Source: an optimization exercise on an open RTL-to-GDS flow (aim: small area, a short achievable clock period and few clock cycles per item). Production flows keep margins and buffers that such runs may drop. At most, simulation tests tie the RTL to the original design; equivalence was not proved. Some runs may be left out. An edit can pass the tests and still lose a function that they never use. Only the layout flow was run in runs 2 to 5; the RTL was not checked for function there.

File: config.mk
export PLATFORM = sky130hd
export DESIGN_NAME = mac
export DESIGN_NICKNAME = mac
export VERILOG_FILES = /design/flow/design.v
export SDC_FILE = /design/flow/constraint.sdc
export NUM_CORES = 4
export LEC_CHECK = 0
export CAP_MARGIN = 20
export CORE_MARGIN = 2
export CORE_UTILIZATION = 40
export SLEW_MARGIN = 20
File: constraint.sdc
create_clock -name core_clock -period 7.0 [get_ports {clk}]
set_input_delay 1.4000 -clock core_clock [delete_from_list [all_inputs] [get_ports {clk}]]
set_output_delay 1.4000 -clock core_clock [all_outputs]
set_load 0.01 [all_outputs]
File: design.v
`timescale 1ns / 1ps
`timescale 1ns / 1ps
module mac (
    input  wire        clk,
    input  wire        rst,
    input  wire [31:0] x,
    input  wire [31:0] y,
    input  wire        start,
    output wire [31:0] z,
    output wire        busy
  );
  wire signed [7:0] a0 = x[ 7: 0], b0 = y[ 7: 0];
  wire signed [7:0] a1 = x[15: 8], b1 = y[15: 8];
  wire signed [7:0] a2 = x[23:16], b2 = y[23:16];
  wire signed [7:0] a3 = x[31:24], b3 = y[31:24];
  wire signed [15:0] p0 = a0 * b0;
  wire signed [15:0] p1 = a1 * b1;
  wire signed [15:0] p2 = a2 * b2;
  wire signed [15:0] p3 = a3 * b3;
  wire signed [17:0] dot = p0 + p1 + p2 + p3;
  reg [17:0] zr;
  always @(posedge clk)
  begin
    if (start)
      zr <= dot;
  end
  assign z    = {{14{zr[17]}}, zr};
  assign busy = 1'b0;
endmodule
File: run.sh
#!/bin/bash
# synth_recipe.tcl (not shown) runs the flow's synth.tcl, then flattens the netlist and writes it again
# the make line also repeats each setting of config.mk as NAME=value (left out here)
make -C /OpenROAD-flow-scripts/flow DESIGN_CONFIG=/design/flow/config.mk WORK_HOME=/design/flow/orfs CLKGATE_MAP_FILE= SYNTH_SCRIPT=/design/flow/synth_recipe.tcl finish
Fig. 1: run 1, cell classes on the final placement
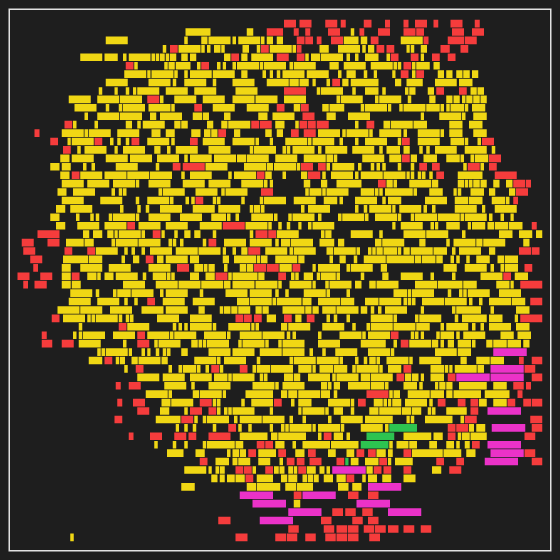
| class | color | cells |
|---|---|---|
| clock drivers and dummy loads | green | 4 |
| remaining logic cells | yellow | 1119 |
| registers | magenta | 18 |
| remaining buffers and delay cells | red | 251 |

Fig. 2: run 1, routed metal per tile
Bar = 50 um. The die is cut into 35 by 35 equal tiles; dark blue is low, red is high, scaled to the fullest tile. Values are wire area over tile area, all layers added.
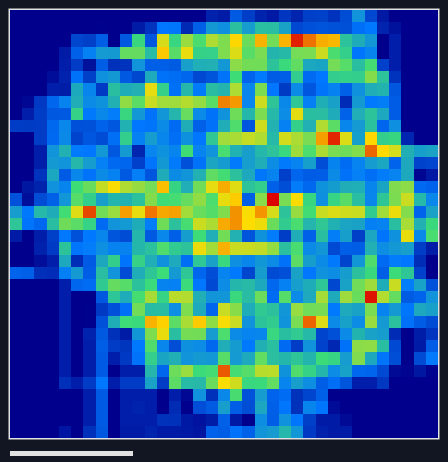
tiles over half the peak: 19%
mean over tiles: 0.13
fullest tile: 0.45
emptiest ninth of the die: south-west
nearly empty tiles: 18%
densest ninth of the die: center

==> impl_metrics.tcl, run 1 <==
set metrics [dict create \
    outcome "complete, but fails checks" \
    so.violations "negative setup slack" \
    cpMaxStageDelayCell "fa_1" \
    vias 7920 \
    coreArea_um2 28600 \
    initial_core_util 0.406 \
    syn_nets 1637 \
    ys_seq_elements 18 \
    layout-drive-gt1-share 0.264 \
    cp.required_ps 6980 \
    grt_pass1_vias 8836 \
    cts_tree "built" \
    setup_violations 7 \
    antenna_found_initial 0 \
    drc 0 \
    fin_crit_sh 1.03 \
    clock-root-buffer "clkbuf_16" \
    critPathCaptureType "register" \
    syn_area_per_cell_um2 10.1 \
    ant_nets 0 \
    slew_viol_final 0 \
    crit_top_cell "fa_1" \
    dp_cells 1745 \
    finalCriticalPeriod_ps 7220 \
    timing.final.ws_setup_ps -219 \
    first_iter_violations 289 \
    die_area_um2 30400 \
    holdPathStages 3 \
    cts.hold.buffers_added 0 \
    yosysSeqAreaShare 0.0465 \
    fill_cells 2596 \
    dr.pass1.iters 4 \
    cts.sinks 18 \
    grt_pass1_wl_um 44000 \
    fp-row-count 62 \
    ys.flop_type "edfxtp_1" \
    placed_area_um2 14000 \
    largest_register_ffs 18 \
    numCtsBuffers 3 \
    nets 1875 \
    critPathKind "in2reg" \
    instances_no_fill 1776 \
    critPathMaxStageDelay_ps 620 \
    synthDistinctLibCells 37 \
]
Testbench counts for the RTL of run 1, summed over its fixed seeds: cycles 512, items 512.
Fig. 3: run 1, wiring by layer
Two of the layers only.
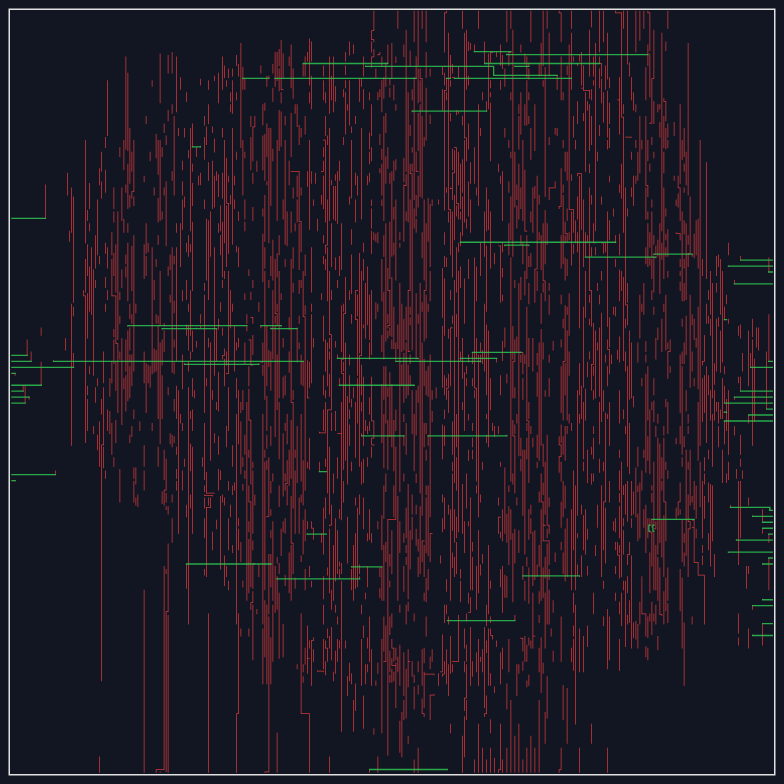
| layer | color | wire length |
|---|---|---|
| M3 | green | 810 um |
| M2 | red | 13900 um |

==> run 1: final timing paths <==
kind,to,startpoint
worst min-delay path,zr[0]$_DFFE_PP_,y[0]
worst max-delay path,zr[16]$_DFFE_PP_,y[20]
==> run 1: per-stage QoR <==
step	setup TNS, ps	utilization	setup slack (ps)
after detailed placement	-10940	0.488	-1060
after global routing	-2480	0.520	-404
after CTS	-1430	0.511	-256
final	-976	0.520	-219
after floorplan	-48.4	-	-37.0
after global placement	-10420	0.488	-1010
==> run 1: metal layers <==
metal | GRT usage | up-vias | routed length (um)
li1 | - | 3758 | -
met1 | 0.253 | 4033 | 11300
met2 | 0.331 | 123 | 13900
met3 | 0.00941 | 6 | 809
met4 | 0.00945 | 0 | 69
met5 | 0 | - | 0
==> run 1: repair_timing <==
action	in CTS	in global routing
setup buffers	24	6
setup endpoints to repair	12	10
pin swaps	164	84
gates resized for setup	436	98
hold endpoints to repair	0	0
==> run 1: kinds of logic after synthesis <==
| family | count (synthesis) | share of synthesized area |
|---|---|---|
| AOI/OAI and AO/OA | 40 | 0.0223 |
| xor gates and xnor gates | 27 | 0.0222 |
| adders and majority gates | 415 | 0.653 |
| buffers and inverters | 375 | 0.126 |
| DFF | 18 | 0.0465 |
| muxes | 2 | 0.00183 |
| other | 1 | 0.000323 |
| and+or+nand+nor | 277 | 0.128 |
==> run 1: Yosys cell counts, types with 2 or more instances <==
library cell | n | area, um2
nor2b_1 | 9 | 56.3
o21ai_0 | 11 | 55.1
nand2_1 | 81 | 304
xnor2_1 | 19 | 166
a31oi_1 | 2 | 12.5
a21o_1 | 7 | 52.6
nand3_1 | 3 | 15.0
buf_4 | 15 | 113
clkbuf_1 | 3 | 11.3
o21bai_1 | 2 | 15.0
nor3_1 | 2 | 10.0
o21a_1 | 2 | 15.0
nor2_1 | 16 | 60.1
and2_1 | 148 | 926
nand2b_1 | 13 | 81.3
inv_1 | 357 | 1340
fa_1 | 318 | 6370
and3_1 | 2 | 12.5
xor2_1 | 6 | 52.6
ha_1 | 97 | 1210
edfxtp_1 | 18 | 541
a21oi_1 | 9 | 45.0
==> run 1: area by class of cell <==
cell class | count | area (um2) | area share
Multi-Input combinational cell | 762 | 10200 | 0.684
Timing Repair Buffer | 251 | 2260 | 0.152
Inverter | 357 | 1340 | 0.0901
Sequential cell | 18 | 541 | 0.0363
Tap cell | 384 | 480 | 0.0323
Clock buffer | 3 | 75.1 | 0.00505
Clock inverter | 1 | 3.75 | 0.000252
==> run 1: worst max-delay path, delay by kind of cell <==
family | cells | cell delay (ps)
adder cells (fa/ha/maj) | 9 | 4440
buffers and inverters | 7 | 620
AND/OR/NAND/NOR | 3 | 450
AO/OA/AOI/OAI | 2 | 270
Fig. 4: run 1, clock nets
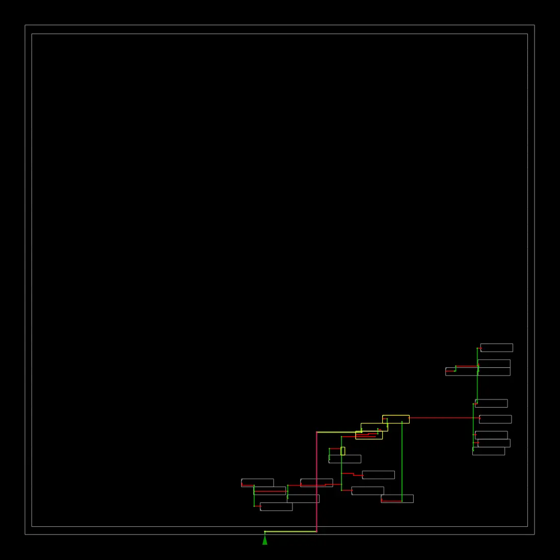

## Run 2: files that changed since run 1, shown whole
==> design.v <==
`timescale 1ns / 1ps
`timescale 1ns / 1ps
module mac (
    input  wire        clk,
    input  wire        rst,
    input  wire [31:0] x,
    input  wire [31:0] y,
    input  wire        start,
    output wire [31:0] z,
    output wire        busy
  );
  wire one1 = y[0] ^ 1'b0;
  wire two2 = (y[1] & ~y[0] & ~1'b0) | (~y[1] & y[0] & 1'b0);
  wire pp3 = ((one1 & x[0]) ^ y[1]);
  wire pp4 = (((one1 & x[1]) | (two2 & x[0])) ^ y[1]);
  wire pp5 = (((one1 & x[2]) | (two2 & x[1])) ^ y[1]);
  wire pp6 = (((one1 & x[3]) | (two2 & x[2])) ^ y[1]);
  wire pp7 = (((one1 & x[4]) | (two2 & x[3])) ^ y[1]);
  wire pp8 = (((one1 & x[5]) | (two2 & x[4])) ^ y[1]);
  wire pp9 = (((one1 & x[6]) | (two2 & x[5])) ^ y[1]);
  wire pp10 = (((one1 & x[7]) | (two2 & x[6])) ^ y[1]);
  wire pp11 = ~(((one1 & x[7]) | (two2 & x[7])) ^ y[1]);
  wire one12 = y[2] ^ y[1];
  wire two13 = (y[3] & ~y[2] & ~y[1]) | (~y[3] & y[2] & y[1]);
  wire pp14 = ((one12 & x[0]) ^ y[3]);
  wire pp15 = (((one12 & x[1]) | (two13 & x[0])) ^ y[3]);
  wire pp16 = (((one12 & x[2]) | (two13 & x[1])) ^ y[3]);
  wire pp17 = (((one12 & x[3]) | (two13 & x[2])) ^ y[3]);
  wire pp18 = (((one12 & x[4]) | (two13 & x[3])) ^ y[3]);
  wire pp19 = (((one12 & x[5]) | (two13 & x[4])) ^ y[3]);
  wire pp20 = (((one12 & x[6]) | (two13 & x[5])) ^ y[3]);
  wire pp21 = (((one12 & x[7]) | (two13 & x[6])) ^ y[3]);
  wire pp22 = ~(((one12 & x[7]) | (two13 & x[7])) ^ y[3]);
  wire one23 = y[4] ^ y[3];
  wire two24 = (y[5] & ~y[4] & ~y[3]) | (~y[5] & y[4] & y[3]);
  wire pp25 = ((one23 & x[0]) ^ y[5]);
  wire pp26 = (((one23 & x[1]) | (two24 & x[0])) ^ y[5]);
  wire pp27 = (((one23 & x[2]) | (two24 & x[1])) ^ y[5]);
  wire pp28 = (((one23 & x[3]) | (two24 & x[2])) ^ y[5]);
  wire pp29 = (((one23 & x[4]) | (two24 & x[3])) ^ y[5]);
  wire pp30 = (((one23 & x[5]) | (two24 & x[4])) ^ y[5]);
  wire pp31 = (((one23 & x[6]) | (two24 & x[5])) ^ y[5]);
  wire pp32 = (((one23 & x[7]) | (two24 & x[6])) ^ y[5]);
  wire pp33 = ~(((one23 & x[7]) | (two24 & x[7])) ^ y[5]);
  wire one34 = y[6] ^ y[5];
  wire two35 = (y[7] & ~y[6] & ~y[5]) | (~y[7] & y[6] & y[5]);
  wire pp36 = ((one34 & x[0]) ^ y[7]);
  wire pp37 = (((one34 & x[1]) | (two35 & x[0])) ^ y[7]);
  wire pp38 = (((one34 & x[2]) | (two35 & x[1])) ^ y[7]);
  wire pp39 = (((one34 & x[3]) | (two35 & x[2])) ^ y[7]);
  wire pp40 = (((one34 & x[4]) | (two35 & x[3])) ^ y[7]);
  wire pp41 = (((one34 & x[5]) | (two35 & x[4])) ^ y[7]);
  wire pp42 = (((one34 & x[6]) | (two35 & x[5])) ^ y[7]);
  wire pp43 = (((one34 & x[7]) | (two35 & x[6])) ^ y[7]);
  wire pp44 = ~(((one34 & x[7]) | (two35 & x[7])) ^ y[7]);
  wire one45 = y[8] ^ 1'b0;
  wire two46 = (y[9] & ~y[8] & ~1'b0) | (~y[9] & y[8] & 1'b0);
  wire pp47 = ((one45 & x[8]) ^ y[9]);
  wire pp48 = (((one45 & x[9]) | (two46 & x[8])) ^ y[9]);
  wire pp49 = (((one45 & x[10]) | (two46 & x[9])) ^ y[9]);
  wire pp50 = (((one45 & x[11]) | (two46 & x[10])) ^ y[9]);
  wire pp51 = (((one45 & x[12]) | (two46 & x[11])) ^ y[9]);
  wire pp52 = (((one45 & x[13]) | (two46 & x[12])) ^ y[9]);
  wire pp53 = (((one45 & x[14]) | (two46 & x[13])) ^ y[9]);
  wire pp54 = (((one45 & x[15]) | (two46 & x[14])) ^ y[9]);
  wire pp55 = ~(((one45 & x[15]) | (two46 & x[15])) ^ y[9]);
  wire one56 = y[10] ^ y[9];
  wire two57 = (y[11] & ~y[10] & ~y[9]) | (~y[11] & y[10] & y[9]);
  wire pp58 = ((one56 & x[8]) ^ y[11]);
  wire pp59 = (((one56 & x[9]) | (two57 & x[8])) ^ y[11]);
  wire pp60 = (((one56 & x[10]) | (two57 & x[9])) ^ y[11]);
  wire pp61 = (((one56 & x[11]) | (two57 & x[10])) ^ y[11]);
  wire pp62 = (((one56 & x[12]) | (two57 & x[11])) ^ y[11]);
  wire pp63 = (((one56 & x[13]) | (two57 & x[12])) ^ y[11]);
  wire pp64 = (((one56 & x[14]) | (two57 & x[13])) ^ y[11]);
  wire pp65 = (((one56 & x[15]) | (two57 & x[14])) ^ y[11]);
  wire pp66 = ~(((one56 & x[15]) | (two57 & x[15])) ^ y[11]);
  wire one67 = y[12] ^ y[11];
  wire two68 = (y[13] & ~y[12] & ~y[11]) | (~y[13] & y[12] & y[11]);
  wire pp69 = ((one67 & x[8]) ^ y[13]);
  wire pp70 = (((one67 & x[9]) | (two68 & x[8])) ^ y[13]);
  wire pp71 = (((one67 & x[10]) | (two68 & x[9])) ^ y[13]);
  wire pp72 = (((one67 & x[11]) | (two68 & x[10])) ^ y[13]);
  wire pp73 = (((one67 & x[12]) | (two68 & x[11])) ^ y[13]);
  wire pp74 = (((one67 & x[13]) | (two68 & x[12])) ^ y[13]);
  wire pp75 = (((one67 & x[14]) | (two68 & x[13])) ^ y[13]);
  wire pp76 = (((one67 & x[15]) | (two68 & x[14])) ^ y[13]);
  wire pp77 = ~(((one67 & x[15]) | (two68 & x[15])) ^ y[13]);
  wire one78 = y[14] ^ y[13];
  wire two79 = (y[15] & ~y[14] & ~y[13]) | (~y[15] & y[14] & y[13]);
  wire pp80 = ((one78 & x[8]) ^ y[15]);
  wire pp81 = (((one78 & x[9]) | (two79 & x[8])) ^ y[15]);
  wire pp82 = (((one78 & x[10]) | (two79 & x[9])) ^ y[15]);
  wire pp83 = (((one78 & x[11]) | (two79 & x[10])) ^ y[15]);
  wire pp84 = (((one78 & x[12]) | (two79 & x[11])) ^ y[15]);
  wire pp85 = (((one78 & x[13]) | (two79 & x[12])) ^ y[15]);
  wire pp86 = (((one78 & x[14]) | (two79 & x[13])) ^ y[15]);
  wire pp87 = (((one78 & x[15]) | (two79 & x[14])) ^ y[15]);
  wire pp88 = ~(((one78 & x[15]) | (two79 & x[15])) ^ y[15]);
  wire one89 = y[16] ^ 1'b0;
  wire two90 = (y[17] & ~y[16] & ~1'b0) | (~y[17] & y[16] & 1'b0);
  wire pp91 = ((one89 & x[16]) ^ y[17]);
  wire pp92 = (((one89 & x[17]) | (two90 & x[16])) ^ y[17]);
  wire pp93 = (((one89 & x[18]) | (two90 & x[17])) ^ y[17]);
  wire pp94 = (((one89 & x[19]) | (two90 & x[18])) ^ y[17]);
  wire pp95 = (((one89 & x[20]) | (two90 & x[19])) ^ y[17]);
  wire pp96 = (((one89 & x[21]) | (two90 & x[20])) ^ y[17]);
  wire pp97 = (((one89 & x[22]) | (two90 & x[21])) ^ y[17]);
  wire pp98 = (((one89 & x[23]) | (two90 & x[22])) ^ y[17]);
  wire pp99 = ~(((one89 & x[23]) | (two90 & x[23])) ^ y[17]);
  wire one100 = y[18] ^ y[17];
  wire two101 = (y[19] & ~y[18] & ~y[17]) | (~y[19] & y[18] & y[17]);
  wire pp102 = ((one100 & x[16]) ^ y[19]);
  wire pp103 = (((one100 & x[17]) | (two101 & x[16])) ^ y[19]);
  wire pp104 = (((one100 & x[18]) | (two101 & x[17])) ^ y[19]);
  wire pp105 = (((one100 & x[19]) | (two101 & x[18])) ^ y[19]);
  wire pp106 = (((one100 & x[20]) | (two101 & x[19])) ^ y[19]);
  wire pp107 = (((one100 & x[21]) | (two101 & x[20])) ^ y[19]);
  wire pp108 = (((one100 & x[22]) | (two101 & x[21])) ^ y[19]);
  wire pp109 = (((one100 & x[23]) | (two101 & x[22])) ^ y[19]);
  wire pp110 = ~(((one100 & x[23]) | (two101 & x[23])) ^ y[19]);
  wire one111 = y[20] ^ y[19];
  wire two112 = (y[21] & ~y[20] & ~y[19]) | (~y[21] & y[20] & y[19]);
  wire pp113 = ((one111 & x[16]) ^ y[21]);
  wire pp114 = (((one111 & x[17]) | (two112 & x[16])) ^ y[21]);
  wire pp115 = (((one111 & x[18]) | (two112 & x[17])) ^ y[21]);
  wire pp116 = (((one111 & x[19]) | (two112 & x[18])) ^ y[21]);
  wire pp117 = (((one111 & x[20]) | (two112 & x[19])) ^ y[21]);
  wire pp118 = (((one111 & x[21]) | (two112 & x[20])) ^ y[21]);
  wire pp119 = (((one111 & x[22]) | (two112 & x[21])) ^ y[21]);
  wire pp120 = (((one111 & x[23]) | (two112 & x[22])) ^ y[21]);
  wire pp121 = ~(((one111 & x[23]) | (two112 & x[23])) ^ y[21]);
  wire one122 = y[22] ^ y[21];
  wire two123 = (y[23] & ~y[22] & ~y[21]) | (~y[23] & y[22] & y[21]);
  wire pp124 = ((one122 & x[16]) ^ y[23]);
  wire pp125 = (((one122 & x[17]) | (two123 & x[16])) ^ y[23]);
  wire pp126 = (((one122 & x[18]) | (two123 & x[17])) ^ y[23]);
  wire pp127 = (((one122 & x[19]) | (two123 & x[18])) ^ y[23]);
  wire pp128 = (((one122 & x[20]) | (two123 & x[19])) ^ y[23]);
  wire pp129 = (((one122 & x[21]) | (two123 & x[20])) ^ y[23]);
  wire pp130 = (((one122 & x[22]) | (two123 & x[21])) ^ y[23]);
  wire pp131 = (((one122 & x[23]) | (two123 & x[22])) ^ y[23]);
  wire pp132 = ~(((one122 & x[23]) | (two123 & x[23])) ^ y[23]);
  wire one133 = y[24] ^ 1'b0;
  wire two134 = (y[25] & ~y[24] & ~1'b0) | (~y[25] & y[24] & 1'b0);
  wire pp135 = ((one133 & x[24]) ^ y[25]);
  wire pp136 = (((one133 & x[25]) | (two134 & x[24])) ^ y[25]);
  wire pp137 = (((one133 & x[26]) | (two134 & x[25])) ^ y[25]);
  wire pp138 = (((one133 & x[27]) | (two134 & x[26])) ^ y[25]);
  wire pp139 = (((one133 & x[28]) | (two134 & x[27])) ^ y[25]);
  wire pp140 = (((one133 & x[29]) | (two134 & x[28])) ^ y[25]);
  wire pp141 = (((one133 & x[30]) | (two134 & x[29])) ^ y[25]);
  wire pp142 = (((one133 & x[31]) | (two134 & x[30])) ^ y[25]);
  wire pp143 = ~(((one133 & x[31]) | (two134 & x[31])) ^ y[25]);
  wire one144 = y[26] ^ y[25];
  wire two145 = (y[27] & ~y[26] & ~y[25]) | (~y[27] & y[26] & y[25]);
  wire pp146 = ((one144 & x[24]) ^ y[27]);
  wire pp147 = (((one144 & x[25]) | (two145 & x[24])) ^ y[27]);
  wire pp148 = (((one144 & x[26]) | (two145 & x[25])) ^ y[27]);
  wire pp149 = (((one144 & x[27]) | (two145 & x[26])) ^ y[27]);
  wire pp150 = (((one144 & x[28]) | (two145 & x[27])) ^ y[27]);
  wire pp151 = (((one144 & x[29]) | (two145 & x[28])) ^ y[27]);
  wire pp152 = (((one144 & x[30]) | (two145 & x[29])) ^ y[27]);
  wire pp153 = (((one144 & x[31]) | (two145 & x[30])) ^ y[27]);
  wire pp154 = ~(((one144 & x[31]) | (two145 & x[31])) ^ y[27]);
  wire one155 = y[28] ^ y[27];
  wire two156 = (y[29] & ~y[28] & ~y[27]) | (~y[29] & y[28] & y[27]);
  wire pp157 = ((one155 & x[24]) ^ y[29]);
  wire pp158 = (((one155 & x[25]) | (two156 & x[24])) ^ y[29]);
  wire pp159 = (((one155 & x[26]) | (two156 & x[25])) ^ y[29]);
  wire pp160 = (((one155 & x[27]) | (two156 & x[26])) ^ y[29]);
  wire pp161 = (((one155 & x[28]) | (two156 & x[27])) ^ y[29]);
  wire pp162 = (((one155 & x[29]) | (two156 & x[28])) ^ y[29]);
  wire pp163 = (((one155 & x[30]) | (two156 & x[29])) ^ y[29]);
  wire pp164 = (((one155 & x[31]) | (two156 & x[30])) ^ y[29]);
  wire pp165 = ~(((one155 & x[31]) | (two156 & x[31])) ^ y[29]);
  wire one166 = y[30] ^ y[29];
  wire two167 = (y[31] & ~y[30] & ~y[29]) | (~y[31] & y[30] & y[29]);
  wire pp168 = ((one166 & x[24]) ^ y[31]);
  wire pp169 = (((one166 & x[25]) | (two167 & x[24])) ^ y[31]);
  wire pp170 = (((one166 & x[26]) | (two167 & x[25])) ^ y[31]);
  wire pp171 = (((one166 & x[27]) | (two167 & x[26])) ^ y[31]);
  wire pp172 = (((one166 & x[28]) | (two167 & x[27])) ^ y[31]);
  wire pp173 = (((one166 & x[29]) | (two167 & x[28])) ^ y[31]);
  wire pp174 = (((one166 & x[30]) | (two167 & x[29])) ^ y[31]);
  wire pp175 = (((one166 & x[31]) | (two167 & x[30])) ^ y[31]);
  wire pp176 = ~(((one166 & x[31]) | (two167 & x[31])) ^ y[31]);
  wire s177 = y[1] ^ y[9] ^ y[17];
  wire c178 = (y[1] & y[9]) | (y[1] & y[17]) | (y[9] & y[17]);
  wire s179 = y[25] ^ pp3 ^ pp47;
  wire c180 = (y[25] & pp3) | (y[25] & pp47) | (pp3 & pp47);
  wire s181 = pp91 ^ pp135 ^ s177;
  wire c182 = (pp91 & pp135) | (pp91 & s177) | (pp135 & s177);
  wire s183 = pp4 ^ pp48 ^ pp92;
  wire c184 = (pp4 & pp48) | (pp4 & pp92) | (pp48 & pp92);
  wire s185 = pp136 ^ c178 ^ c180;
  wire c186 = (pp136 & c178) | (pp136 & c180) | (c178 & c180);
  wire s187 = s183 ^ c182 ^ s185;
  wire c188 = (s183 & c182) | (s183 & s185) | (c182 & s185);
  wire s189 = y[3] ^ y[11] ^ y[19];
  wire c190 = (y[3] & y[11]) | (y[3] & y[19]) | (y[11] & y[19]);
  wire s191 = y[27] ^ pp5 ^ pp14;
  wire c192 = (y[27] & pp5) | (y[27] & pp14) | (pp5 & pp14);
  wire s193 = pp49 ^ pp58 ^ pp93;
  wire c194 = (pp49 & pp58) | (pp49 & pp93) | (pp58 & pp93);
  wire s195 = pp102 ^ pp137 ^ pp146;
  wire c196 = (pp102 & pp137) | (pp102 & pp146) | (pp137 & pp146);
  wire s197 = s189 ^ c184 ^ s191;
  wire c198 = (s189 & c184) | (s189 & s191) | (c184 & s191);
  wire s199 = s193 ^ s195 ^ c186;
  wire c200 = (s193 & s195) | (s193 & c186) | (s195 & c186);
  wire s201 = s197 ^ c188 ^ s199;
  wire c202 = (s197 & c188) | (s197 & s199) | (c188 & s199);
  wire s203 = pp6 ^ pp15 ^ pp50;
  wire c204 = (pp6 & pp15) | (pp6 & pp50) | (pp15 & pp50);
  wire s205 = pp59 ^ pp94 ^ pp103;
  wire c206 = (pp59 & pp94) | (pp59 & pp103) | (pp94 & pp103);
  wire s207 = pp138 ^ pp147 ^ c190;
  wire c208 = (pp138 & pp147) | (pp138 & c190) | (pp147 & c190);
  wire s209 = c192 ^ c194 ^ c196;
  wire c210 = (c192 & c194) | (c192 & c196) | (c194 & c196);
  wire s211 = s203 ^ s205 ^ s207;
  wire c212 = (s203 & s205) | (s203 & s207) | (s205 & s207);
  wire s213 = c198 ^ s209 ^ s211;
  wire c214 = (c198 & s209) | (c198 & s211) | (s209 & s211);
  wire s215 = c200 ^ s213 ^ c202;
  wire c216 = (c200 & s213) | (c200 & c202) | (s213 & c202);
  wire s217 = y[5] ^ y[13] ^ y[21];
  wire c218 = (y[5] & y[13]) | (y[5] & y[21]) | (y[13] & y[21]);
  wire s219 = y[29] ^ pp7 ^ pp16;
  wire c220 = (y[29] & pp7) | (y[29] & pp16) | (pp7 & pp16);
  wire s221 = pp25 ^ pp51 ^ pp60;
  wire c222 = (pp25 & pp51) | (pp25 & pp60) | (pp51 & pp60);
  wire s223 = pp69 ^ pp95 ^ pp104;
  wire c224 = (pp69 & pp95) | (pp69 & pp104) | (pp95 & pp104);
  wire s225 = pp113 ^ pp139 ^ pp148;
  wire c226 = (pp113 & pp139) | (pp113 & pp148) | (pp139 & pp148);
  wire s227 = pp157 ^ s217 ^ c204;
  wire c228 = (pp157 & s217) | (pp157 & c204) | (s217 & c204);
  wire s229 = c206 ^ s219 ^ s221;
  wire c230 = (c206 & s219) | (c206 & s221) | (s219 & s221);
  wire s231 = s223 ^ s225 ^ c208;
  wire c232 = (s223 & s225) | (s223 & c208) | (s225 & c208);
  wire s233 = c210 ^ s227 ^ s229;
  wire c234 = (c210 & s227) | (c210 & s229) | (s227 & s229);
  wire s235 = c212 ^ s231 ^ s233;
  wire c236 = (c212 & s231) | (c212 & s233) | (s231 & s233);
  wire s237 = c214 ^ s235 ^ c216;
  wire c238 = (c214 & s235) | (c214 & c216) | (s235 & c216);
  wire s239 = pp8 ^ pp17 ^ pp26;
  wire c240 = (pp8 & pp17) | (pp8 & pp26) | (pp17 & pp26);
  wire s241 = pp52 ^ pp61 ^ pp70;
  wire c242 = (pp52 & pp61) | (pp52 & pp70) | (pp61 & pp70);
  wire s243 = pp96 ^ pp105 ^ pp114;
  wire c244 = (pp96 & pp105) | (pp96 & pp114) | (pp105 & pp114);
  wire s245 = pp140 ^ pp149 ^ pp158;
  wire c246 = (pp140 & pp149) | (pp140 & pp158) | (pp149 & pp158);
  wire s247 = c218 ^ c220 ^ c222;
  wire c248 = (c218 & c220) | (c218 & c222) | (c220 & c222);
  wire s249 = c224 ^ c226 ^ s239;
  wire c250 = (c224 & c226) | (c224 & s239) | (c226 & s239);
  wire s251 = s241 ^ s243 ^ s245;
  wire c252 = (s241 & s243) | (s241 & s245) | (s243 & s245);
  wire s253 = c228 ^ c230 ^ s247;
  wire c254 = (c228 & c230) | (c228 & s247) | (c230 & s247);
  wire s255 = c232 ^ s249 ^ s251;
  wire c256 = (c232 & s249) | (c232 & s251) | (s249 & s251);
  wire s257 = c234 ^ s253 ^ s255;
  wire c258 = (c234 & s253) | (c234 & s255) | (s253 & s255);
  wire s259 = c236 ^ s257 ^ c238;
  wire c260 = (c236 & s257) | (c236 & c238) | (s257 & c238);
  wire s261 = y[7] ^ y[15] ^ y[23];
  wire c262 = (y[7] & y[15]) | (y[7] & y[23]) | (y[15] & y[23]);
  wire s263 = y[31] ^ pp9 ^ pp18;
  wire c264 = (y[31] & pp9) | (y[31] & pp18) | (pp9 & pp18);
  wire s265 = pp27 ^ pp36 ^ pp53;
  wire c266 = (pp27 & pp36) | (pp27 & pp53) | (pp36 & pp53);
  wire s267 = pp62 ^ pp71 ^ pp80;
  wire c268 = (pp62 & pp71) | (pp62 & pp80) | (pp71 & pp80);
  wire s269 = pp97 ^ pp106 ^ pp115;
  wire c270 = (pp97 & pp106) | (pp97 & pp115) | (pp106 & pp115);
  wire s271 = pp124 ^ pp141 ^ pp150;
  wire c272 = (pp124 & pp141) | (pp124 & pp150) | (pp141 & pp150);
  wire s273 = pp159 ^ pp168 ^ s261;
  wire c274 = (pp159 & pp168) | (pp159 & s261) | (pp168 & s261);
  wire s275 = c240 ^ c242 ^ c244;
  wire c276 = (c240 & c242) | (c240 & c244) | (c242 & c244);
  wire s277 = c246 ^ s263 ^ s265;
  wire c278 = (c246 & s263) | (c246 & s265) | (s263 & s265);
  wire s279 = s267 ^ s269 ^ s271;
  wire c280 = (s267 & s269) | (s267 & s271) | (s269 & s271);
  wire s281 = s273 ^ c248 ^ c250;
  wire c282 = (s273 & c248) | (s273 & c250) | (c248 & c250);
  wire s283 = c252 ^ s275 ^ s277;
  wire c284 = (c252 & s275) | (c252 & s277) | (s275 & s277);
  wire s285 = s279 ^ c254 ^ c256;
  wire c286 = (s279 & c254) | (s279 & c256) | (c254 & c256);
  wire s287 = s281 ^ s283 ^ c258;
  wire c288 = (s281 & s283) | (s281 & c258) | (s283 & c258);
  wire s289 = s285 ^ s287 ^ c260;
  wire c290 = (s285 & s287) | (s285 & c260) | (s287 & c260);
  wire s291 = pp10 ^ pp19 ^ pp28;
  wire c292 = (pp10 & pp19) | (pp10 & pp28) | (pp19 & pp28);
  wire s293 = pp37 ^ pp54 ^ pp63;
  wire c294 = (pp37 & pp54) | (pp37 & pp63) | (pp54 & pp63);
  wire s295 = pp72 ^ pp81 ^ pp98;
  wire c296 = (pp72 & pp81) | (pp72 & pp98) | (pp81 & pp98);
  wire s297 = pp107 ^ pp116 ^ pp125;
  wire c298 = (pp107 & pp116) | (pp107 & pp125) | (pp116 & pp125);
  wire s299 = pp142 ^ pp151 ^ pp160;
  wire c300 = (pp142 & pp151) | (pp142 & pp160) | (pp151 & pp160);
  wire s301 = pp169 ^ c262 ^ c264;
  wire c302 = (pp169 & c262) | (pp169 & c264) | (c262 & c264);
  wire s303 = c266 ^ c268 ^ c270;
  wire c304 = (c266 & c268) | (c266 & c270) | (c268 & c270);
  wire s305 = c272 ^ s291 ^ s293;
  wire c306 = (c272 & s291) | (c272 & s293) | (s291 & s293);
  wire s307 = s295 ^ s297 ^ s299;
  wire c308 = (s295 & s297) | (s295 & s299) | (s297 & s299);
  wire s309 = c274 ^ c276 ^ c278;
  wire c310 = (c274 & c276) | (c274 & c278) | (c276 & c278);
  wire s311 = c280 ^ s301 ^ s303;
  wire c312 = (c280 & s301) | (c280 & s303) | (s301 & s303);
  wire s313 = s305 ^ s307 ^ c282;
  wire c314 = (s305 & s307) | (s305 & c282) | (s307 & c282);
  wire s315 = c284 ^ s309 ^ s311;
  wire c316 = (c284 & s309) | (c284 & s311) | (s309 & s311);
  wire s317 = c286 ^ s313 ^ s315;
  wire c318 = (c286 & s313) | (c286 & s315) | (s313 & s315);
  wire s319 = c288 ^ s317 ^ c290;
  wire c320 = (c288 & s317) | (c288 & c290) | (s317 & c290);
  wire s321 = pp11 ^ pp20 ^ pp29;
  wire c322 = (pp11 & pp20) | (pp11 & pp29) | (pp20 & pp29);
  wire s323 = pp38 ^ pp55 ^ pp64;
  wire c324 = (pp38 & pp55) | (pp38 & pp64) | (pp55 & pp64);
  wire s325 = pp73 ^ pp82 ^ pp99;
  wire c326 = (pp73 & pp82) | (pp73 & pp99) | (pp82 & pp99);
  wire s327 = pp108 ^ pp117 ^ pp126;
  wire c328 = (pp108 & pp117) | (pp108 & pp126) | (pp117 & pp126);
  wire s329 = pp143 ^ pp152 ^ pp161;
  wire c330 = (pp143 & pp152) | (pp143 & pp161) | (pp152 & pp161);
  wire s331 = pp170 ^ c292 ^ c294;
  wire c332 = (pp170 & c292) | (pp170 & c294) | (c292 & c294);
  wire s333 = c296 ^ c298 ^ c300;
  wire c334 = (c296 & c298) | (c296 & c300) | (c298 & c300);
  wire s335 = s321 ^ s323 ^ s325;
  wire c336 = (s321 & s323) | (s321 & s325) | (s323 & s325);
  wire s337 = s327 ^ s329 ^ c302;
  wire c338 = (s327 & s329) | (s327 & c302) | (s329 & c302);
  wire s339 = c304 ^ c306 ^ c308;
  wire c340 = (c304 & c306) | (c304 & c308) | (c306 & c308);
  wire s341 = s331 ^ s333 ^ s335;
  wire c342 = (s331 & s333) | (s331 & s335) | (s333 & s335);
  wire s343 = c310 ^ c312 ^ s337;
  wire c344 = (c310 & c312) | (c310 & s337) | (c312 & s337);
  wire s345 = s339 ^ s341 ^ c314;
  wire c346 = (s339 & s341) | (s339 & c314) | (s341 & c314);
  wire s347 = c316 ^ s343 ^ s345;
  wire c348 = (c316 & s343) | (c316 & s345) | (s343 & s345);
  wire s349 = c318 ^ s347 ^ c320;
  wire c350 = (c318 & s347) | (c318 & c320) | (s347 & c320);
  wire s351 = pp21 ^ pp30 ^ pp39;
  wire c352 = (pp21 & pp30) | (pp21 & pp39) | (pp30 & pp39);
  wire s353 = pp65 ^ pp74 ^ pp83;
  wire c354 = (pp65 & pp74) | (pp65 & pp83) | (pp74 & pp83);
  wire s355 = pp109 ^ pp118 ^ pp127;
  wire c356 = (pp109 & pp118) | (pp109 & pp127) | (pp118 & pp127);
  wire s357 = pp153 ^ pp162 ^ pp171;
  wire c358 = (pp153 & pp162) | (pp153 & pp171) | (pp162 & pp171);
  wire s359 = c322 ^ c324 ^ c326;
  wire c360 = (c322 & c324) | (c322 & c326) | (c324 & c326);
  wire s361 = c328 ^ c330 ^ s351;
  wire c362 = (c328 & c330) | (c328 & s351) | (c330 & s351);
  wire s363 = s353 ^ s355 ^ s357;
  wire c364 = (s353 & s355) | (s353 & s357) | (s355 & s357);
  wire s365 = c332 ^ c334 ^ c336;
  wire c366 = (c332 & c334) | (c332 & c336) | (c334 & c336);
  wire s367 = s359 ^ s361 ^ s363;
  wire c368 = (s359 & s361) | (s359 & s363) | (s361 & s363);
  wire s369 = c338 ^ c340 ^ c342;
  wire c370 = (c338 & c340) | (c338 & c342) | (c340 & c342);
  wire s371 = s365 ^ s367 ^ c344;
  wire c372 = (s365 & s367) | (s365 & c344) | (s367 & c344);
  wire s373 = s369 ^ c346 ^ s371;
  wire c374 = (s369 & c346) | (s369 & s371) | (c346 & s371);
  wire s375 = c348 ^ s373 ^ c350;
  wire c376 = (c348 & s373) | (c348 & c350) | (s373 & c350);
  wire s377 = 1'b1 ^ pp22 ^ pp31;
  wire c378 = (1'b1 & pp22) | (1'b1 & pp31) | (pp22 & pp31);
  wire s379 = pp40 ^ pp66 ^ pp75;
  wire c380 = (pp40 & pp66) | (pp40 & pp75) | (pp66 & pp75);
  wire s381 = pp84 ^ pp110 ^ pp119;
  wire c382 = (pp84 & pp110) | (pp84 & pp119) | (pp110 & pp119);
  wire s383 = pp128 ^ pp154 ^ pp163;
  wire c384 = (pp128 & pp154) | (pp128 & pp163) | (pp154 & pp163);
  wire s385 = pp172 ^ c352 ^ c354;
  wire c386 = (pp172 & c352) | (pp172 & c354) | (c352 & c354);
  wire s387 = c356 ^ c358 ^ s377;
  wire c388 = (c356 & c358) | (c356 & s377) | (c358 & s377);
  wire s389 = s379 ^ s381 ^ s383;
  wire c390 = (s379 & s381) | (s379 & s383) | (s381 & s383);
  wire s391 = c360 ^ c362 ^ c364;
  wire c392 = (c360 & c362) | (c360 & c364) | (c362 & c364);
  wire s393 = s385 ^ s387 ^ s389;
  wire c394 = (s385 & s387) | (s385 & s389) | (s387 & s389);
  wire s395 = c366 ^ c368 ^ s391;
  wire c396 = (c366 & c368) | (c366 & s391) | (c368 & s391);
  wire s397 = s393 ^ c370 ^ s395;
  wire c398 = (s393 & c370) | (s393 & s395) | (c370 & s395);
  wire s399 = c372 ^ s397 ^ c374;
  wire c400 = (c372 & s397) | (c372 & c374) | (s397 & c374);
  wire s401 = 1'b1 ^ pp32 ^ pp41;
  wire c402 = (1'b1 & pp32) | (1'b1 & pp41) | (pp32 & pp41);
  wire s403 = pp76 ^ pp85 ^ pp120;
  wire c404 = (pp76 & pp85) | (pp76 & pp120) | (pp85 & pp120);
  wire s405 = pp129 ^ pp164 ^ pp173;
  wire c406 = (pp129 & pp164) | (pp129 & pp173) | (pp164 & pp173);
  wire s407 = c378 ^ c380 ^ c382;
  wire c408 = (c378 & c380) | (c378 & c382) | (c380 & c382);
  wire s409 = c384 ^ s401 ^ s403;
  wire c410 = (c384 & s401) | (c384 & s403) | (s401 & s403);
  wire s411 = s405 ^ c386 ^ c388;
  wire c412 = (s405 & c386) | (s405 & c388) | (c386 & c388);
  wire s413 = c390 ^ s407 ^ s409;
  wire c414 = (c390 & s407) | (c390 & s409) | (s407 & s409);
  wire s415 = c392 ^ c394 ^ s411;
  wire c416 = (c392 & c394) | (c392 & s411) | (c394 & s411);
  wire s417 = s413 ^ c396 ^ s415;
  wire c418 = (s413 & c396) | (s413 & s415) | (c396 & s415);
  wire s419 = c398 ^ s417 ^ c400;
  wire c420 = (c398 & s417) | (c398 & c400) | (s417 & c400);
  wire s421 = pp33 ^ pp42 ^ pp77;
  wire c422 = (pp33 & pp42) | (pp33 & pp77) | (pp42 & pp77);
  wire s423 = pp86 ^ pp121 ^ pp130;
  wire c424 = (pp86 & pp121) | (pp86 & pp130) | (pp121 & pp130);
  wire s425 = pp165 ^ pp174 ^ c402;
  wire c426 = (pp165 & pp174) | (pp165 & c402) | (pp174 & c402);
  wire s427 = c404 ^ c406 ^ s421;
  wire c428 = (c404 & c406) | (c404 & s421) | (c406 & s421);
  wire s429 = s423 ^ c408 ^ c410;
  wire c430 = (s423 & c408) | (s423 & c410) | (c408 & c410);
  wire s431 = s425 ^ s427 ^ c412;
  wire c432 = (s425 & s427) | (s425 & c412) | (s427 & c412);
  wire s433 = c414 ^ s429 ^ c416;
  wire c434 = (c414 & s429) | (c414 & c416) | (s429 & c416);
  wire s435 = s431 ^ c418 ^ s433;
  wire c436 = (s431 & c418) | (s431 & s433) | (c418 & s433);
  wire s437 = 1'b1 ^ pp43 ^ pp87;
  wire c438 = (1'b1 & pp43) | (1'b1 & pp87) | (pp43 & pp87);
  wire s439 = pp131 ^ pp175 ^ c422;
  wire c440 = (pp131 & pp175) | (pp131 & c422) | (pp175 & c422);
  wire s441 = c424 ^ s437 ^ c426;
  wire c442 = (c424 & s437) | (c424 & c426) | (s437 & c426);
  wire s443 = c428 ^ s439 ^ c430;
  wire c444 = (c428 & s439) | (c428 & c430) | (s439 & c430);
  wire s445 = s441 ^ c432 ^ s443;
  wire c446 = (s441 & c432) | (s441 & s443) | (c432 & s443);
  wire s447 = c434 ^ s445 ^ c436;
  wire c448 = (c434 & s445) | (c434 & c436) | (s445 & c436);
  wire s449 = pp44 ^ pp88 ^ pp132;
  wire c450 = (pp44 & pp88) | (pp44 & pp132) | (pp88 & pp132);
  wire s451 = pp176 ^ c438 ^ s449;
  wire c452 = (pp176 & c438) | (pp176 & s449) | (c438 & s449);
  wire s453 = c440 ^ s451 ^ c442;
  wire c454 = (c440 & s451) | (c440 & c442) | (s451 & c442);
  wire s455 = c444 ^ s453 ^ c446;
  wire c456 = (c444 & s453) | (c444 & c446) | (s453 & c446);
  wire s457 = 1'b1 ^ c450 ^ c452;
  wire c458 = (1'b1 & c450) | (1'b1 & c452) | (c450 & c452);
  wire s459 = s457 ^ c454 ^ c456;
  wire c460 = (s457 & c454) | (s457 & c456) | (c454 & c456);
  reg  [16:0] ra;
  reg  [4:0] rb;
  always @(posedge clk)
  begin
    if (start)
    begin
      ra <= {c458, s459, s455, s447, s435, s419, s399, s375, s349, s319, s289, s259, s237, s215, s201, s187, s179};
      rb <= {c460, c448, c420, c376, s181};
    end
  end
  wire [17:0] sum = {1'b1, ra[16], ra[15], ra[14], ra[13], ra[12], ra[11], ra[10], ra[9], ra[8], ra[7], ra[6], ra[5], ra[4], ra[3], ra[2], ra[1], ra[0]} + {1'b0, rb[4], 1'b0, rb[3], 1'b0, rb[2], 1'b0, rb[1], 1'b0, 1'b0, 1'b0, 1'b0, 1'b0, 1'b0, 1'b0, 1'b0, 1'b0, rb[0]};
  assign z    = {{14{sum[17]}}, sum};
  assign busy = 1'b0;
endmodule
Fig. 5: run 2, clock nets
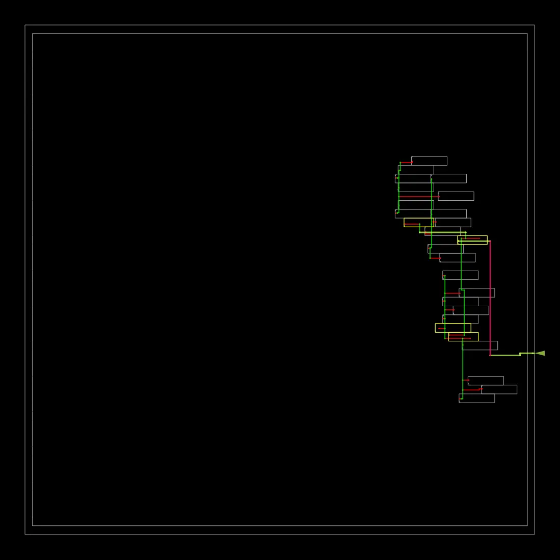
CTS buffer count: 3
Sink Count: 22

Fig. 6: run 2, routed metal per tile
Bar = 50 um. The die is cut into 32 by 32 equal tiles; dark blue is low, red is high, scaled to the fullest tile. Values are wire area over tile area, all layers added.
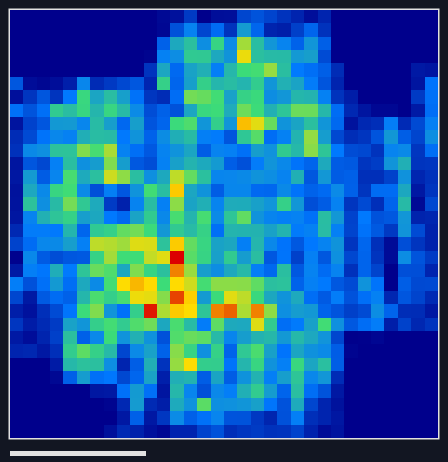
emptiest ninth of the die: south-east
nearly empty tiles: 20%
densest ninth of the die: center
tiles over half the peak: 10%
fullest tile: 0.76
mean over tiles: 0.19

==> run 2 against run 1 <==
Now clean on timing, DRC and antenna. Non-clock buffer count increased by 28. Area after synthesis decreased by 19%. First-iteration DRC count rose to 2.6 times the previous value. Die area is 18% lower. Cell count fell by 5.9%. Cell area is 21% lower. Count of clock-buffer cells in the layout is the same. Via count is 14% higher. Synthesized cell count is 3.5% higher. Critical path type unchanged. Highest routed layer unchanged.
==> impl_metrics.tcl, run 2 <==
set metrics [dict create \
    clock-root-buffer "clkbuf_16" \
    largest_register_ffs 17 \
    fill_cells 2249 \
    holdPathStages 7 \
    grt_pass1_wl_um 45100 \
    syn_inst 1196 \
    synth_most_common_cell "inv_1" \
    yosysSeqAreaShare 0.0699 \
    grt_pass1_vias 8321 \
    synth_top_area_frac 0.292 \
    yosysTopAreaCell "fa_1" \
    top_regs "ra: 17 flops, rb: 5 flops" \
    critPathKind "in2reg" \
    critPathCaptureType "register" \
    finalCriticalPeriod_ps 6830 \
    layout-drive-gt1-share 0.160 \
    cts.hold.buffers_added 0 \
    synthDistinctLibCells 54 \
    cp.required_ps 7000 \
    ios 100 \
    first_iter_violations 750 \
    die_area_um2 24900 \
    ys.flop_type "edfxtp_1" \
    vias 9019 \
    fp-row-count 56 \
    antenna_found_initial 0 \
    drc 0 \
    dr.pass1.iters 6 \
    cts_tree "built" \
    nets 1568 \
    critPathArrivalTime_ps 6820 \
    slew_viol_final 0 \
    die_w_um 158 \
    routed_via_density 5.40 \
    syn_nets 1411 \
    yosys-top-cells-count "156 x inv_1, 138 x fa_1, 119 x a21oi_1" \
    syn_area_per_cell_um2 7.90 \
    fin_hold_ws_ps 2180 \
    yosys-top-cells-area "fa_1 29%, edfxtp_1 7.0%, a21oi_1 6.3%" \
    setup_violations 0 \
    fin_crit_sh 0.975 \
    ys_seq_elements 22 \
    coreArea_um2 23300 \
    initial_core_util 0.405 \
    timing.setup.tns_ps 0 \
    ant_nets 0 \
    outcome "complete, no violations" \
]
## run 2: changes by cell type after synthesis, sizes merged, moves of 28 or more
cell    previous run  this run
o22ai              0        52
nor2b              9        39
maj3               0        39
buf               15        78
fa               318       138
inv              357       158
o21ai             11        64
a22oi              0        28
a21oi              9       119
ha                97        10
clkbuf             3        49
and2             148        14
## run 2: metal layers
layer  vias up  GRT usage  share of wire
met3        26     0.0104          0.065
met1      4280      0.329           0.44
li1       4387          -              -
met4         0     0.0506          0.022
met5         -          0              0
met2       326      0.391           0.47
## run 2: logic make-up (layout without fill, tap and decap cells)
| group | after synthesis | after routing | share of synthesized area |
|---|---|---|---|
| AOI/OAI and AO/OA | 383 | 383 | 0.258 |
| xor gates and xnor gates | 56 | 56 | 0.0519 |
| adders and majority gates | 187 | 187 | 0.347 |
| buffers and inverters | 290 | 446 | 0.129 |
| DFF | 22 | 22 | 0.0699 |
| muxes | 18 | 18 | 0.0201 |
| other | 1 | 1 | 0.000397 |
| and+or+nand+nor | 239 | 239 | 0.124 |
## run 2: worst paths after layout
kind	start	end	slack [ps]
min	y[1]	ra[0]$_DFFE_PP_	2180
max	x[1]	ra[9]$_DFFE_PP_	170
## run 2: through the flow
| stage | util | setup WS [ps] | area [um2] | std cells |
|---|---|---|---|---|
| 6_report | 0.504 | 173 | 11800 | 1671 |
| 5_1_grt | 0.504 | -10.8 | 11800 | 1671 |
| 4_1_cts | 0.502 | 18.0 | 11700 | 1671 |
| 3_5_place_dp | 0.497 | -330 | 11600 | 1667 |
| 3_3_place_gp | 0.497 | -269 | 11600 | 1667 |
| 2_1_floorplan | - | 274 | 9450 | 1196 |
## run 2: timing repair
| action | CTS | global route |
|---|---|---|
| endpoints found under the setup margin | 2 | 2 |
| pin swaps | 1 | 2 |
| buffers inserted | 0 | 0 |
| resized for setup | 10 | 15 |
## run 2: area by class of cell
cell class / instances / area (um2) / share of cell area
multi-input combinational: 884 / 7620 / 0.648
clock buffer: 3 / 75.1 / 0.00639
tap: 319 / 399 / 0.0340
clock inverter: 1 / 30.0 / 0.00255
timing repair buffer: 279 / 2360 / 0.201
inverter: 163 / 612 / 0.0520
sequential: 22 / 661 / 0.0562
## run 2: worst max-delay path, cell delays in order
cell	delay, ps
clkdlybuf4s50_1	470
maj3_1	350
o22ai_1	180
a21oi_1	80
buf_4	150
fa_1	510
inv_1	60
fa_1	530
inv_1	50
fa_1	480
fa_2	400
fa_2	360
fa_2	350
fa_1	370
inv_1	70
fa_1	150
inv_1	50
fa_2	340
fa_1	460
## Run 3: files that changed since run 2, shown whole
==> design.v <==
`timescale 1ns / 1ps
`timescale 1ns / 1ps
module mac (
    input  wire        clk,
    input  wire        rst,
    input  wire [31:0] x,
    input  wire [31:0] y,
    input  wire        start,
    output wire [31:0] z,
    output wire        busy
  );
  wire pp1 = x[0] & y[0];
  wire pp2 = x[0] & y[1];
  wire pp3 = x[0] & y[2];
  wire pp4 = x[0] & y[3];
  wire pp5 = x[0] & y[4];
  wire pp6 = x[0] & y[5];
  wire pp7 = x[0] & y[6];
  wire pp8 = ~(x[0] & y[7]);
  wire pp9 = x[1] & y[0];
  wire pp10 = x[1] & y[1];
  wire pp11 = x[1] & y[2];
  wire pp12 = x[1] & y[3];
  wire pp13 = x[1] & y[4];
  wire pp14 = x[1] & y[5];
  wire pp15 = x[1] & y[6];
  wire pp16 = ~(x[1] & y[7]);
  wire pp17 = x[2] & y[0];
  wire pp18 = x[2] & y[1];
  wire pp19 = x[2] & y[2];
  wire pp20 = x[2] & y[3];
  wire pp21 = x[2] & y[4];
  wire pp22 = x[2] & y[5];
  wire pp23 = x[2] & y[6];
  wire pp24 = ~(x[2] & y[7]);
  wire pp25 = x[3] & y[0];
  wire pp26 = x[3] & y[1];
  wire pp27 = x[3] & y[2];
  wire pp28 = x[3] & y[3];
  wire pp29 = x[3] & y[4];
  wire pp30 = x[3] & y[5];
  wire pp31 = x[3] & y[6];
  wire pp32 = ~(x[3] & y[7]);
  wire pp33 = x[4] & y[0];
  wire pp34 = x[4] & y[1];
  wire pp35 = x[4] & y[2];
  wire pp36 = x[4] & y[3];
  wire pp37 = x[4] & y[4];
  wire pp38 = x[4] & y[5];
  wire pp39 = x[4] & y[6];
  wire pp40 = ~(x[4] & y[7]);
  wire pp41 = x[5] & y[0];
  wire pp42 = x[5] & y[1];
  wire pp43 = x[5] & y[2];
  wire pp44 = x[5] & y[3];
  wire pp45 = x[5] & y[4];
  wire pp46 = x[5] & y[5];
  wire pp47 = x[5] & y[6];
  wire pp48 = ~(x[5] & y[7]);
  wire pp49 = x[6] & y[0];
  wire pp50 = x[6] & y[1];
  wire pp51 = x[6] & y[2];
  wire pp52 = x[6] & y[3];
  wire pp53 = x[6] & y[4];
  wire pp54 = x[6] & y[5];
  wire pp55 = x[6] & y[6];
  wire pp56 = ~(x[6] & y[7]);
  wire pp57 = ~(x[7] & y[0]);
  wire pp58 = ~(x[7] & y[1]);
  wire pp59 = ~(x[7] & y[2]);
  wire pp60 = ~(x[7] & y[3]);
  wire pp61 = ~(x[7] & y[4]);
  wire pp62 = ~(x[7] & y[5]);
  wire pp63 = ~(x[7] & y[6]);
  wire pp64 = x[7] & y[7];
  wire pp65 = x[8] & y[8];
  wire pp66 = x[8] & y[9];
  wire pp67 = x[8] & y[10];
  wire pp68 = x[8] & y[11];
  wire pp69 = x[8] & y[12];
  wire pp70 = x[8] & y[13];
  wire pp71 = x[8] & y[14];
  wire pp72 = ~(x[8] & y[15]);
  wire pp73 = x[9] & y[8];
  wire pp74 = x[9] & y[9];
  wire pp75 = x[9] & y[10];
  wire pp76 = x[9] & y[11];
  wire pp77 = x[9] & y[12];
  wire pp78 = x[9] & y[13];
  wire pp79 = x[9] & y[14];
  wire pp80 = ~(x[9] & y[15]);
  wire pp81 = x[10] & y[8];
  wire pp82 = x[10] & y[9];
  wire pp83 = x[10] & y[10];
  wire pp84 = x[10] & y[11];
  wire pp85 = x[10] & y[12];
  wire pp86 = x[10] & y[13];
  wire pp87 = x[10] & y[14];
  wire pp88 = ~(x[10] & y[15]);
  wire pp89 = x[11] & y[8];
  wire pp90 = x[11] & y[9];
  wire pp91 = x[11] & y[10];
  wire pp92 = x[11] & y[11];
  wire pp93 = x[11] & y[12];
  wire pp94 = x[11] & y[13];
  wire pp95 = x[11] & y[14];
  wire pp96 = ~(x[11] & y[15]);
  wire pp97 = x[12] & y[8];
  wire pp98 = x[12] & y[9];
  wire pp99 = x[12] & y[10];
  wire pp100 = x[12] & y[11];
  wire pp101 = x[12] & y[12];
  wire pp102 = x[12] & y[13];
  wire pp103 = x[12] & y[14];
  wire pp104 = ~(x[12] & y[15]);
  wire pp105 = x[13] & y[8];
  wire pp106 = x[13] & y[9];
  wire pp107 = x[13] & y[10];
  wire pp108 = x[13] & y[11];
  wire pp109 = x[13] & y[12];
  wire pp110 = x[13] & y[13];
  wire pp111 = x[13] & y[14];
  wire pp112 = ~(x[13] & y[15]);
  wire pp113 = x[14] & y[8];
  wire pp114 = x[14] & y[9];
  wire pp115 = x[14] & y[10];
  wire pp116 = x[14] & y[11];
  wire pp117 = x[14] & y[12];
  wire pp118 = x[14] & y[13];
  wire pp119 = x[14] & y[14];
  wire pp120 = ~(x[14] & y[15]);
  wire pp121 = ~(x[15] & y[8]);
  wire pp122 = ~(x[15] & y[9]);
  wire pp123 = ~(x[15] & y[10]);
  wire pp124 = ~(x[15] & y[11]);
  wire pp125 = ~(x[15] & y[12]);
  wire pp126 = ~(x[15] & y[13]);
  wire pp127 = ~(x[15] & y[14]);
  wire pp128 = x[15] & y[15];
  wire pp129 = x[16] & y[16];
  wire pp130 = x[16] & y[17];
  wire pp131 = x[16] & y[18];
  wire pp132 = x[16] & y[19];
  wire pp133 = x[16] & y[20];
  wire pp134 = x[16] & y[21];
  wire pp135 = x[16] & y[22];
  wire pp136 = ~(x[16] & y[23]);
  wire pp137 = x[17] & y[16];
  wire pp138 = x[17] & y[17];
  wire pp139 = x[17] & y[18];
  wire pp140 = x[17] & y[19];
  wire pp141 = x[17] & y[20];
  wire pp142 = x[17] & y[21];
  wire pp143 = x[17] & y[22];
  wire pp144 = ~(x[17] & y[23]);
  wire pp145 = x[18] & y[16];
  wire pp146 = x[18] & y[17];
  wire pp147 = x[18] & y[18];
  wire pp148 = x[18] & y[19];
  wire pp149 = x[18] & y[20];
  wire pp150 = x[18] & y[21];
  wire pp151 = x[18] & y[22];
  wire pp152 = ~(x[18] & y[23]);
  wire pp153 = x[19] & y[16];
  wire pp154 = x[19] & y[17];
  wire pp155 = x[19] & y[18];
  wire pp156 = x[19] & y[19];
  wire pp157 = x[19] & y[20];
  wire pp158 = x[19] & y[21];
  wire pp159 = x[19] & y[22];
  wire pp160 = ~(x[19] & y[23]);
  wire pp161 = x[20] & y[16];
  wire pp162 = x[20] & y[17];
  wire pp163 = x[20] & y[18];
  wire pp164 = x[20] & y[19];
  wire pp165 = x[20] & y[20];
  wire pp166 = x[20] & y[21];
  wire pp167 = x[20] & y[22];
  wire pp168 = ~(x[20] & y[23]);
  wire pp169 = x[21] & y[16];
  wire pp170 = x[21] & y[17];
  wire pp171 = x[21] & y[18];
  wire pp172 = x[21] & y[19];
  wire pp173 = x[21] & y[20];
  wire pp174 = x[21] & y[21];
  wire pp175 = x[21] & y[22];
  wire pp176 = ~(x[21] & y[23]);
  wire pp177 = x[22] & y[16];
  wire pp178 = x[22] & y[17];
  wire pp179 = x[22] & y[18];
  wire pp180 = x[22] & y[19];
  wire pp181 = x[22] & y[20];
  wire pp182 = x[22] & y[21];
  wire pp183 = x[22] & y[22];
  wire pp184 = ~(x[22] & y[23]);
  wire pp185 = ~(x[23] & y[16]);
  wire pp186 = ~(x[23] & y[17]);
  wire pp187 = ~(x[23] & y[18]);
  wire pp188 = ~(x[23] & y[19]);
  wire pp189 = ~(x[23] & y[20]);
  wire pp190 = ~(x[23] & y[21]);
  wire pp191 = ~(x[23] & y[22]);
  wire pp192 = x[23] & y[23];
  wire pp193 = x[24] & y[24];
  wire pp194 = x[24] & y[25];
  wire pp195 = x[24] & y[26];
  wire pp196 = x[24] & y[27];
  wire pp197 = x[24] & y[28];
  wire pp198 = x[24] & y[29];
  wire pp199 = x[24] & y[30];
  wire pp200 = ~(x[24] & y[31]);
  wire pp201 = x[25] & y[24];
  wire pp202 = x[25] & y[25];
  wire pp203 = x[25] & y[26];
  wire pp204 = x[25] & y[27];
  wire pp205 = x[25] & y[28];
  wire pp206 = x[25] & y[29];
  wire pp207 = x[25] & y[30];
  wire pp208 = ~(x[25] & y[31]);
  wire pp209 = x[26] & y[24];
  wire pp210 = x[26] & y[25];
  wire pp211 = x[26] & y[26];
  wire pp212 = x[26] & y[27];
  wire pp213 = x[26] & y[28];
  wire pp214 = x[26] & y[29];
  wire pp215 = x[26] & y[30];
  wire pp216 = ~(x[26] & y[31]);
  wire pp217 = x[27] & y[24];
  wire pp218 = x[27] & y[25];
  wire pp219 = x[27] & y[26];
  wire pp220 = x[27] & y[27];
  wire pp221 = x[27] & y[28];
  wire pp222 = x[27] & y[29];
  wire pp223 = x[27] & y[30];
  wire pp224 = ~(x[27] & y[31]);
  wire pp225 = x[28] & y[24];
  wire pp226 = x[28] & y[25];
  wire pp227 = x[28] & y[26];
  wire pp228 = x[28] & y[27];
  wire pp229 = x[28] & y[28];
  wire pp230 = x[28] & y[29];
  wire pp231 = x[28] & y[30];
  wire pp232 = ~(x[28] & y[31]);
  wire pp233 = x[29] & y[24];
  wire pp234 = x[29] & y[25];
  wire pp235 = x[29] & y[26];
  wire pp236 = x[29] & y[27];
  wire pp237 = x[29] & y[28];
  wire pp238 = x[29] & y[29];
  wire pp239 = x[29] & y[30];
  wire pp240 = ~(x[29] & y[31]);
  wire pp241 = x[30] & y[24];
  wire pp242 = x[30] & y[25];
  wire pp243 = x[30] & y[26];
  wire pp244 = x[30] & y[27];
  wire pp245 = x[30] & y[28];
  wire pp246 = x[30] & y[29];
  wire pp247 = x[30] & y[30];
  wire pp248 = ~(x[30] & y[31]);
  wire pp249 = ~(x[31] & y[24]);
  wire pp250 = ~(x[31] & y[25]);
  wire pp251 = ~(x[31] & y[26]);
  wire pp252 = ~(x[31] & y[27]);
  wire pp253 = ~(x[31] & y[28]);
  wire pp254 = ~(x[31] & y[29]);
  wire pp255 = ~(x[31] & y[30]);
  wire pp256 = x[31] & y[31];
  wire s257 = pp1 ^ pp65 ^ pp129;
  wire c258 = (pp1 & pp65) | (pp1 & pp129) | (pp65 & pp129);
  wire s259 = pp2 ^ pp9 ^ pp66;
  wire c260 = (pp2 & pp9) | (pp2 & pp66) | (pp9 & pp66);
  wire s261 = pp73 ^ pp130 ^ pp137;
  wire c262 = (pp73 & pp130) | (pp73 & pp137) | (pp130 & pp137);
  wire s263 = pp194 ^ pp201 ^ c258;
  wire c264 = (pp194 & pp201) | (pp194 & c258) | (pp201 & c258);
  wire s265 = s259 ^ s261 ^ s263;
  wire c266 = (s259 & s261) | (s259 & s263) | (s261 & s263);
  wire s267 = pp3 ^ pp10 ^ pp17;
  wire c268 = (pp3 & pp10) | (pp3 & pp17) | (pp10 & pp17);
  wire s269 = pp67 ^ pp74 ^ pp81;
  wire c270 = (pp67 & pp74) | (pp67 & pp81) | (pp74 & pp81);
  wire s271 = pp131 ^ pp138 ^ pp145;
  wire c272 = (pp131 & pp138) | (pp131 & pp145) | (pp138 & pp145);
  wire s273 = pp195 ^ pp202 ^ pp209;
  wire c274 = (pp195 & pp202) | (pp195 & pp209) | (pp202 & pp209);
  wire s275 = c260 ^ c262 ^ s267;
  wire c276 = (c260 & c262) | (c260 & s267) | (c262 & s267);
  wire s277 = s269 ^ s271 ^ s273;
  wire c278 = (s269 & s271) | (s269 & s273) | (s271 & s273);
  wire s279 = c264 ^ s275 ^ s277;
  wire c280 = (c264 & s275) | (c264 & s277) | (s275 & s277);
  wire s281 = pp4 ^ pp11 ^ pp18;
  wire c282 = (pp4 & pp11) | (pp4 & pp18) | (pp11 & pp18);
  wire s283 = pp25 ^ pp68 ^ pp75;
  wire c284 = (pp25 & pp68) | (pp25 & pp75) | (pp68 & pp75);
  wire s285 = pp82 ^ pp89 ^ pp132;
  wire c286 = (pp82 & pp89) | (pp82 & pp132) | (pp89 & pp132);
  wire s287 = pp139 ^ pp146 ^ pp153;
  wire c288 = (pp139 & pp146) | (pp139 & pp153) | (pp146 & pp153);
  wire s289 = pp196 ^ pp203 ^ pp210;
  wire c290 = (pp196 & pp203) | (pp196 & pp210) | (pp203 & pp210);
  wire s291 = pp217 ^ c268 ^ c270;
  wire c292 = (pp217 & c268) | (pp217 & c270) | (c268 & c270);
  wire s293 = c272 ^ c274 ^ s281;
  wire c294 = (c272 & c274) | (c272 & s281) | (c274 & s281);
  wire s295 = s283 ^ s285 ^ s287;
  wire c296 = (s283 & s285) | (s283 & s287) | (s285 & s287);
  wire s297 = s289 ^ c276 ^ c278;
  wire c298 = (s289 & c276) | (s289 & c278) | (c276 & c278);
  wire s299 = s291 ^ s293 ^ s295;
  wire c300 = (s291 & s293) | (s291 & s295) | (s293 & s295);
  wire s301 = c280 ^ s297 ^ s299;
  wire c302 = (c280 & s297) | (c280 & s299) | (s297 & s299);
  wire s303 = pp5 ^ pp12 ^ pp19;
  wire c304 = (pp5 & pp12) | (pp5 & pp19) | (pp12 & pp19);
  wire s305 = pp26 ^ pp33 ^ pp69;
  wire c306 = (pp26 & pp33) | (pp26 & pp69) | (pp33 & pp69);
  wire s307 = pp76 ^ pp83 ^ pp90;
  wire c308 = (pp76 & pp83) | (pp76 & pp90) | (pp83 & pp90);
  wire s309 = pp97 ^ pp133 ^ pp140;
  wire c310 = (pp97 & pp133) | (pp97 & pp140) | (pp133 & pp140);
  wire s311 = pp147 ^ pp154 ^ pp161;
  wire c312 = (pp147 & pp154) | (pp147 & pp161) | (pp154 & pp161);
  wire s313 = pp197 ^ pp204 ^ pp211;
  wire c314 = (pp197 & pp204) | (pp197 & pp211) | (pp204 & pp211);
  wire s315 = pp218 ^ pp225 ^ c282;
  wire c316 = (pp218 & pp225) | (pp218 & c282) | (pp225 & c282);
  wire s317 = c284 ^ c286 ^ c288;
  wire c318 = (c284 & c286) | (c284 & c288) | (c286 & c288);
  wire s319 = c290 ^ s303 ^ s305;
  wire c320 = (c290 & s303) | (c290 & s305) | (s303 & s305);
  wire s321 = s307 ^ s309 ^ s311;
  wire c322 = (s307 & s309) | (s307 & s311) | (s309 & s311);
  wire s323 = s313 ^ c292 ^ c294;
  wire c324 = (s313 & c292) | (s313 & c294) | (c292 & c294);
  wire s325 = c296 ^ s315 ^ s317;
  wire c326 = (c296 & s315) | (c296 & s317) | (s315 & s317);
  wire s327 = s319 ^ s321 ^ c298;
  wire c328 = (s319 & s321) | (s319 & c298) | (s321 & c298);
  wire s329 = c300 ^ s323 ^ s325;
  wire c330 = (c300 & s323) | (c300 & s325) | (s323 & s325);
  wire s331 = s327 ^ c302 ^ s329;
  wire c332 = (s327 & c302) | (s327 & s329) | (c302 & s329);
  wire s333 = pp6 ^ pp13 ^ pp20;
  wire c334 = (pp6 & pp13) | (pp6 & pp20) | (pp13 & pp20);
  wire s335 = pp27 ^ pp34 ^ pp41;
  wire c336 = (pp27 & pp34) | (pp27 & pp41) | (pp34 & pp41);
  wire s337 = pp70 ^ pp77 ^ pp84;
  wire c338 = (pp70 & pp77) | (pp70 & pp84) | (pp77 & pp84);
  wire s339 = pp91 ^ pp98 ^ pp105;
  wire c340 = (pp91 & pp98) | (pp91 & pp105) | (pp98 & pp105);
  wire s341 = pp134 ^ pp141 ^ pp148;
  wire c342 = (pp134 & pp141) | (pp134 & pp148) | (pp141 & pp148);
  wire s343 = pp155 ^ pp162 ^ pp169;
  wire c344 = (pp155 & pp162) | (pp155 & pp169) | (pp162 & pp169);
  wire s345 = pp198 ^ pp205 ^ pp212;
  wire c346 = (pp198 & pp205) | (pp198 & pp212) | (pp205 & pp212);
  wire s347 = pp219 ^ pp226 ^ pp233;
  wire c348 = (pp219 & pp226) | (pp219 & pp233) | (pp226 & pp233);
  wire s349 = c304 ^ c306 ^ c308;
  wire c350 = (c304 & c306) | (c304 & c308) | (c306 & c308);
  wire s351 = c310 ^ c312 ^ c314;
  wire c352 = (c310 & c312) | (c310 & c314) | (c312 & c314);
  wire s353 = s333 ^ s335 ^ s337;
  wire c354 = (s333 & s335) | (s333 & s337) | (s335 & s337);
  wire s355 = s339 ^ s341 ^ s343;
  wire c356 = (s339 & s341) | (s339 & s343) | (s341 & s343);
  wire s357 = s345 ^ s347 ^ c316;
  wire c358 = (s345 & s347) | (s345 & c316) | (s347 & c316);
  wire s359 = c318 ^ c320 ^ c322;
  wire c360 = (c318 & c320) | (c318 & c322) | (c320 & c322);
  wire s361 = s349 ^ s351 ^ s353;
  wire c362 = (s349 & s351) | (s349 & s353) | (s351 & s353);
  wire s363 = s355 ^ c324 ^ c326;
  wire c364 = (s355 & c324) | (s355 & c326) | (c324 & c326);
  wire s365 = s357 ^ s359 ^ s361;
  wire c366 = (s357 & s359) | (s357 & s361) | (s359 & s361);
  wire s367 = c328 ^ c330 ^ s363;
  wire c368 = (c328 & c330) | (c328 & s363) | (c330 & s363);
  wire s369 = s365 ^ c332 ^ s367;
  wire c370 = (s365 & c332) | (s365 & s367) | (c332 & s367);
  wire s371 = pp7 ^ pp14 ^ pp21;
  wire c372 = (pp7 & pp14) | (pp7 & pp21) | (pp14 & pp21);
  wire s373 = pp28 ^ pp35 ^ pp42;
  wire c374 = (pp28 & pp35) | (pp28 & pp42) | (pp35 & pp42);
  wire s375 = pp49 ^ pp71 ^ pp78;
  wire c376 = (pp49 & pp71) | (pp49 & pp78) | (pp71 & pp78);
  wire s377 = pp85 ^ pp92 ^ pp99;
  wire c378 = (pp85 & pp92) | (pp85 & pp99) | (pp92 & pp99);
  wire s379 = pp106 ^ pp113 ^ pp135;
  wire c380 = (pp106 & pp113) | (pp106 & pp135) | (pp113 & pp135);
  wire s381 = pp142 ^ pp149 ^ pp156;
  wire c382 = (pp142 & pp149) | (pp142 & pp156) | (pp149 & pp156);
  wire s383 = pp163 ^ pp170 ^ pp177;
  wire c384 = (pp163 & pp170) | (pp163 & pp177) | (pp170 & pp177);
  wire s385 = pp199 ^ pp206 ^ pp213;
  wire c386 = (pp199 & pp206) | (pp199 & pp213) | (pp206 & pp213);
  wire s387 = pp220 ^ pp227 ^ pp234;
  wire c388 = (pp220 & pp227) | (pp220 & pp234) | (pp227 & pp234);
  wire s389 = pp241 ^ c334 ^ c336;
  wire c390 = (pp241 & c334) | (pp241 & c336) | (c334 & c336);
  wire s391 = c338 ^ c340 ^ c342;
  wire c392 = (c338 & c340) | (c338 & c342) | (c340 & c342);
  wire s393 = c344 ^ c346 ^ c348;
  wire c394 = (c344 & c346) | (c344 & c348) | (c346 & c348);
  wire s395 = s371 ^ s373 ^ s375;
  wire c396 = (s371 & s373) | (s371 & s375) | (s373 & s375);
  wire s397 = s377 ^ s379 ^ s381;
  wire c398 = (s377 & s379) | (s377 & s381) | (s379 & s381);
  wire s399 = s383 ^ s385 ^ s387;
  wire c400 = (s383 & s385) | (s383 & s387) | (s385 & s387);
  wire s401 = c350 ^ c352 ^ c354;
  wire c402 = (c350 & c352) | (c350 & c354) | (c352 & c354);
  wire s403 = c356 ^ s389 ^ s391;
  wire c404 = (c356 & s389) | (c356 & s391) | (s389 & s391);
  wire s405 = s393 ^ s395 ^ s397;
  wire c406 = (s393 & s395) | (s393 & s397) | (s395 & s397);
  wire s407 = s399 ^ c358 ^ c360;
  wire c408 = (s399 & c358) | (s399 & c360) | (c358 & c360);
  wire s409 = c362 ^ s401 ^ s403;
  wire c410 = (c362 & s401) | (c362 & s403) | (s401 & s403);
  wire s411 = s405 ^ c364 ^ s407;
  wire c412 = (s405 & c364) | (s405 & s407) | (c364 & s407);
  wire s413 = c366 ^ s409 ^ c368;
  wire c414 = (c366 & s409) | (c366 & c368) | (s409 & c368);
  wire s415 = s411 ^ c370 ^ s413;
  wire c416 = (s411 & c370) | (s411 & s413) | (c370 & s413);
  wire s417 = pp8 ^ pp15 ^ pp22;
  wire c418 = (pp8 & pp15) | (pp8 & pp22) | (pp15 & pp22);
  wire s419 = pp29 ^ pp36 ^ pp43;
  wire c420 = (pp29 & pp36) | (pp29 & pp43) | (pp36 & pp43);
  wire s421 = pp50 ^ pp57 ^ pp72;
  wire c422 = (pp50 & pp57) | (pp50 & pp72) | (pp57 & pp72);
  wire s423 = pp79 ^ pp86 ^ pp93;
  wire c424 = (pp79 & pp86) | (pp79 & pp93) | (pp86 & pp93);
  wire s425 = pp100 ^ pp107 ^ pp114;
  wire c426 = (pp100 & pp107) | (pp100 & pp114) | (pp107 & pp114);
  wire s427 = pp121 ^ pp136 ^ pp143;
  wire c428 = (pp121 & pp136) | (pp121 & pp143) | (pp136 & pp143);
  wire s429 = pp150 ^ pp157 ^ pp164;
  wire c430 = (pp150 & pp157) | (pp150 & pp164) | (pp157 & pp164);
  wire s431 = pp171 ^ pp178 ^ pp185;
  wire c432 = (pp171 & pp178) | (pp171 & pp185) | (pp178 & pp185);
  wire s433 = pp200 ^ pp207 ^ pp214;
  wire c434 = (pp200 & pp207) | (pp200 & pp214) | (pp207 & pp214);
  wire s435 = pp221 ^ pp228 ^ pp235;
  wire c436 = (pp221 & pp228) | (pp221 & pp235) | (pp228 & pp235);
  wire s437 = pp242 ^ pp249 ^ c372;
  wire c438 = (pp242 & pp249) | (pp242 & c372) | (pp249 & c372);
  wire s439 = c374 ^ c376 ^ c378;
  wire c440 = (c374 & c376) | (c374 & c378) | (c376 & c378);
  wire s441 = c380 ^ c382 ^ c384;
  wire c442 = (c380 & c382) | (c380 & c384) | (c382 & c384);
  wire s443 = c386 ^ c388 ^ s417;
  wire c444 = (c386 & c388) | (c386 & s417) | (c388 & s417);
  wire s445 = s419 ^ s421 ^ s423;
  wire c446 = (s419 & s421) | (s419 & s423) | (s421 & s423);
  wire s447 = s425 ^ s427 ^ s429;
  wire c448 = (s425 & s427) | (s425 & s429) | (s427 & s429);
  wire s449 = s431 ^ s433 ^ s435;
  wire c450 = (s431 & s433) | (s431 & s435) | (s433 & s435);
  wire s451 = c390 ^ c392 ^ c394;
  wire c452 = (c390 & c392) | (c390 & c394) | (c392 & c394);
  wire s453 = c396 ^ c398 ^ c400;
  wire c454 = (c396 & c398) | (c396 & c400) | (c398 & c400);
  wire s455 = s437 ^ s439 ^ s441;
  wire c456 = (s437 & s439) | (s437 & s441) | (s439 & s441);
  wire s457 = s443 ^ s445 ^ s447;
  wire c458 = (s443 & s445) | (s443 & s447) | (s445 & s447);
  wire s459 = s449 ^ c402 ^ c404;
  wire c460 = (s449 & c402) | (s449 & c404) | (c402 & c404);
  wire s461 = s451 ^ c406 ^ s453;
  wire c462 = (s451 & c406) | (s451 & s453) | (c406 & s453);
  wire s463 = s455 ^ s457 ^ c408;
  wire c464 = (s455 & s457) | (s455 & c408) | (s457 & c408);
  wire s465 = c410 ^ s459 ^ s461;
  wire c466 = (c410 & s459) | (c410 & s461) | (s459 & s461);
  wire s467 = c412 ^ s463 ^ s465;
  wire c468 = (c412 & s463) | (c412 & s465) | (s463 & s465);
  wire s469 = c414 ^ s467 ^ c416;
  wire c470 = (c414 & s467) | (c414 & c416) | (s467 & c416);
  wire s471 = pp16 ^ pp23 ^ pp30;
  wire c472 = (pp16 & pp23) | (pp16 & pp30) | (pp23 & pp30);
  wire s473 = pp37 ^ pp44 ^ pp51;
  wire c474 = (pp37 & pp44) | (pp37 & pp51) | (pp44 & pp51);
  wire s475 = pp58 ^ pp80 ^ pp87;
  wire c476 = (pp58 & pp80) | (pp58 & pp87) | (pp80 & pp87);
  wire s477 = pp94 ^ pp101 ^ pp108;
  wire c478 = (pp94 & pp101) | (pp94 & pp108) | (pp101 & pp108);
  wire s479 = pp115 ^ pp122 ^ pp144;
  wire c480 = (pp115 & pp122) | (pp115 & pp144) | (pp122 & pp144);
  wire s481 = pp151 ^ pp158 ^ pp165;
  wire c482 = (pp151 & pp158) | (pp151 & pp165) | (pp158 & pp165);
  wire s483 = pp172 ^ pp179 ^ pp186;
  wire c484 = (pp172 & pp179) | (pp172 & pp186) | (pp179 & pp186);
  wire s485 = pp208 ^ pp215 ^ pp222;
  wire c486 = (pp208 & pp215) | (pp208 & pp222) | (pp215 & pp222);
  wire s487 = pp229 ^ pp236 ^ pp243;
  wire c488 = (pp229 & pp236) | (pp229 & pp243) | (pp236 & pp243);
  wire s489 = pp250 ^ c418 ^ c420;
  wire c490 = (pp250 & c418) | (pp250 & c420) | (c418 & c420);
  wire s491 = c422 ^ c424 ^ c426;
  wire c492 = (c422 & c424) | (c422 & c426) | (c424 & c426);
  wire s493 = c428 ^ c430 ^ c432;
  wire c494 = (c428 & c430) | (c428 & c432) | (c430 & c432);
  wire s495 = c434 ^ c436 ^ s471;
  wire c496 = (c434 & c436) | (c434 & s471) | (c436 & s471);
  wire s497 = s473 ^ s475 ^ s477;
  wire c498 = (s473 & s475) | (s473 & s477) | (s475 & s477);
  wire s499 = s479 ^ s481 ^ s483;
  wire c500 = (s479 & s481) | (s479 & s483) | (s481 & s483);
  wire s501 = s485 ^ s487 ^ c438;
  wire c502 = (s485 & s487) | (s485 & c438) | (s487 & c438);
  wire s503 = c440 ^ c442 ^ c444;
  wire c504 = (c440 & c442) | (c440 & c444) | (c442 & c444);
  wire s505 = c446 ^ c448 ^ c450;
  wire c506 = (c446 & c448) | (c446 & c450) | (c448 & c450);
  wire s507 = s489 ^ s491 ^ s493;
  wire c508 = (s489 & s491) | (s489 & s493) | (s491 & s493);
  wire s509 = s495 ^ s497 ^ s499;
  wire c510 = (s495 & s497) | (s495 & s499) | (s497 & s499);
  wire s511 = c452 ^ c454 ^ c456;
  wire c512 = (c452 & c454) | (c452 & c456) | (c454 & c456);
  wire s513 = s501 ^ c458 ^ s503;
  wire c514 = (s501 & c458) | (s501 & s503) | (c458 & s503);
  wire s515 = s505 ^ s507 ^ s509;
  wire c516 = (s505 & s507) | (s505 & s509) | (s507 & s509);
  wire s517 = c460 ^ c462 ^ s511;
  wire c518 = (c460 & c462) | (c460 & s511) | (c462 & s511);
  wire s519 = s513 ^ s515 ^ c464;
  wire c520 = (s513 & s515) | (s513 & c464) | (s515 & c464);
  wire s521 = c466 ^ s517 ^ s519;
  wire c522 = (c466 & s517) | (c466 & s519) | (s517 & s519);
  wire s523 = c468 ^ s521 ^ c470;
  wire c524 = (c468 & s521) | (c468 & c470) | (s521 & c470);
  wire s525 = pp24 ^ pp31 ^ pp38;
  wire c526 = (pp24 & pp31) | (pp24 & pp38) | (pp31 & pp38);
  wire s527 = pp45 ^ pp52 ^ pp59;
  wire c528 = (pp45 & pp52) | (pp45 & pp59) | (pp52 & pp59);
  wire s529 = pp88 ^ pp95 ^ pp102;
  wire c530 = (pp88 & pp95) | (pp88 & pp102) | (pp95 & pp102);
  wire s531 = pp109 ^ pp116 ^ pp123;
  wire c532 = (pp109 & pp116) | (pp109 & pp123) | (pp116 & pp123);
  wire s533 = pp152 ^ pp159 ^ pp166;
  wire c534 = (pp152 & pp159) | (pp152 & pp166) | (pp159 & pp166);
  wire s535 = pp173 ^ pp180 ^ pp187;
  wire c536 = (pp173 & pp180) | (pp173 & pp187) | (pp180 & pp187);
  wire s537 = pp216 ^ pp223 ^ pp230;
  wire c538 = (pp216 & pp223) | (pp216 & pp230) | (pp223 & pp230);
  wire s539 = pp237 ^ pp244 ^ pp251;
  wire c540 = (pp237 & pp244) | (pp237 & pp251) | (pp244 & pp251);
  wire s541 = c472 ^ c474 ^ c476;
  wire c542 = (c472 & c474) | (c472 & c476) | (c474 & c476);
  wire s543 = c478 ^ c480 ^ c482;
  wire c544 = (c478 & c480) | (c478 & c482) | (c480 & c482);
  wire s545 = c484 ^ c486 ^ c488;
  wire c546 = (c484 & c486) | (c484 & c488) | (c486 & c488);
  wire s547 = s525 ^ s527 ^ s529;
  wire c548 = (s525 & s527) | (s525 & s529) | (s527 & s529);
  wire s549 = s531 ^ s533 ^ s535;
  wire c550 = (s531 & s533) | (s531 & s535) | (s533 & s535);
  wire s551 = s537 ^ s539 ^ c490;
  wire c552 = (s537 & s539) | (s537 & c490) | (s539 & c490);
  wire s553 = c492 ^ c494 ^ c496;
  wire c554 = (c492 & c494) | (c492 & c496) | (c494 & c496);
  wire s555 = c498 ^ c500 ^ s541;
  wire c556 = (c498 & c500) | (c498 & s541) | (c500 & s541);
  wire s557 = s543 ^ s545 ^ s547;
  wire c558 = (s543 & s545) | (s543 & s547) | (s545 & s547);
  wire s559 = s549 ^ c502 ^ c504;
  wire c560 = (s549 & c502) | (s549 & c504) | (c502 & c504);
  wire s561 = c506 ^ c508 ^ s551;
  wire c562 = (c506 & c508) | (c506 & s551) | (c508 & s551);
  wire s563 = c510 ^ s553 ^ s555;
  wire c564 = (c510 & s553) | (c510 & s555) | (s553 & s555);
  wire s565 = s557 ^ c512 ^ c514;
  wire c566 = (s557 & c512) | (s557 & c514) | (c512 & c514);
  wire s567 = s559 ^ s561 ^ c516;
  wire c568 = (s559 & s561) | (s559 & c516) | (s561 & c516);
  wire s569 = s563 ^ c518 ^ s565;
  wire c570 = (s563 & c518) | (s563 & s565) | (c518 & s565);
  wire s571 = s567 ^ c520 ^ s569;
  wire c572 = (s567 & c520) | (s567 & s569) | (c520 & s569);
  wire s573 = c522 ^ s571 ^ c524;
  wire c574 = (c522 & s571) | (c522 & c524) | (s571 & c524);
  wire s575 = 1'b1 ^ pp32 ^ pp39;
  wire c576 = (1'b1 & pp32) | (1'b1 & pp39) | (pp32 & pp39);
  wire s577 = pp46 ^ pp53 ^ pp60;
  wire c578 = (pp46 & pp53) | (pp46 & pp60) | (pp53 & pp60);
  wire s579 = pp96 ^ pp103 ^ pp110;
  wire c580 = (pp96 & pp103) | (pp96 & pp110) | (pp103 & pp110);
  wire s581 = pp117 ^ pp124 ^ pp160;
  wire c582 = (pp117 & pp124) | (pp117 & pp160) | (pp124 & pp160);
  wire s583 = pp167 ^ pp174 ^ pp181;
  wire c584 = (pp167 & pp174) | (pp167 & pp181) | (pp174 & pp181);
  wire s585 = pp188 ^ pp224 ^ pp231;
  wire c586 = (pp188 & pp224) | (pp188 & pp231) | (pp224 & pp231);
  wire s587 = pp238 ^ pp245 ^ pp252;
  wire c588 = (pp238 & pp245) | (pp238 & pp252) | (pp245 & pp252);
  wire s589 = c526 ^ c528 ^ c530;
  wire c590 = (c526 & c528) | (c526 & c530) | (c528 & c530);
  wire s591 = c532 ^ c534 ^ c536;
  wire c592 = (c532 & c534) | (c532 & c536) | (c534 & c536);
  wire s593 = c538 ^ c540 ^ s575;
  wire c594 = (c538 & c540) | (c538 & s575) | (c540 & s575);
  wire s595 = s577 ^ s579 ^ s581;
  wire c596 = (s577 & s579) | (s577 & s581) | (s579 & s581);
  wire s597 = s583 ^ s585 ^ s587;
  wire c598 = (s583 & s585) | (s583 & s587) | (s585 & s587);
  wire s599 = c542 ^ c544 ^ c546;
  wire c600 = (c542 & c544) | (c542 & c546) | (c544 & c546);
  wire s601 = c548 ^ c550 ^ s589;
  wire c602 = (c548 & c550) | (c548 & s589) | (c550 & s589);
  wire s603 = s591 ^ s593 ^ s595;
  wire c604 = (s591 & s593) | (s591 & s595) | (s593 & s595);
  wire s605 = s597 ^ c552 ^ c554;
  wire c606 = (s597 & c552) | (s597 & c554) | (c552 & c554);
  wire s607 = c556 ^ s599 ^ c558;
  wire c608 = (c556 & s599) | (c556 & c558) | (s599 & c558);
  wire s609 = s601 ^ s603 ^ c560;
  wire c610 = (s601 & s603) | (s601 & c560) | (s603 & c560);
  wire s611 = c562 ^ c564 ^ s605;
  wire c612 = (c562 & c564) | (c562 & s605) | (c564 & s605);
  wire s613 = s607 ^ c566 ^ s609;
  wire c614 = (s607 & c566) | (s607 & s609) | (c566 & s609);
  wire s615 = c568 ^ s611 ^ c570;
  wire c616 = (c568 & s611) | (c568 & c570) | (s611 & c570);
  wire s617 = s613 ^ c572 ^ s615;
  wire c618 = (s613 & c572) | (s613 & s615) | (c572 & s615);
  wire s619 = pp40 ^ pp47 ^ pp54;
  wire c620 = (pp40 & pp47) | (pp40 & pp54) | (pp47 & pp54);
  wire s621 = pp61 ^ pp104 ^ pp111;
  wire c622 = (pp61 & pp104) | (pp61 & pp111) | (pp104 & pp111);
  wire s623 = pp118 ^ pp125 ^ pp168;
  wire c624 = (pp118 & pp125) | (pp118 & pp168) | (pp125 & pp168);
  wire s625 = pp175 ^ pp182 ^ pp189;
  wire c626 = (pp175 & pp182) | (pp175 & pp189) | (pp182 & pp189);
  wire s627 = pp232 ^ pp239 ^ pp246;
  wire c628 = (pp232 & pp239) | (pp232 & pp246) | (pp239 & pp246);
  wire s629 = pp253 ^ c576 ^ c578;
  wire c630 = (pp253 & c576) | (pp253 & c578) | (c576 & c578);
  wire s631 = c580 ^ c582 ^ c584;
  wire c632 = (c580 & c582) | (c580 & c584) | (c582 & c584);
  wire s633 = c586 ^ c588 ^ s619;
  wire c634 = (c586 & c588) | (c586 & s619) | (c588 & s619);
  wire s635 = s621 ^ s623 ^ s625;
  wire c636 = (s621 & s623) | (s621 & s625) | (s623 & s625);
  wire s637 = s627 ^ c590 ^ c592;
  wire c638 = (s627 & c590) | (s627 & c592) | (c590 & c592);
  wire s639 = c594 ^ c596 ^ c598;
  wire c640 = (c594 & c596) | (c594 & c598) | (c596 & c598);
  wire s641 = s629 ^ s631 ^ s633;
  wire c642 = (s629 & s631) | (s629 & s633) | (s631 & s633);
  wire s643 = s635 ^ c600 ^ c602;
  wire c644 = (s635 & c600) | (s635 & c602) | (c600 & c602);
  wire s645 = s637 ^ c604 ^ s639;
  wire c646 = (s637 & c604) | (s637 & s639) | (c604 & s639);
  wire s647 = s641 ^ c606 ^ c608;
  wire c648 = (s641 & c606) | (s641 & c608) | (c606 & c608);
  wire s649 = s643 ^ s645 ^ c610;
  wire c650 = (s643 & s645) | (s643 & c610) | (s645 & c610);
  wire s651 = c612 ^ s647 ^ c614;
  wire c652 = (c612 & s647) | (c612 & c614) | (s647 & c614);
  wire s653 = s649 ^ c616 ^ s651;
  wire c654 = (s649 & c616) | (s649 & s651) | (c616 & s651);
  wire s655 = pp48 ^ pp55 ^ pp62;
  wire c656 = (pp48 & pp55) | (pp48 & pp62) | (pp55 & pp62);
  wire s657 = pp112 ^ pp119 ^ pp126;
  wire c658 = (pp112 & pp119) | (pp112 & pp126) | (pp119 & pp126);
  wire s659 = pp176 ^ pp183 ^ pp190;
  wire c660 = (pp176 & pp183) | (pp176 & pp190) | (pp183 & pp190);
  wire s661 = pp240 ^ pp247 ^ pp254;
  wire c662 = (pp240 & pp247) | (pp240 & pp254) | (pp247 & pp254);
  wire s663 = c620 ^ c622 ^ c624;
  wire c664 = (c620 & c622) | (c620 & c624) | (c622 & c624);
  wire s665 = c626 ^ c628 ^ s655;
  wire c666 = (c626 & c628) | (c626 & s655) | (c628 & s655);
  wire s667 = s657 ^ s659 ^ s661;
  wire c668 = (s657 & s659) | (s657 & s661) | (s659 & s661);
  wire s669 = c630 ^ c632 ^ c634;
  wire c670 = (c630 & c632) | (c630 & c634) | (c632 & c634);
  wire s671 = c636 ^ s663 ^ s665;
  wire c672 = (c636 & s663) | (c636 & s665) | (s663 & s665);
  wire s673 = s667 ^ c638 ^ c640;
  wire c674 = (s667 & c638) | (s667 & c640) | (c638 & c640);
  wire s675 = c642 ^ s669 ^ s671;
  wire c676 = (c642 & s669) | (c642 & s671) | (s669 & s671);
  wire s677 = c644 ^ c646 ^ s673;
  wire c678 = (c644 & c646) | (c644 & s673) | (c646 & s673);
  wire s679 = s675 ^ c648 ^ s677;
  wire c680 = (s675 & c648) | (s675 & s677) | (c648 & s677);
  wire s681 = c650 ^ s679 ^ c652;
  wire c682 = (c650 & s679) | (c650 & c652) | (s679 & c652);
  wire s683 = pp56 ^ pp63 ^ pp120;
  wire c684 = (pp56 & pp63) | (pp56 & pp120) | (pp63 & pp120);
  wire s685 = pp127 ^ pp184 ^ pp191;
  wire c686 = (pp127 & pp184) | (pp127 & pp191) | (pp184 & pp191);
  wire s687 = pp248 ^ pp255 ^ c656;
  wire c688 = (pp248 & pp255) | (pp248 & c656) | (pp255 & c656);
  wire s689 = c658 ^ c660 ^ c662;
  wire c690 = (c658 & c660) | (c658 & c662) | (c660 & c662);
  wire s691 = s683 ^ s685 ^ c664;
  wire c692 = (s683 & s685) | (s683 & c664) | (s685 & c664);
  wire s693 = c666 ^ c668 ^ s687;
  wire c694 = (c666 & c668) | (c666 & s687) | (c668 & s687);
  wire s695 = s689 ^ c670 ^ s691;
  wire c696 = (s689 & c670) | (s689 & s691) | (c670 & s691);
  wire s697 = c672 ^ s693 ^ c674;
  wire c698 = (c672 & s693) | (c672 & c674) | (s693 & c674);
  wire s699 = s695 ^ c676 ^ c678;
  wire c700 = (s695 & c676) | (s695 & c678) | (c676 & c678);
  wire s701 = s697 ^ c680 ^ s699;
  wire c702 = (s697 & c680) | (s697 & s699) | (c680 & s699);
  wire s703 = pp64 ^ pp128 ^ pp192;
  wire c704 = (pp64 & pp128) | (pp64 & pp192) | (pp128 & pp192);
  wire s705 = pp256 ^ c684 ^ c686;
  wire c706 = (pp256 & c684) | (pp256 & c686) | (c684 & c686);
  wire s707 = s703 ^ c688 ^ c690;
  wire c708 = (s703 & c688) | (s703 & c690) | (c688 & c690);
  wire s709 = s705 ^ c692 ^ c694;
  wire c710 = (s705 & c692) | (s705 & c694) | (c692 & c694);
  wire s711 = s707 ^ c696 ^ s709;
  wire c712 = (s707 & c696) | (s707 & s709) | (c696 & s709);
  wire s713 = c698 ^ s711 ^ c700;
  wire c714 = (c698 & s711) | (c698 & c700) | (s711 & c700);
  wire s715 = c704 ^ c706 ^ c708;
  wire c716 = (c704 & c706) | (c704 & c708) | (c706 & c708);
  wire s717 = c710 ^ s715 ^ c712;
  wire c718 = (c710 & s715) | (c710 & c712) | (s715 & c712);
  reg  [16:0] ra;
  reg  [8:0] rb;
  always @(posedge clk)
  begin
    if (start)
    begin
      ra <= {c716, s717, c702, s701, c654, c618, s617, s573, s523, s469, s415, s369, s331, s301, c266, s265, pp193};
      rb <= {c718, c714, s713, c682, s681, s653, c574, s279, s257};
    end
  end
  wire [17:0] sum = {1'b1, ra[16], ra[15], ra[14], ra[13], ra[12], ra[11], ra[10], ra[9], ra[8], ra[7], ra[6], ra[5], ra[4], ra[3], ra[2], ra[1], ra[0]} + {1'b0, rb[8], rb[7], rb[6], rb[5], rb[4], rb[3], rb[2], 1'b0, 1'b0, 1'b0, 1'b0, 1'b0, 1'b0, 1'b0, rb[1], 1'b0, rb[0]};
  assign z    = {{14{sum[17]}}, sum};
  assign busy = 1'b0;
endmodule
Fig. 7: run 3, port wiring
Bar = 50 um.
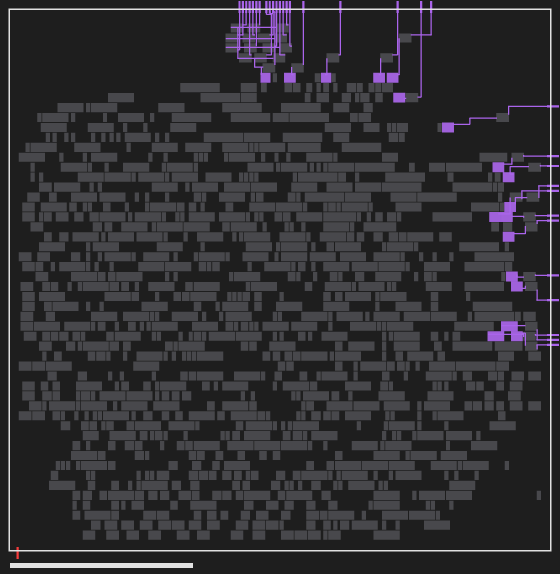
| port | color | bits | direction | edge | end cells | buffers |
|---|---|---|---|---|---|---|
| `rst` | red | 1 | input | south | 0 | 0 |
| `z` | purple | 32 | output | 20 north, 12 east | 18 | 32 |

Fig. 8: run 3, wiring by layer
Two of the layers only.
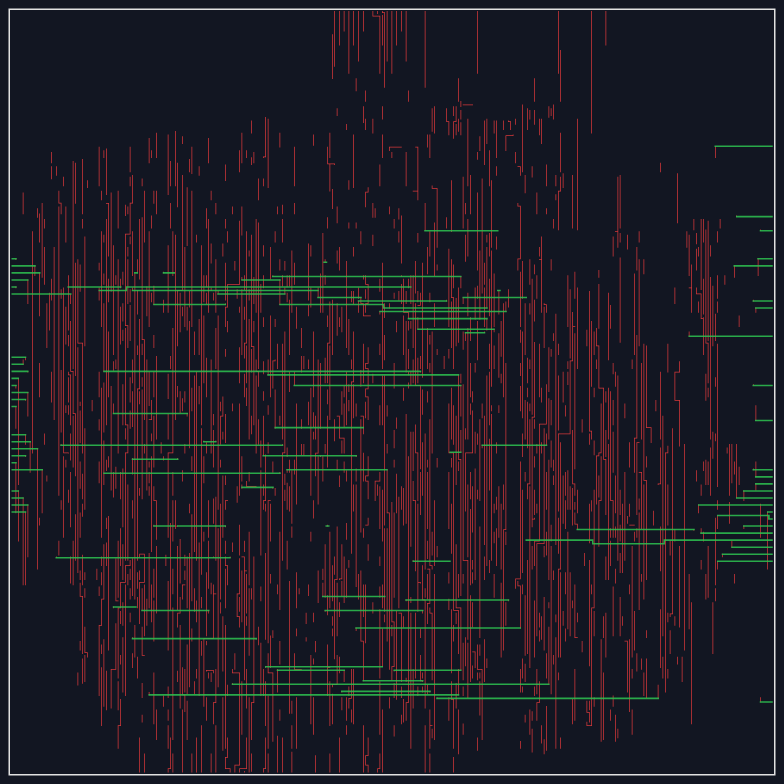
| layer | color | wire length |
|---|---|---|
| M2 | red | 10700 um |
| M3 | green | 1350 um |

==> run 3 against run 2 <==
Critical path type unchanged. Non-clock buffer count is 123 lower. Synthesized cell count decreased by 32%. Still clean on timing, DRC and antenna. Worst hold slack worse by 510 ps.
==> impl_metrics.tcl, run 3 <==
set metrics [dict create \
    yosysSeqAreaShare 0.0945 \
    grt_pass1_wl_um 35200 \
    areaGrowthSynthToFinish_pct 21.0 \
    rsz0062_at_grt "no" \
    layout_common_cells "230 x fa_1, 209 x inv_1, 159 x and2_1" \
    dpl.hpwl_um 20300 \
    clock-root-buffer "clkbuf_16" \
    critPathKind "in2reg" \
    initial_core_util 0.408 \
    die_w_um 148 \
    ctsResizeCount 0 \
    finalHoldViolations 0 \
    yosys-top-cells-count "230 x fa_1, 209 x inv_1, 159 x and2_1" \
    grt_pass1_vias 6330 \
    ios 100 \
    gp_congestion 0.891 \
    finish.instance_area_um2 10000 \
    cts_tree "built" \
    cts.sinks 26 \
    antenna_found_initial 1 \
    hp-class "in2reg" \
    top_regs "ra: 17 flops, rb: 9 flops" \
    die_area_um2 21800 \
    ant_nets 0 \
    synthesis.area_um2 8260 \
    cts_setup_buffers 0 \
    fill_cells 1938 \
    syn_area_per_cell_um2 10.2 \
    finalCriticalPeriod_ps 6750 \
    ys.flop_type "edfxtp_1" \
    drc 0 \
    ys_seq_elements 26 \
    nets 1265 \
    port-buffer-count 97 \
    yosys-top-cells-area "fa_1 56%, and2_1 12%, inv_1 9.5%" \
    critPathLaunchType "primary input" \
    die_h_um 148 \
    cp.required_ps 7000 \
    outcome "complete, no violations" \
    yosysTopAreaCell "fa_1" \
    grt_usage 0.216 \
    synth_top_area_frac 0.557 \
    htreeDepth 1 \
    dr.pass1.iters 5 \
    cts.hold.buffers_added 0 \
    largest_register_ffs 17 \
    setup_violations 0 \
    routed_via_density 4.62 \
    syn_inst 812 \
    numCtsBuffers 3 \
    placed_area_um2 9900 \
    fp-row-count 52 \
    fin_crit_sh 0.964 \
    syn_nets 1120 \
    coreArea_um2 20200 \
    vias 5662 \
    critPathArrivalTime_ps 6750 \
    synth_most_common_cell "fa_1" \
    layout-drive-gt1-share 0.0732 \
    critPathCaptureType "register" \
    slew_viol_final 0 \
    synthDistinctLibCells 37 \
    crit_fanout 2 \
    first_iter_violations 280 \
]
-- run 3: changes by cell type after synthesis, moves of 22 or more --
cell,before,now
xnor2_1,30,8
clkbuf_1,49,0
nor2b_1,39,2
fa_1,138,230
a22oi_1,28,0
maj3_1,39,0
a21oi_1,119,4
buf_2,54,1
o22ai_1,52,0
inv_1,156,209
and2_1,11,159
o21ai_0,64,2
nor2_1,33,5
a221oi_1,25,0
-- run 3: layout make-up --
type                            count  area, um2  share of cell area
Multi-Input combinational cell    561       6580               0.658
Timing Repair Buffer              156       1410               0.141
Inverter                          209        785              0.0785
Sequential cell                    26        781              0.0781
Tap cell                          270        338              0.0338
Clock buffer                        3       75.1             0.00751
Clock inverter                      1       30.0             0.00300
-- run 3: stage by stage --
stage,setup slack [ps],utilization,hold WS (ps),instances,setup TNS (ps)
2_1_floorplan,666,-,1510,812,0
3_3_place_gp,-21.5,0.489,2260,1222,-21.5
6_report,254,0.494,1670,1226,0
4_1_cts,229,0.494,2000,1226,0
3_5_place_dp,-49.3,0.489,2260,1222,-49.3
5_1_grt,58.2,0.494,1700,1226,0
-- run 3: logic make-up (layout without fill, tap and decap cells) --
| kind of cell | after synthesis | count (layout) | synth area share |
|---|---|---|---|
| simple gates | 288 | 288 | 0.188 |
| fa+ha+maj | 241 | 241 | 0.574 |
| buf+inv | 225 | 369 | 0.109 |
| flops | 26 | 26 | 0.0945 |
| compound gates | 18 | 18 | 0.0201 |
| xor+xnor | 13 | 13 | 0.0138 |
| other cells | 1 | 1 | 0.000454 |
-- run 3: per-layer routing --
| metal | vias up | share of wire | global-route usage |
|---|---|---|---|
| met5 | - | 0 | 0 |
| met4 | 0 | 0.011 | 0.0288 |
| met3 | 12 | 0.062 | 0.0293 |
| met2 | 160 | 0.49 | 0.366 |
| met1 | 2893 | 0.44 | 0.308 |
| li1 | 2597 | - | - |
-- run 3: critical path: stages --
cell             delay, ps
clkdlybuf4s50_1        470
and2_1                 200
fa_1                   430
fa_1                   510
inv_1                   50
fa_1                   540
inv_1                   60
fa_1                   450
fa_1                   500
fa_1                   460
fa_1                   440
inv_1                   90
fa_1                   160
inv_1                   50
fa_1                   450
fa_1                   470
-- run 3: worst paths after layout --
| path | cells after the start | startpoint | to |
|---|---|---|---|
| max | 16 | x[11] | ra[9]$_DFFE_PP_ |
| min | 1 | start | ra[2]$_DFFE_PP_ |
==> run 4: too many edits to list; what changed since run 3 <==
design.v: 743 -> 895 lines; modules unchanged: 0
  mac: edited, 741 -> 858 lines
  mac_fa: new, 10 lines
  mac_sgn: new, 9 lines
  mac_sgn0: new, 8 lines
  mac_sgn1: new, 8 lines
==> module mac_fa as of run 4 <==
module mac_fa (
    input  wire a,
    input  wire b,
    input  wire ci,
    output wire s,
    output wire co
  );
  assign s  = a ^ b ^ ci;
  assign co = (a & b) | (a & ci) | (b & ci);
endmodule
==> module mac_sgn as of run 4 <==
module mac_sgn (
    input  wire t,
    input  wire g,
    input  wire p,
    input  wire c,
    output wire s
  );
  assign s = ~(t ^ (g | (p & c)));
endmodule
==> module mac_sgn0 as of run 4 <==
module mac_sgn0 (
    input  wire g,
    input  wire p,
    input  wire c,
    output wire s
  );
  assign s = ~(g | (p & c));
endmodule
==> module mac_sgn1 as of run 4 <==
module mac_sgn1 (
    input  wire g,
    input  wire p,
    input  wire c,
    output wire s
  );
  assign s = g | (p & c);
endmodule
==> flow/run.sh (new file) <==
#!/bin/bash
# The standard layout (standard.sh), with port buffers of the given cell instead
# of the one buffer_ports picks by default.  make's output goes to standard.log;
# ORFS keeps each step's log under orfs/logs.
set -euo pipefail
export BUFFER_PORTS_ARGS="-buffer_cell sky130_fd_sc_hd__buf_2"
bash standard.sh > standard.log 2>&1
==> standard.sh (new file) <==
#!/bin/bash
# synth_recipe.tcl (not shown) runs the flow's synth.tcl, then flattens the netlist and writes it again
# the make line also repeats each setting of config.mk as NAME=value (left out here)
make -C /OpenROAD-flow-scripts/flow DESIGN_CONFIG=/design/flow/config.mk WORK_HOME=/design/flow/orfs CLKGATE_MAP_FILE= SYNTH_SCRIPT=/design/flow/synth_recipe.tcl "${@:-finish}"
--- a/config.mk
+++ b/config.mk
@@ -10,2 +10,4 @@
 export CORE_UTILIZATION = 40
 export SLEW_MARGIN = 20
+export SYNTH_HIERARCHICAL = 1
+export SYNTH_MINIMUM_KEEP_SIZE = 0
removed: run.sh
==> run 4 against run 3 <==
Still clean on timing, DRC and antenna. Core utilization down 5.0 points. Maximum frequency increased by 36%. Worst hold slack got worse by 210 ps. Cell area fell by 14%. Global-route usage shrank 0.56 points.
==> impl_metrics.tcl, run 4 <==
set metrics [dict create \
    cts.hold.buffers_added 0 \
    first_iter_violations 284 \
    gp_congestion 0.894 \
    yosys-top-cells-area "fa_1 59%, edfxtp_1 15%, nand2_1 9.8%" \
    ant_nets 0 \
    htreeDepth 2 \
    coreArea_um2 19300 \
    nets 1053 \
    critPathKind "reg2out" \
    port-buffer-count 97 \
    grt_pass1_wl_um 32200 \
    yosys-top-cells-count "230 x fa_1, 205 x nand2_1, 56 x and2_1" \
    ys.flop_type "edfxtp_1" \
    areaGrowthSynthToFinish_pct 9.64 \
    wl_per_cell_um 19.9 \
    critPathCaptureType "output pin" \
    grt_max_degree 39 \
    yosysWarningCount 7 \
    die_h_um 144 \
    die_w_um 144 \
    hp-class "in2reg" \
    vias 5092 \
    instances_no_fill 997 \
    ctsResizeCount 0 \
    die_area_um2 20700 \
    crit_fanout 5 \
    drt-total-wl_um 19800 \
    timing.setup.tns_ps 0 \
    drc 0 \
    regMostFlops "r" \
    initial_core_util 0.405 \
    clockBufferDepth 2 \
    cts_tree "built" \
    outcome "complete, no violations" \
    layout_common_cells "230 x fa_1, 205 x nand2_1, 97 x buf_2" \
    rsz0062_at_grt "no" \
    fp-row-count 51 \
    tightestPinTransition_ps 890 \
    synth_edf_count 38 \
    cts_setup_buffers 0 \
    dr.pass1.iters 4 \
    critPathArrivalTime_ps 3550 \
    cts.sinks 38 \
    maxCapViolCount 0 \
    slew_viol_final 0 \
    async_flop_share 0 \
    slew_headroom 0.407 \
    yosysTopAreaCell "fa_1" \
    synth_top_area_frac 0.588 \
    grt_pass1_vias 5781 \
    grt_overflow 0 \
    ios 100 \
    largest_register_ffs 38 \
    finalCriticalPeriod_ps 4950 \
    layout-drive-gt1-share 0.149 \
    synthesis.area_um2 7830 \
    critPathLaunchType "register" \
    cp.required_ps 5600 \
    clk_pin_slew_ps 60 \
    synthDistinctLibCells 37 \
    syn_inst 667 \
    grt_usage 0.211 \
    top_regs "r: 38 flops" \
    ys_seq_elements 38 \
    synth_most_common_cell "fa_1" \
    n_antenna_cell 0 \
    dp_cells 991 \
    fill_cells 1806 \
    syn_area_per_cell_um2 11.7 \
    routed_via_density 5.11 \
    final_util 0.444 \
    layout_commonest_cell "fa_1" \
    numCtsBuffers 5 \
    dpl.hpwl_um 17600 \
    syn_nets 987 \
    yosysSeqAreaShare 0.146 \
    setup_violations 0 \
    antenna_found_initial 0 \
    fin_crit_sh 0.707 \
    clock-root-buffer "clkbuf_16" \
    finalHoldViolations 0 \
    fmax_mhz 202 \
]
==> run 4: layout make-up <==
cell class	count	area, um2	share of cell area
inverter	26	97.6	0.0114
multi-input combinational	565	6400	0.745
clock buffer	5	125	0.0146
sequential	38	1140	0.133
tap	265	332	0.0386
timing repair buffer	97	485	0.0566
clock inverter	1	3.75	0.000437
==> run 4: final timing paths <==
path / endpoint / from / slack (ps) / cells past startpoint
min: r[0]$_DFFE_PP_ / x[24] / 1460 / 2
max: z[28] / r[13]$_DFFE_PP_ / 2050 / 13
==> run 4: metrics by stage <==
step           worst slack [ps]  area (um2)  hold slack (ps)
6_report                   2050        8580             1460
5_1_grt                    1770        8580             1470
4_1_cts                    1990        8580             1460
3_5_place_dp               2020        8450             1750
3_3_place_gp               2050        8450             1750
2_1_floorplan              2200        7830             1510
==> run 4: per-layer routing <==
layer	GRT usage	vias up	routed length (um)
li1	-	2178	-
met1	0.288	2715	8620
met2	0.341	173	9430
met3	0.0470	26	1410
met4	0.0583	0	388
met5	0	-	0
==> run 4: kinds of logic (layout without fill, tap and decap cells) <==
logic type / count (synthesis) / count (layout) / share of synthesized area
DFF: 38 / 38 / 0.146
AOI/OAI and AO/OA: 20 / 20 / 0.0185
buffers and inverters: 64 / 129 / 0.0369
muxes: 1 / 1 / 0.00128
adders and majority gates: 253 / 253 / 0.625
xor gates and xnor gates: 8 / 8 / 0.00895
other: 1 / 1 / 0.000479
and+or+nand+nor: 282 / 282 / 0.163
==> run 4: Yosys stat by module (local to each module, per instance) <==
module    flops+latches  copies in the design
mac_fa                0                   229
mac_sgn1              0                     3
mac                  38                     1
==> run 4: critical path: stages, from the launching register on <==
cell,delay [ps]
edfxtp_1,410
fa_1,420
inv_1,70
ha_1,140
inv_1,50
fa_1,430
ha_1,360
and4_1,200
a21oi_1,80
a21boi_1,300
a21oi_1,170
o21bai_1,280
a21o_1,210
buf_2,150
Fig. 9: run 4, port wiring
Bar = 50 um.
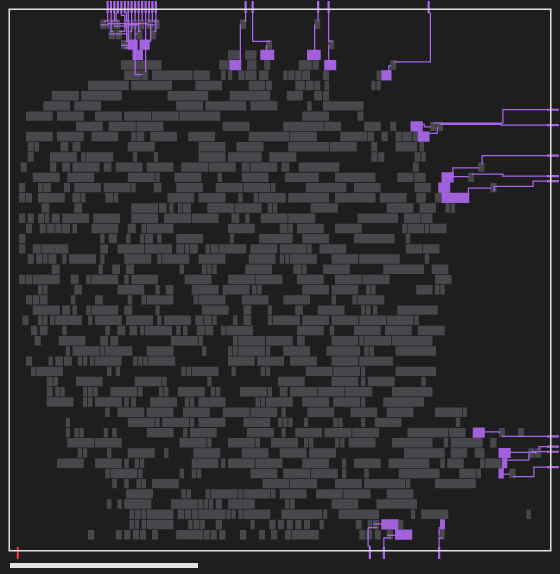
| port | color | bits | direction | edge | end cells | buffers |
|---|---|---|---|---|---|---|
| `z` | purple | 32 | output | 20 north, 9 east, 3 south | 20 | 32 |
| `rst` | red | 1 | input | south | 0 | 0 |

Fig. 10: run 4, cell classes on the final placement
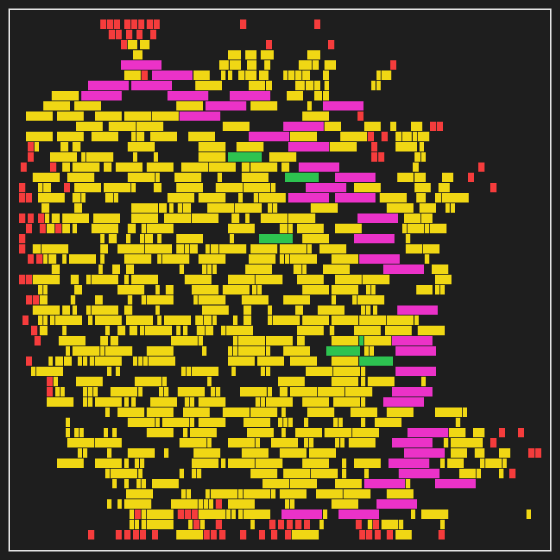
| class | color | cells |
|---|---|---|
| remaining logic cells | yellow | 591 |
| clock drivers and dummy loads | green | 6 |
| remaining buffers and delay cells | red | 97 |
| registers | magenta | 38 |

--- run 5: outline of the changes from run 4 ---
design.v: 895 -> 895 lines; modules unchanged: 4
  mac: edited, 858 -> 858 lines
Fig. 11: run 5, wiring by layer
Two of the layers only.
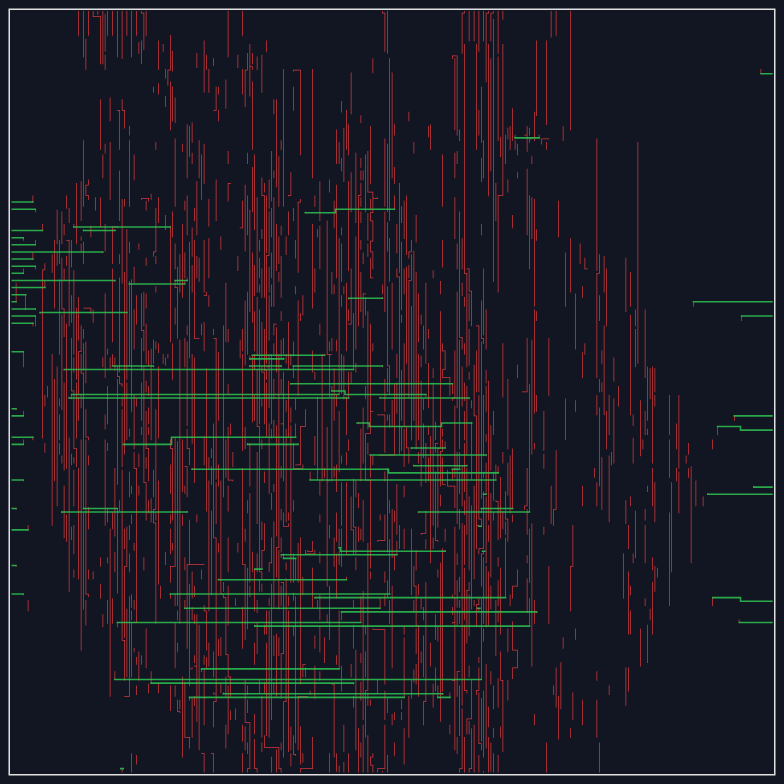
DR vias: 4958
WL/cell: 19.6 um
Final Routed Wirelength: 19500 um
all-layer global routing usage: 0.192

Fig. 12: run 5, cell classes on the final placement
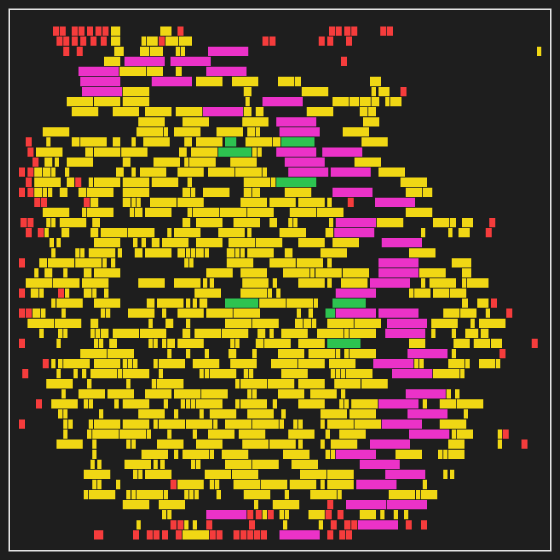
Row Count: 51
design area: 8840 um2
post-layout utilization of the core: 0.451
Seq/total area: 0.163

==> run 5 against run 4 <==
Still clean. Sequential share of layout area is 3.0 points higher. Non-clock buffer count did not move. Setup slack worse by 230 ps. Global-route usage shrank 1.8 points. Wire length fell by 1.6%. Critical path depth down 2. Cell area grew 3.0%. First-iteration DRC count is 3.2% higher. Maximum frequency down 4.4%. Cell count grew 0.10%. Largest cell class unchanged.
==> impl_metrics.tcl, run 5 <==
set metrics [dict create \
    routed_via_density 4.97 \
    cts_setup_buffers 0 \
    finalHoldViolations 0 \
    fin_hold_ws_ps 1450 \
    syn_inst 666 \
    grt_overflow 0 \
    syn_nets 987 \
    tightestPinTransition_ps 635 \
    place_ws_ps 2030 \
    placed_area_um2 8670 \
    timing.setup.tns_ps 0 \
    synth_top_area_frac 0.573 \
    areaGrowthSynthToFinish_pct 9.94 \
    ant_nets 0 \
    synth_edf_count 48 \
    grt_pass1_wl_um 31600 \
    synth_most_common_cell "fa_1" \
    dr.pass1.iters 5 \
    ys_seq_elements 48 \
    coreArea_um2 19600 \
    gp_congestion 0.879 \
    syn_area_per_cell_um2 12.1 \
    layout-drive-gt1-share 0.151 \
    yosys-top-cells-area "fa_1 57%, edfxtp_1 18%, nand2_1 9.5%" \
    cts.hold.buffers_added 0 \
    cts.sinks 48 \
    fin_crit_sh 0.739 \
    setup_violations 0 \
    nets 1053 \
    synthesis.area_um2 8040 \
    grt_max_degree 49 \
    crit_fanout 5 \
    slew_headroom 0.577 \
    yosysSeqAreaShare 0.179 \
    fmax_mhz 193 \
    ios 100 \
    htreeDepth 2 \
    critPathCaptureType "output pin" \
    outcome "complete, no violations" \
    cp.required_ps 5600 \
    die_area_um2 21300 \
    synthDistinctLibCells 28 \
    largest_register_ffs 48 \
    rsz0062_at_grt "no" \
    yosysWarningCount 7 \
    critPathKind "reg2out" \
    grt_pass1_vias 5764 \
    yosys-top-cells-count "230 x fa_1, 203 x nand2_1, 56 x and2_1" \
    multiInputGateArea_um2 6290 \
    slew_viol_final 0 \
    numCtsBuffers 5 \
    critPathLaunchType "register" \
    initial_core_util 0.410 \
    cts_tree "built" \
    hp-class "in2reg" \
    yosysTopAreaCell "fa_1" \
    die_w_um 146 \
    regMostFlops "r" \
    fill_cells 1823 \
    async_flop_share 0 \
    finalCriticalPeriod_ps 5170 \
    ctsResizeCount 0 \
    layout_commonest_cell "fa_1" \
    clk_pin_slew_ps 70 \
    first_iter_violations 293 \
    maxCapViolCount 0 \
    top_regs "r: 48 flops" \
    drc 0 \
    n_antenna_cell 0 \
    critPathArrivalTime_ps 3770 \
    port-buffer-count 97 \
    clock-root-buffer "clkbuf_16" \
    layout_common_cells "230 x fa_1, 203 x nand2_1, 96 x buf_2" \
    dpl.hpwl_um 17400 \
    antenna_found_initial 0 \
    clockBufferDepth 2 \
    ys.flop_type "edfxtp_1" \
    seqCellArea_um2 1440 \
    die_h_um 146 \
    timing.final.ws_setup_ps 1830 \
]
-- run 5: worst paths after layout --
path | end | startpoint | slack, ps | cells past startpoint
worst max-delay path | z[21] | r[22]$_DFFE_PP_ | 1830 | 11
worst min-delay path | r[0]$_DFFE_PP_ | x[24] | 1450 | 2
-- run 5: routing by layer --
| metal | share of wire | routed length (um) | track usage | up-vias |
|---|---|---|---|---|
| met1 | 0.45 | 8730 | 0.271 | 2650 |
| met2 | 0.48 | 9320 | 0.313 | 140 |
| li1 | - | - | - | 2160 |
| met5 | 0 | 0 | 0 | - |
| met4 | 0.0066 | 129 | 0.0353 | 0 |
| met3 | 0.069 | 1350 | 0.0414 | 8 |
-- run 5: logic make-up after synthesis --
logic type,share of synthesized area
AOI/OAI and AO/OA,0.0135
xor gates and xnor gates,0.00871
adders and majority gates,0.610
buffers and inverters,0.0387
DFF,0.179
muxes,0.00124
other,0.000466
and+or+nand+nor,0.148
-- run 5: stage by stage --
| stage | util | cells |
|---|---|---|
| after floorplan | - | 666 |
| after global placement | 0.442 | 990 |
| after detailed placement | 0.442 | 990 |
| after CTS | 0.451 | 998 |
| after global routing | 0.451 | 998 |
| final | 0.451 | 998 |
-- run 5: per-module statistics from Yosys (local to each module, per instance) --
| module | cells | area (um2) | copies in the design | flip-flops and latches |
|---|---|---|---|---|
| mac_fa | 1 | 20.0 | 229 | 0 |
| mac_sgn1 | 1 | 7.51 | 3 | 0 |
| mac | 434 | 3430 | 1 | 48 |
-- run 5: layout make-up --
type	instances	area share
clock inverter	3	0.00524
sequential	48	0.163
timing repair buffer	97	0.0552
multi-input combinational	548	0.711
inverter	32	0.0136
tap	265	0.0375
clock buffer	5	0.0142
-- run 5: critical path, stage by stage, from the launching register on --
cell       delay, ps
edfxtp_1         390
fa_1             510
fa_1             450
fa_1             480
ha_1             340
nand2_1           70
a221oi_2         310
o2111ai_1        260
nand2_1          180
a21o_1           160
a21o_1           170
buf_2            150

port drivers added, routing unchanged:
In the flow no input, the clock included, has a driving cell. The finished layouts below were timed again as built, in two steps. Step 1 (the two cells are an assumption about what drives the block):
set clk [get_ports {clk}]
set_driving_cell -lib_cell sky130_fd_sc_hd__clkbuf_16 $clk
set_driving_cell -lib_cell sky130_fd_sc_hd__buf_2 [delete_from_list [all_inputs] $clk]
Step 2 adds t to the input delays and takes it off the output delays; t is the mean of the earliest and latest rising clock arrival at the registers after step 1. Input paths then give back, and output paths get back, about the clock's delay inside the block. a / b / c = ideal / step 1 / step 2; a / b = the first two.
run	t (ns)	slack for setup (ns)	hold slack, ns	worst setup path after step 2	latest minus earliest clock arrival (ns)
run 1	0.277	-0.219 / -0.214 / -0.491	1.710 / 1.702 / 1.979	input to register	0.002 / 0.002
run 2	0.282	0.173 / 0.184 / -0.098	2.178 / 2.163 / 2.297	input to register	0.001 / 0.001
run 3	0.303	0.254 / 0.279 / -0.024	1.673 / 1.654 / 1.957	input to register	0.004 / 0.004
run 4	0.328	2.054 / 2.005 / 1.992	1.458 / 1.430 / 1.757	input to register	0.006 / 0.007
run 5	0.333	1.825 / 1.783 / 2.116	1.447 / 1.427 / 1.759	register to output	0.013 / 0.013
Met with ideal ports but missed after step 2: setup timing in run 2 and run 3. For run 3, which loses most, drivers alone change the setup slack by +0.025 ns; drivers and shift together by -0.278 ns.
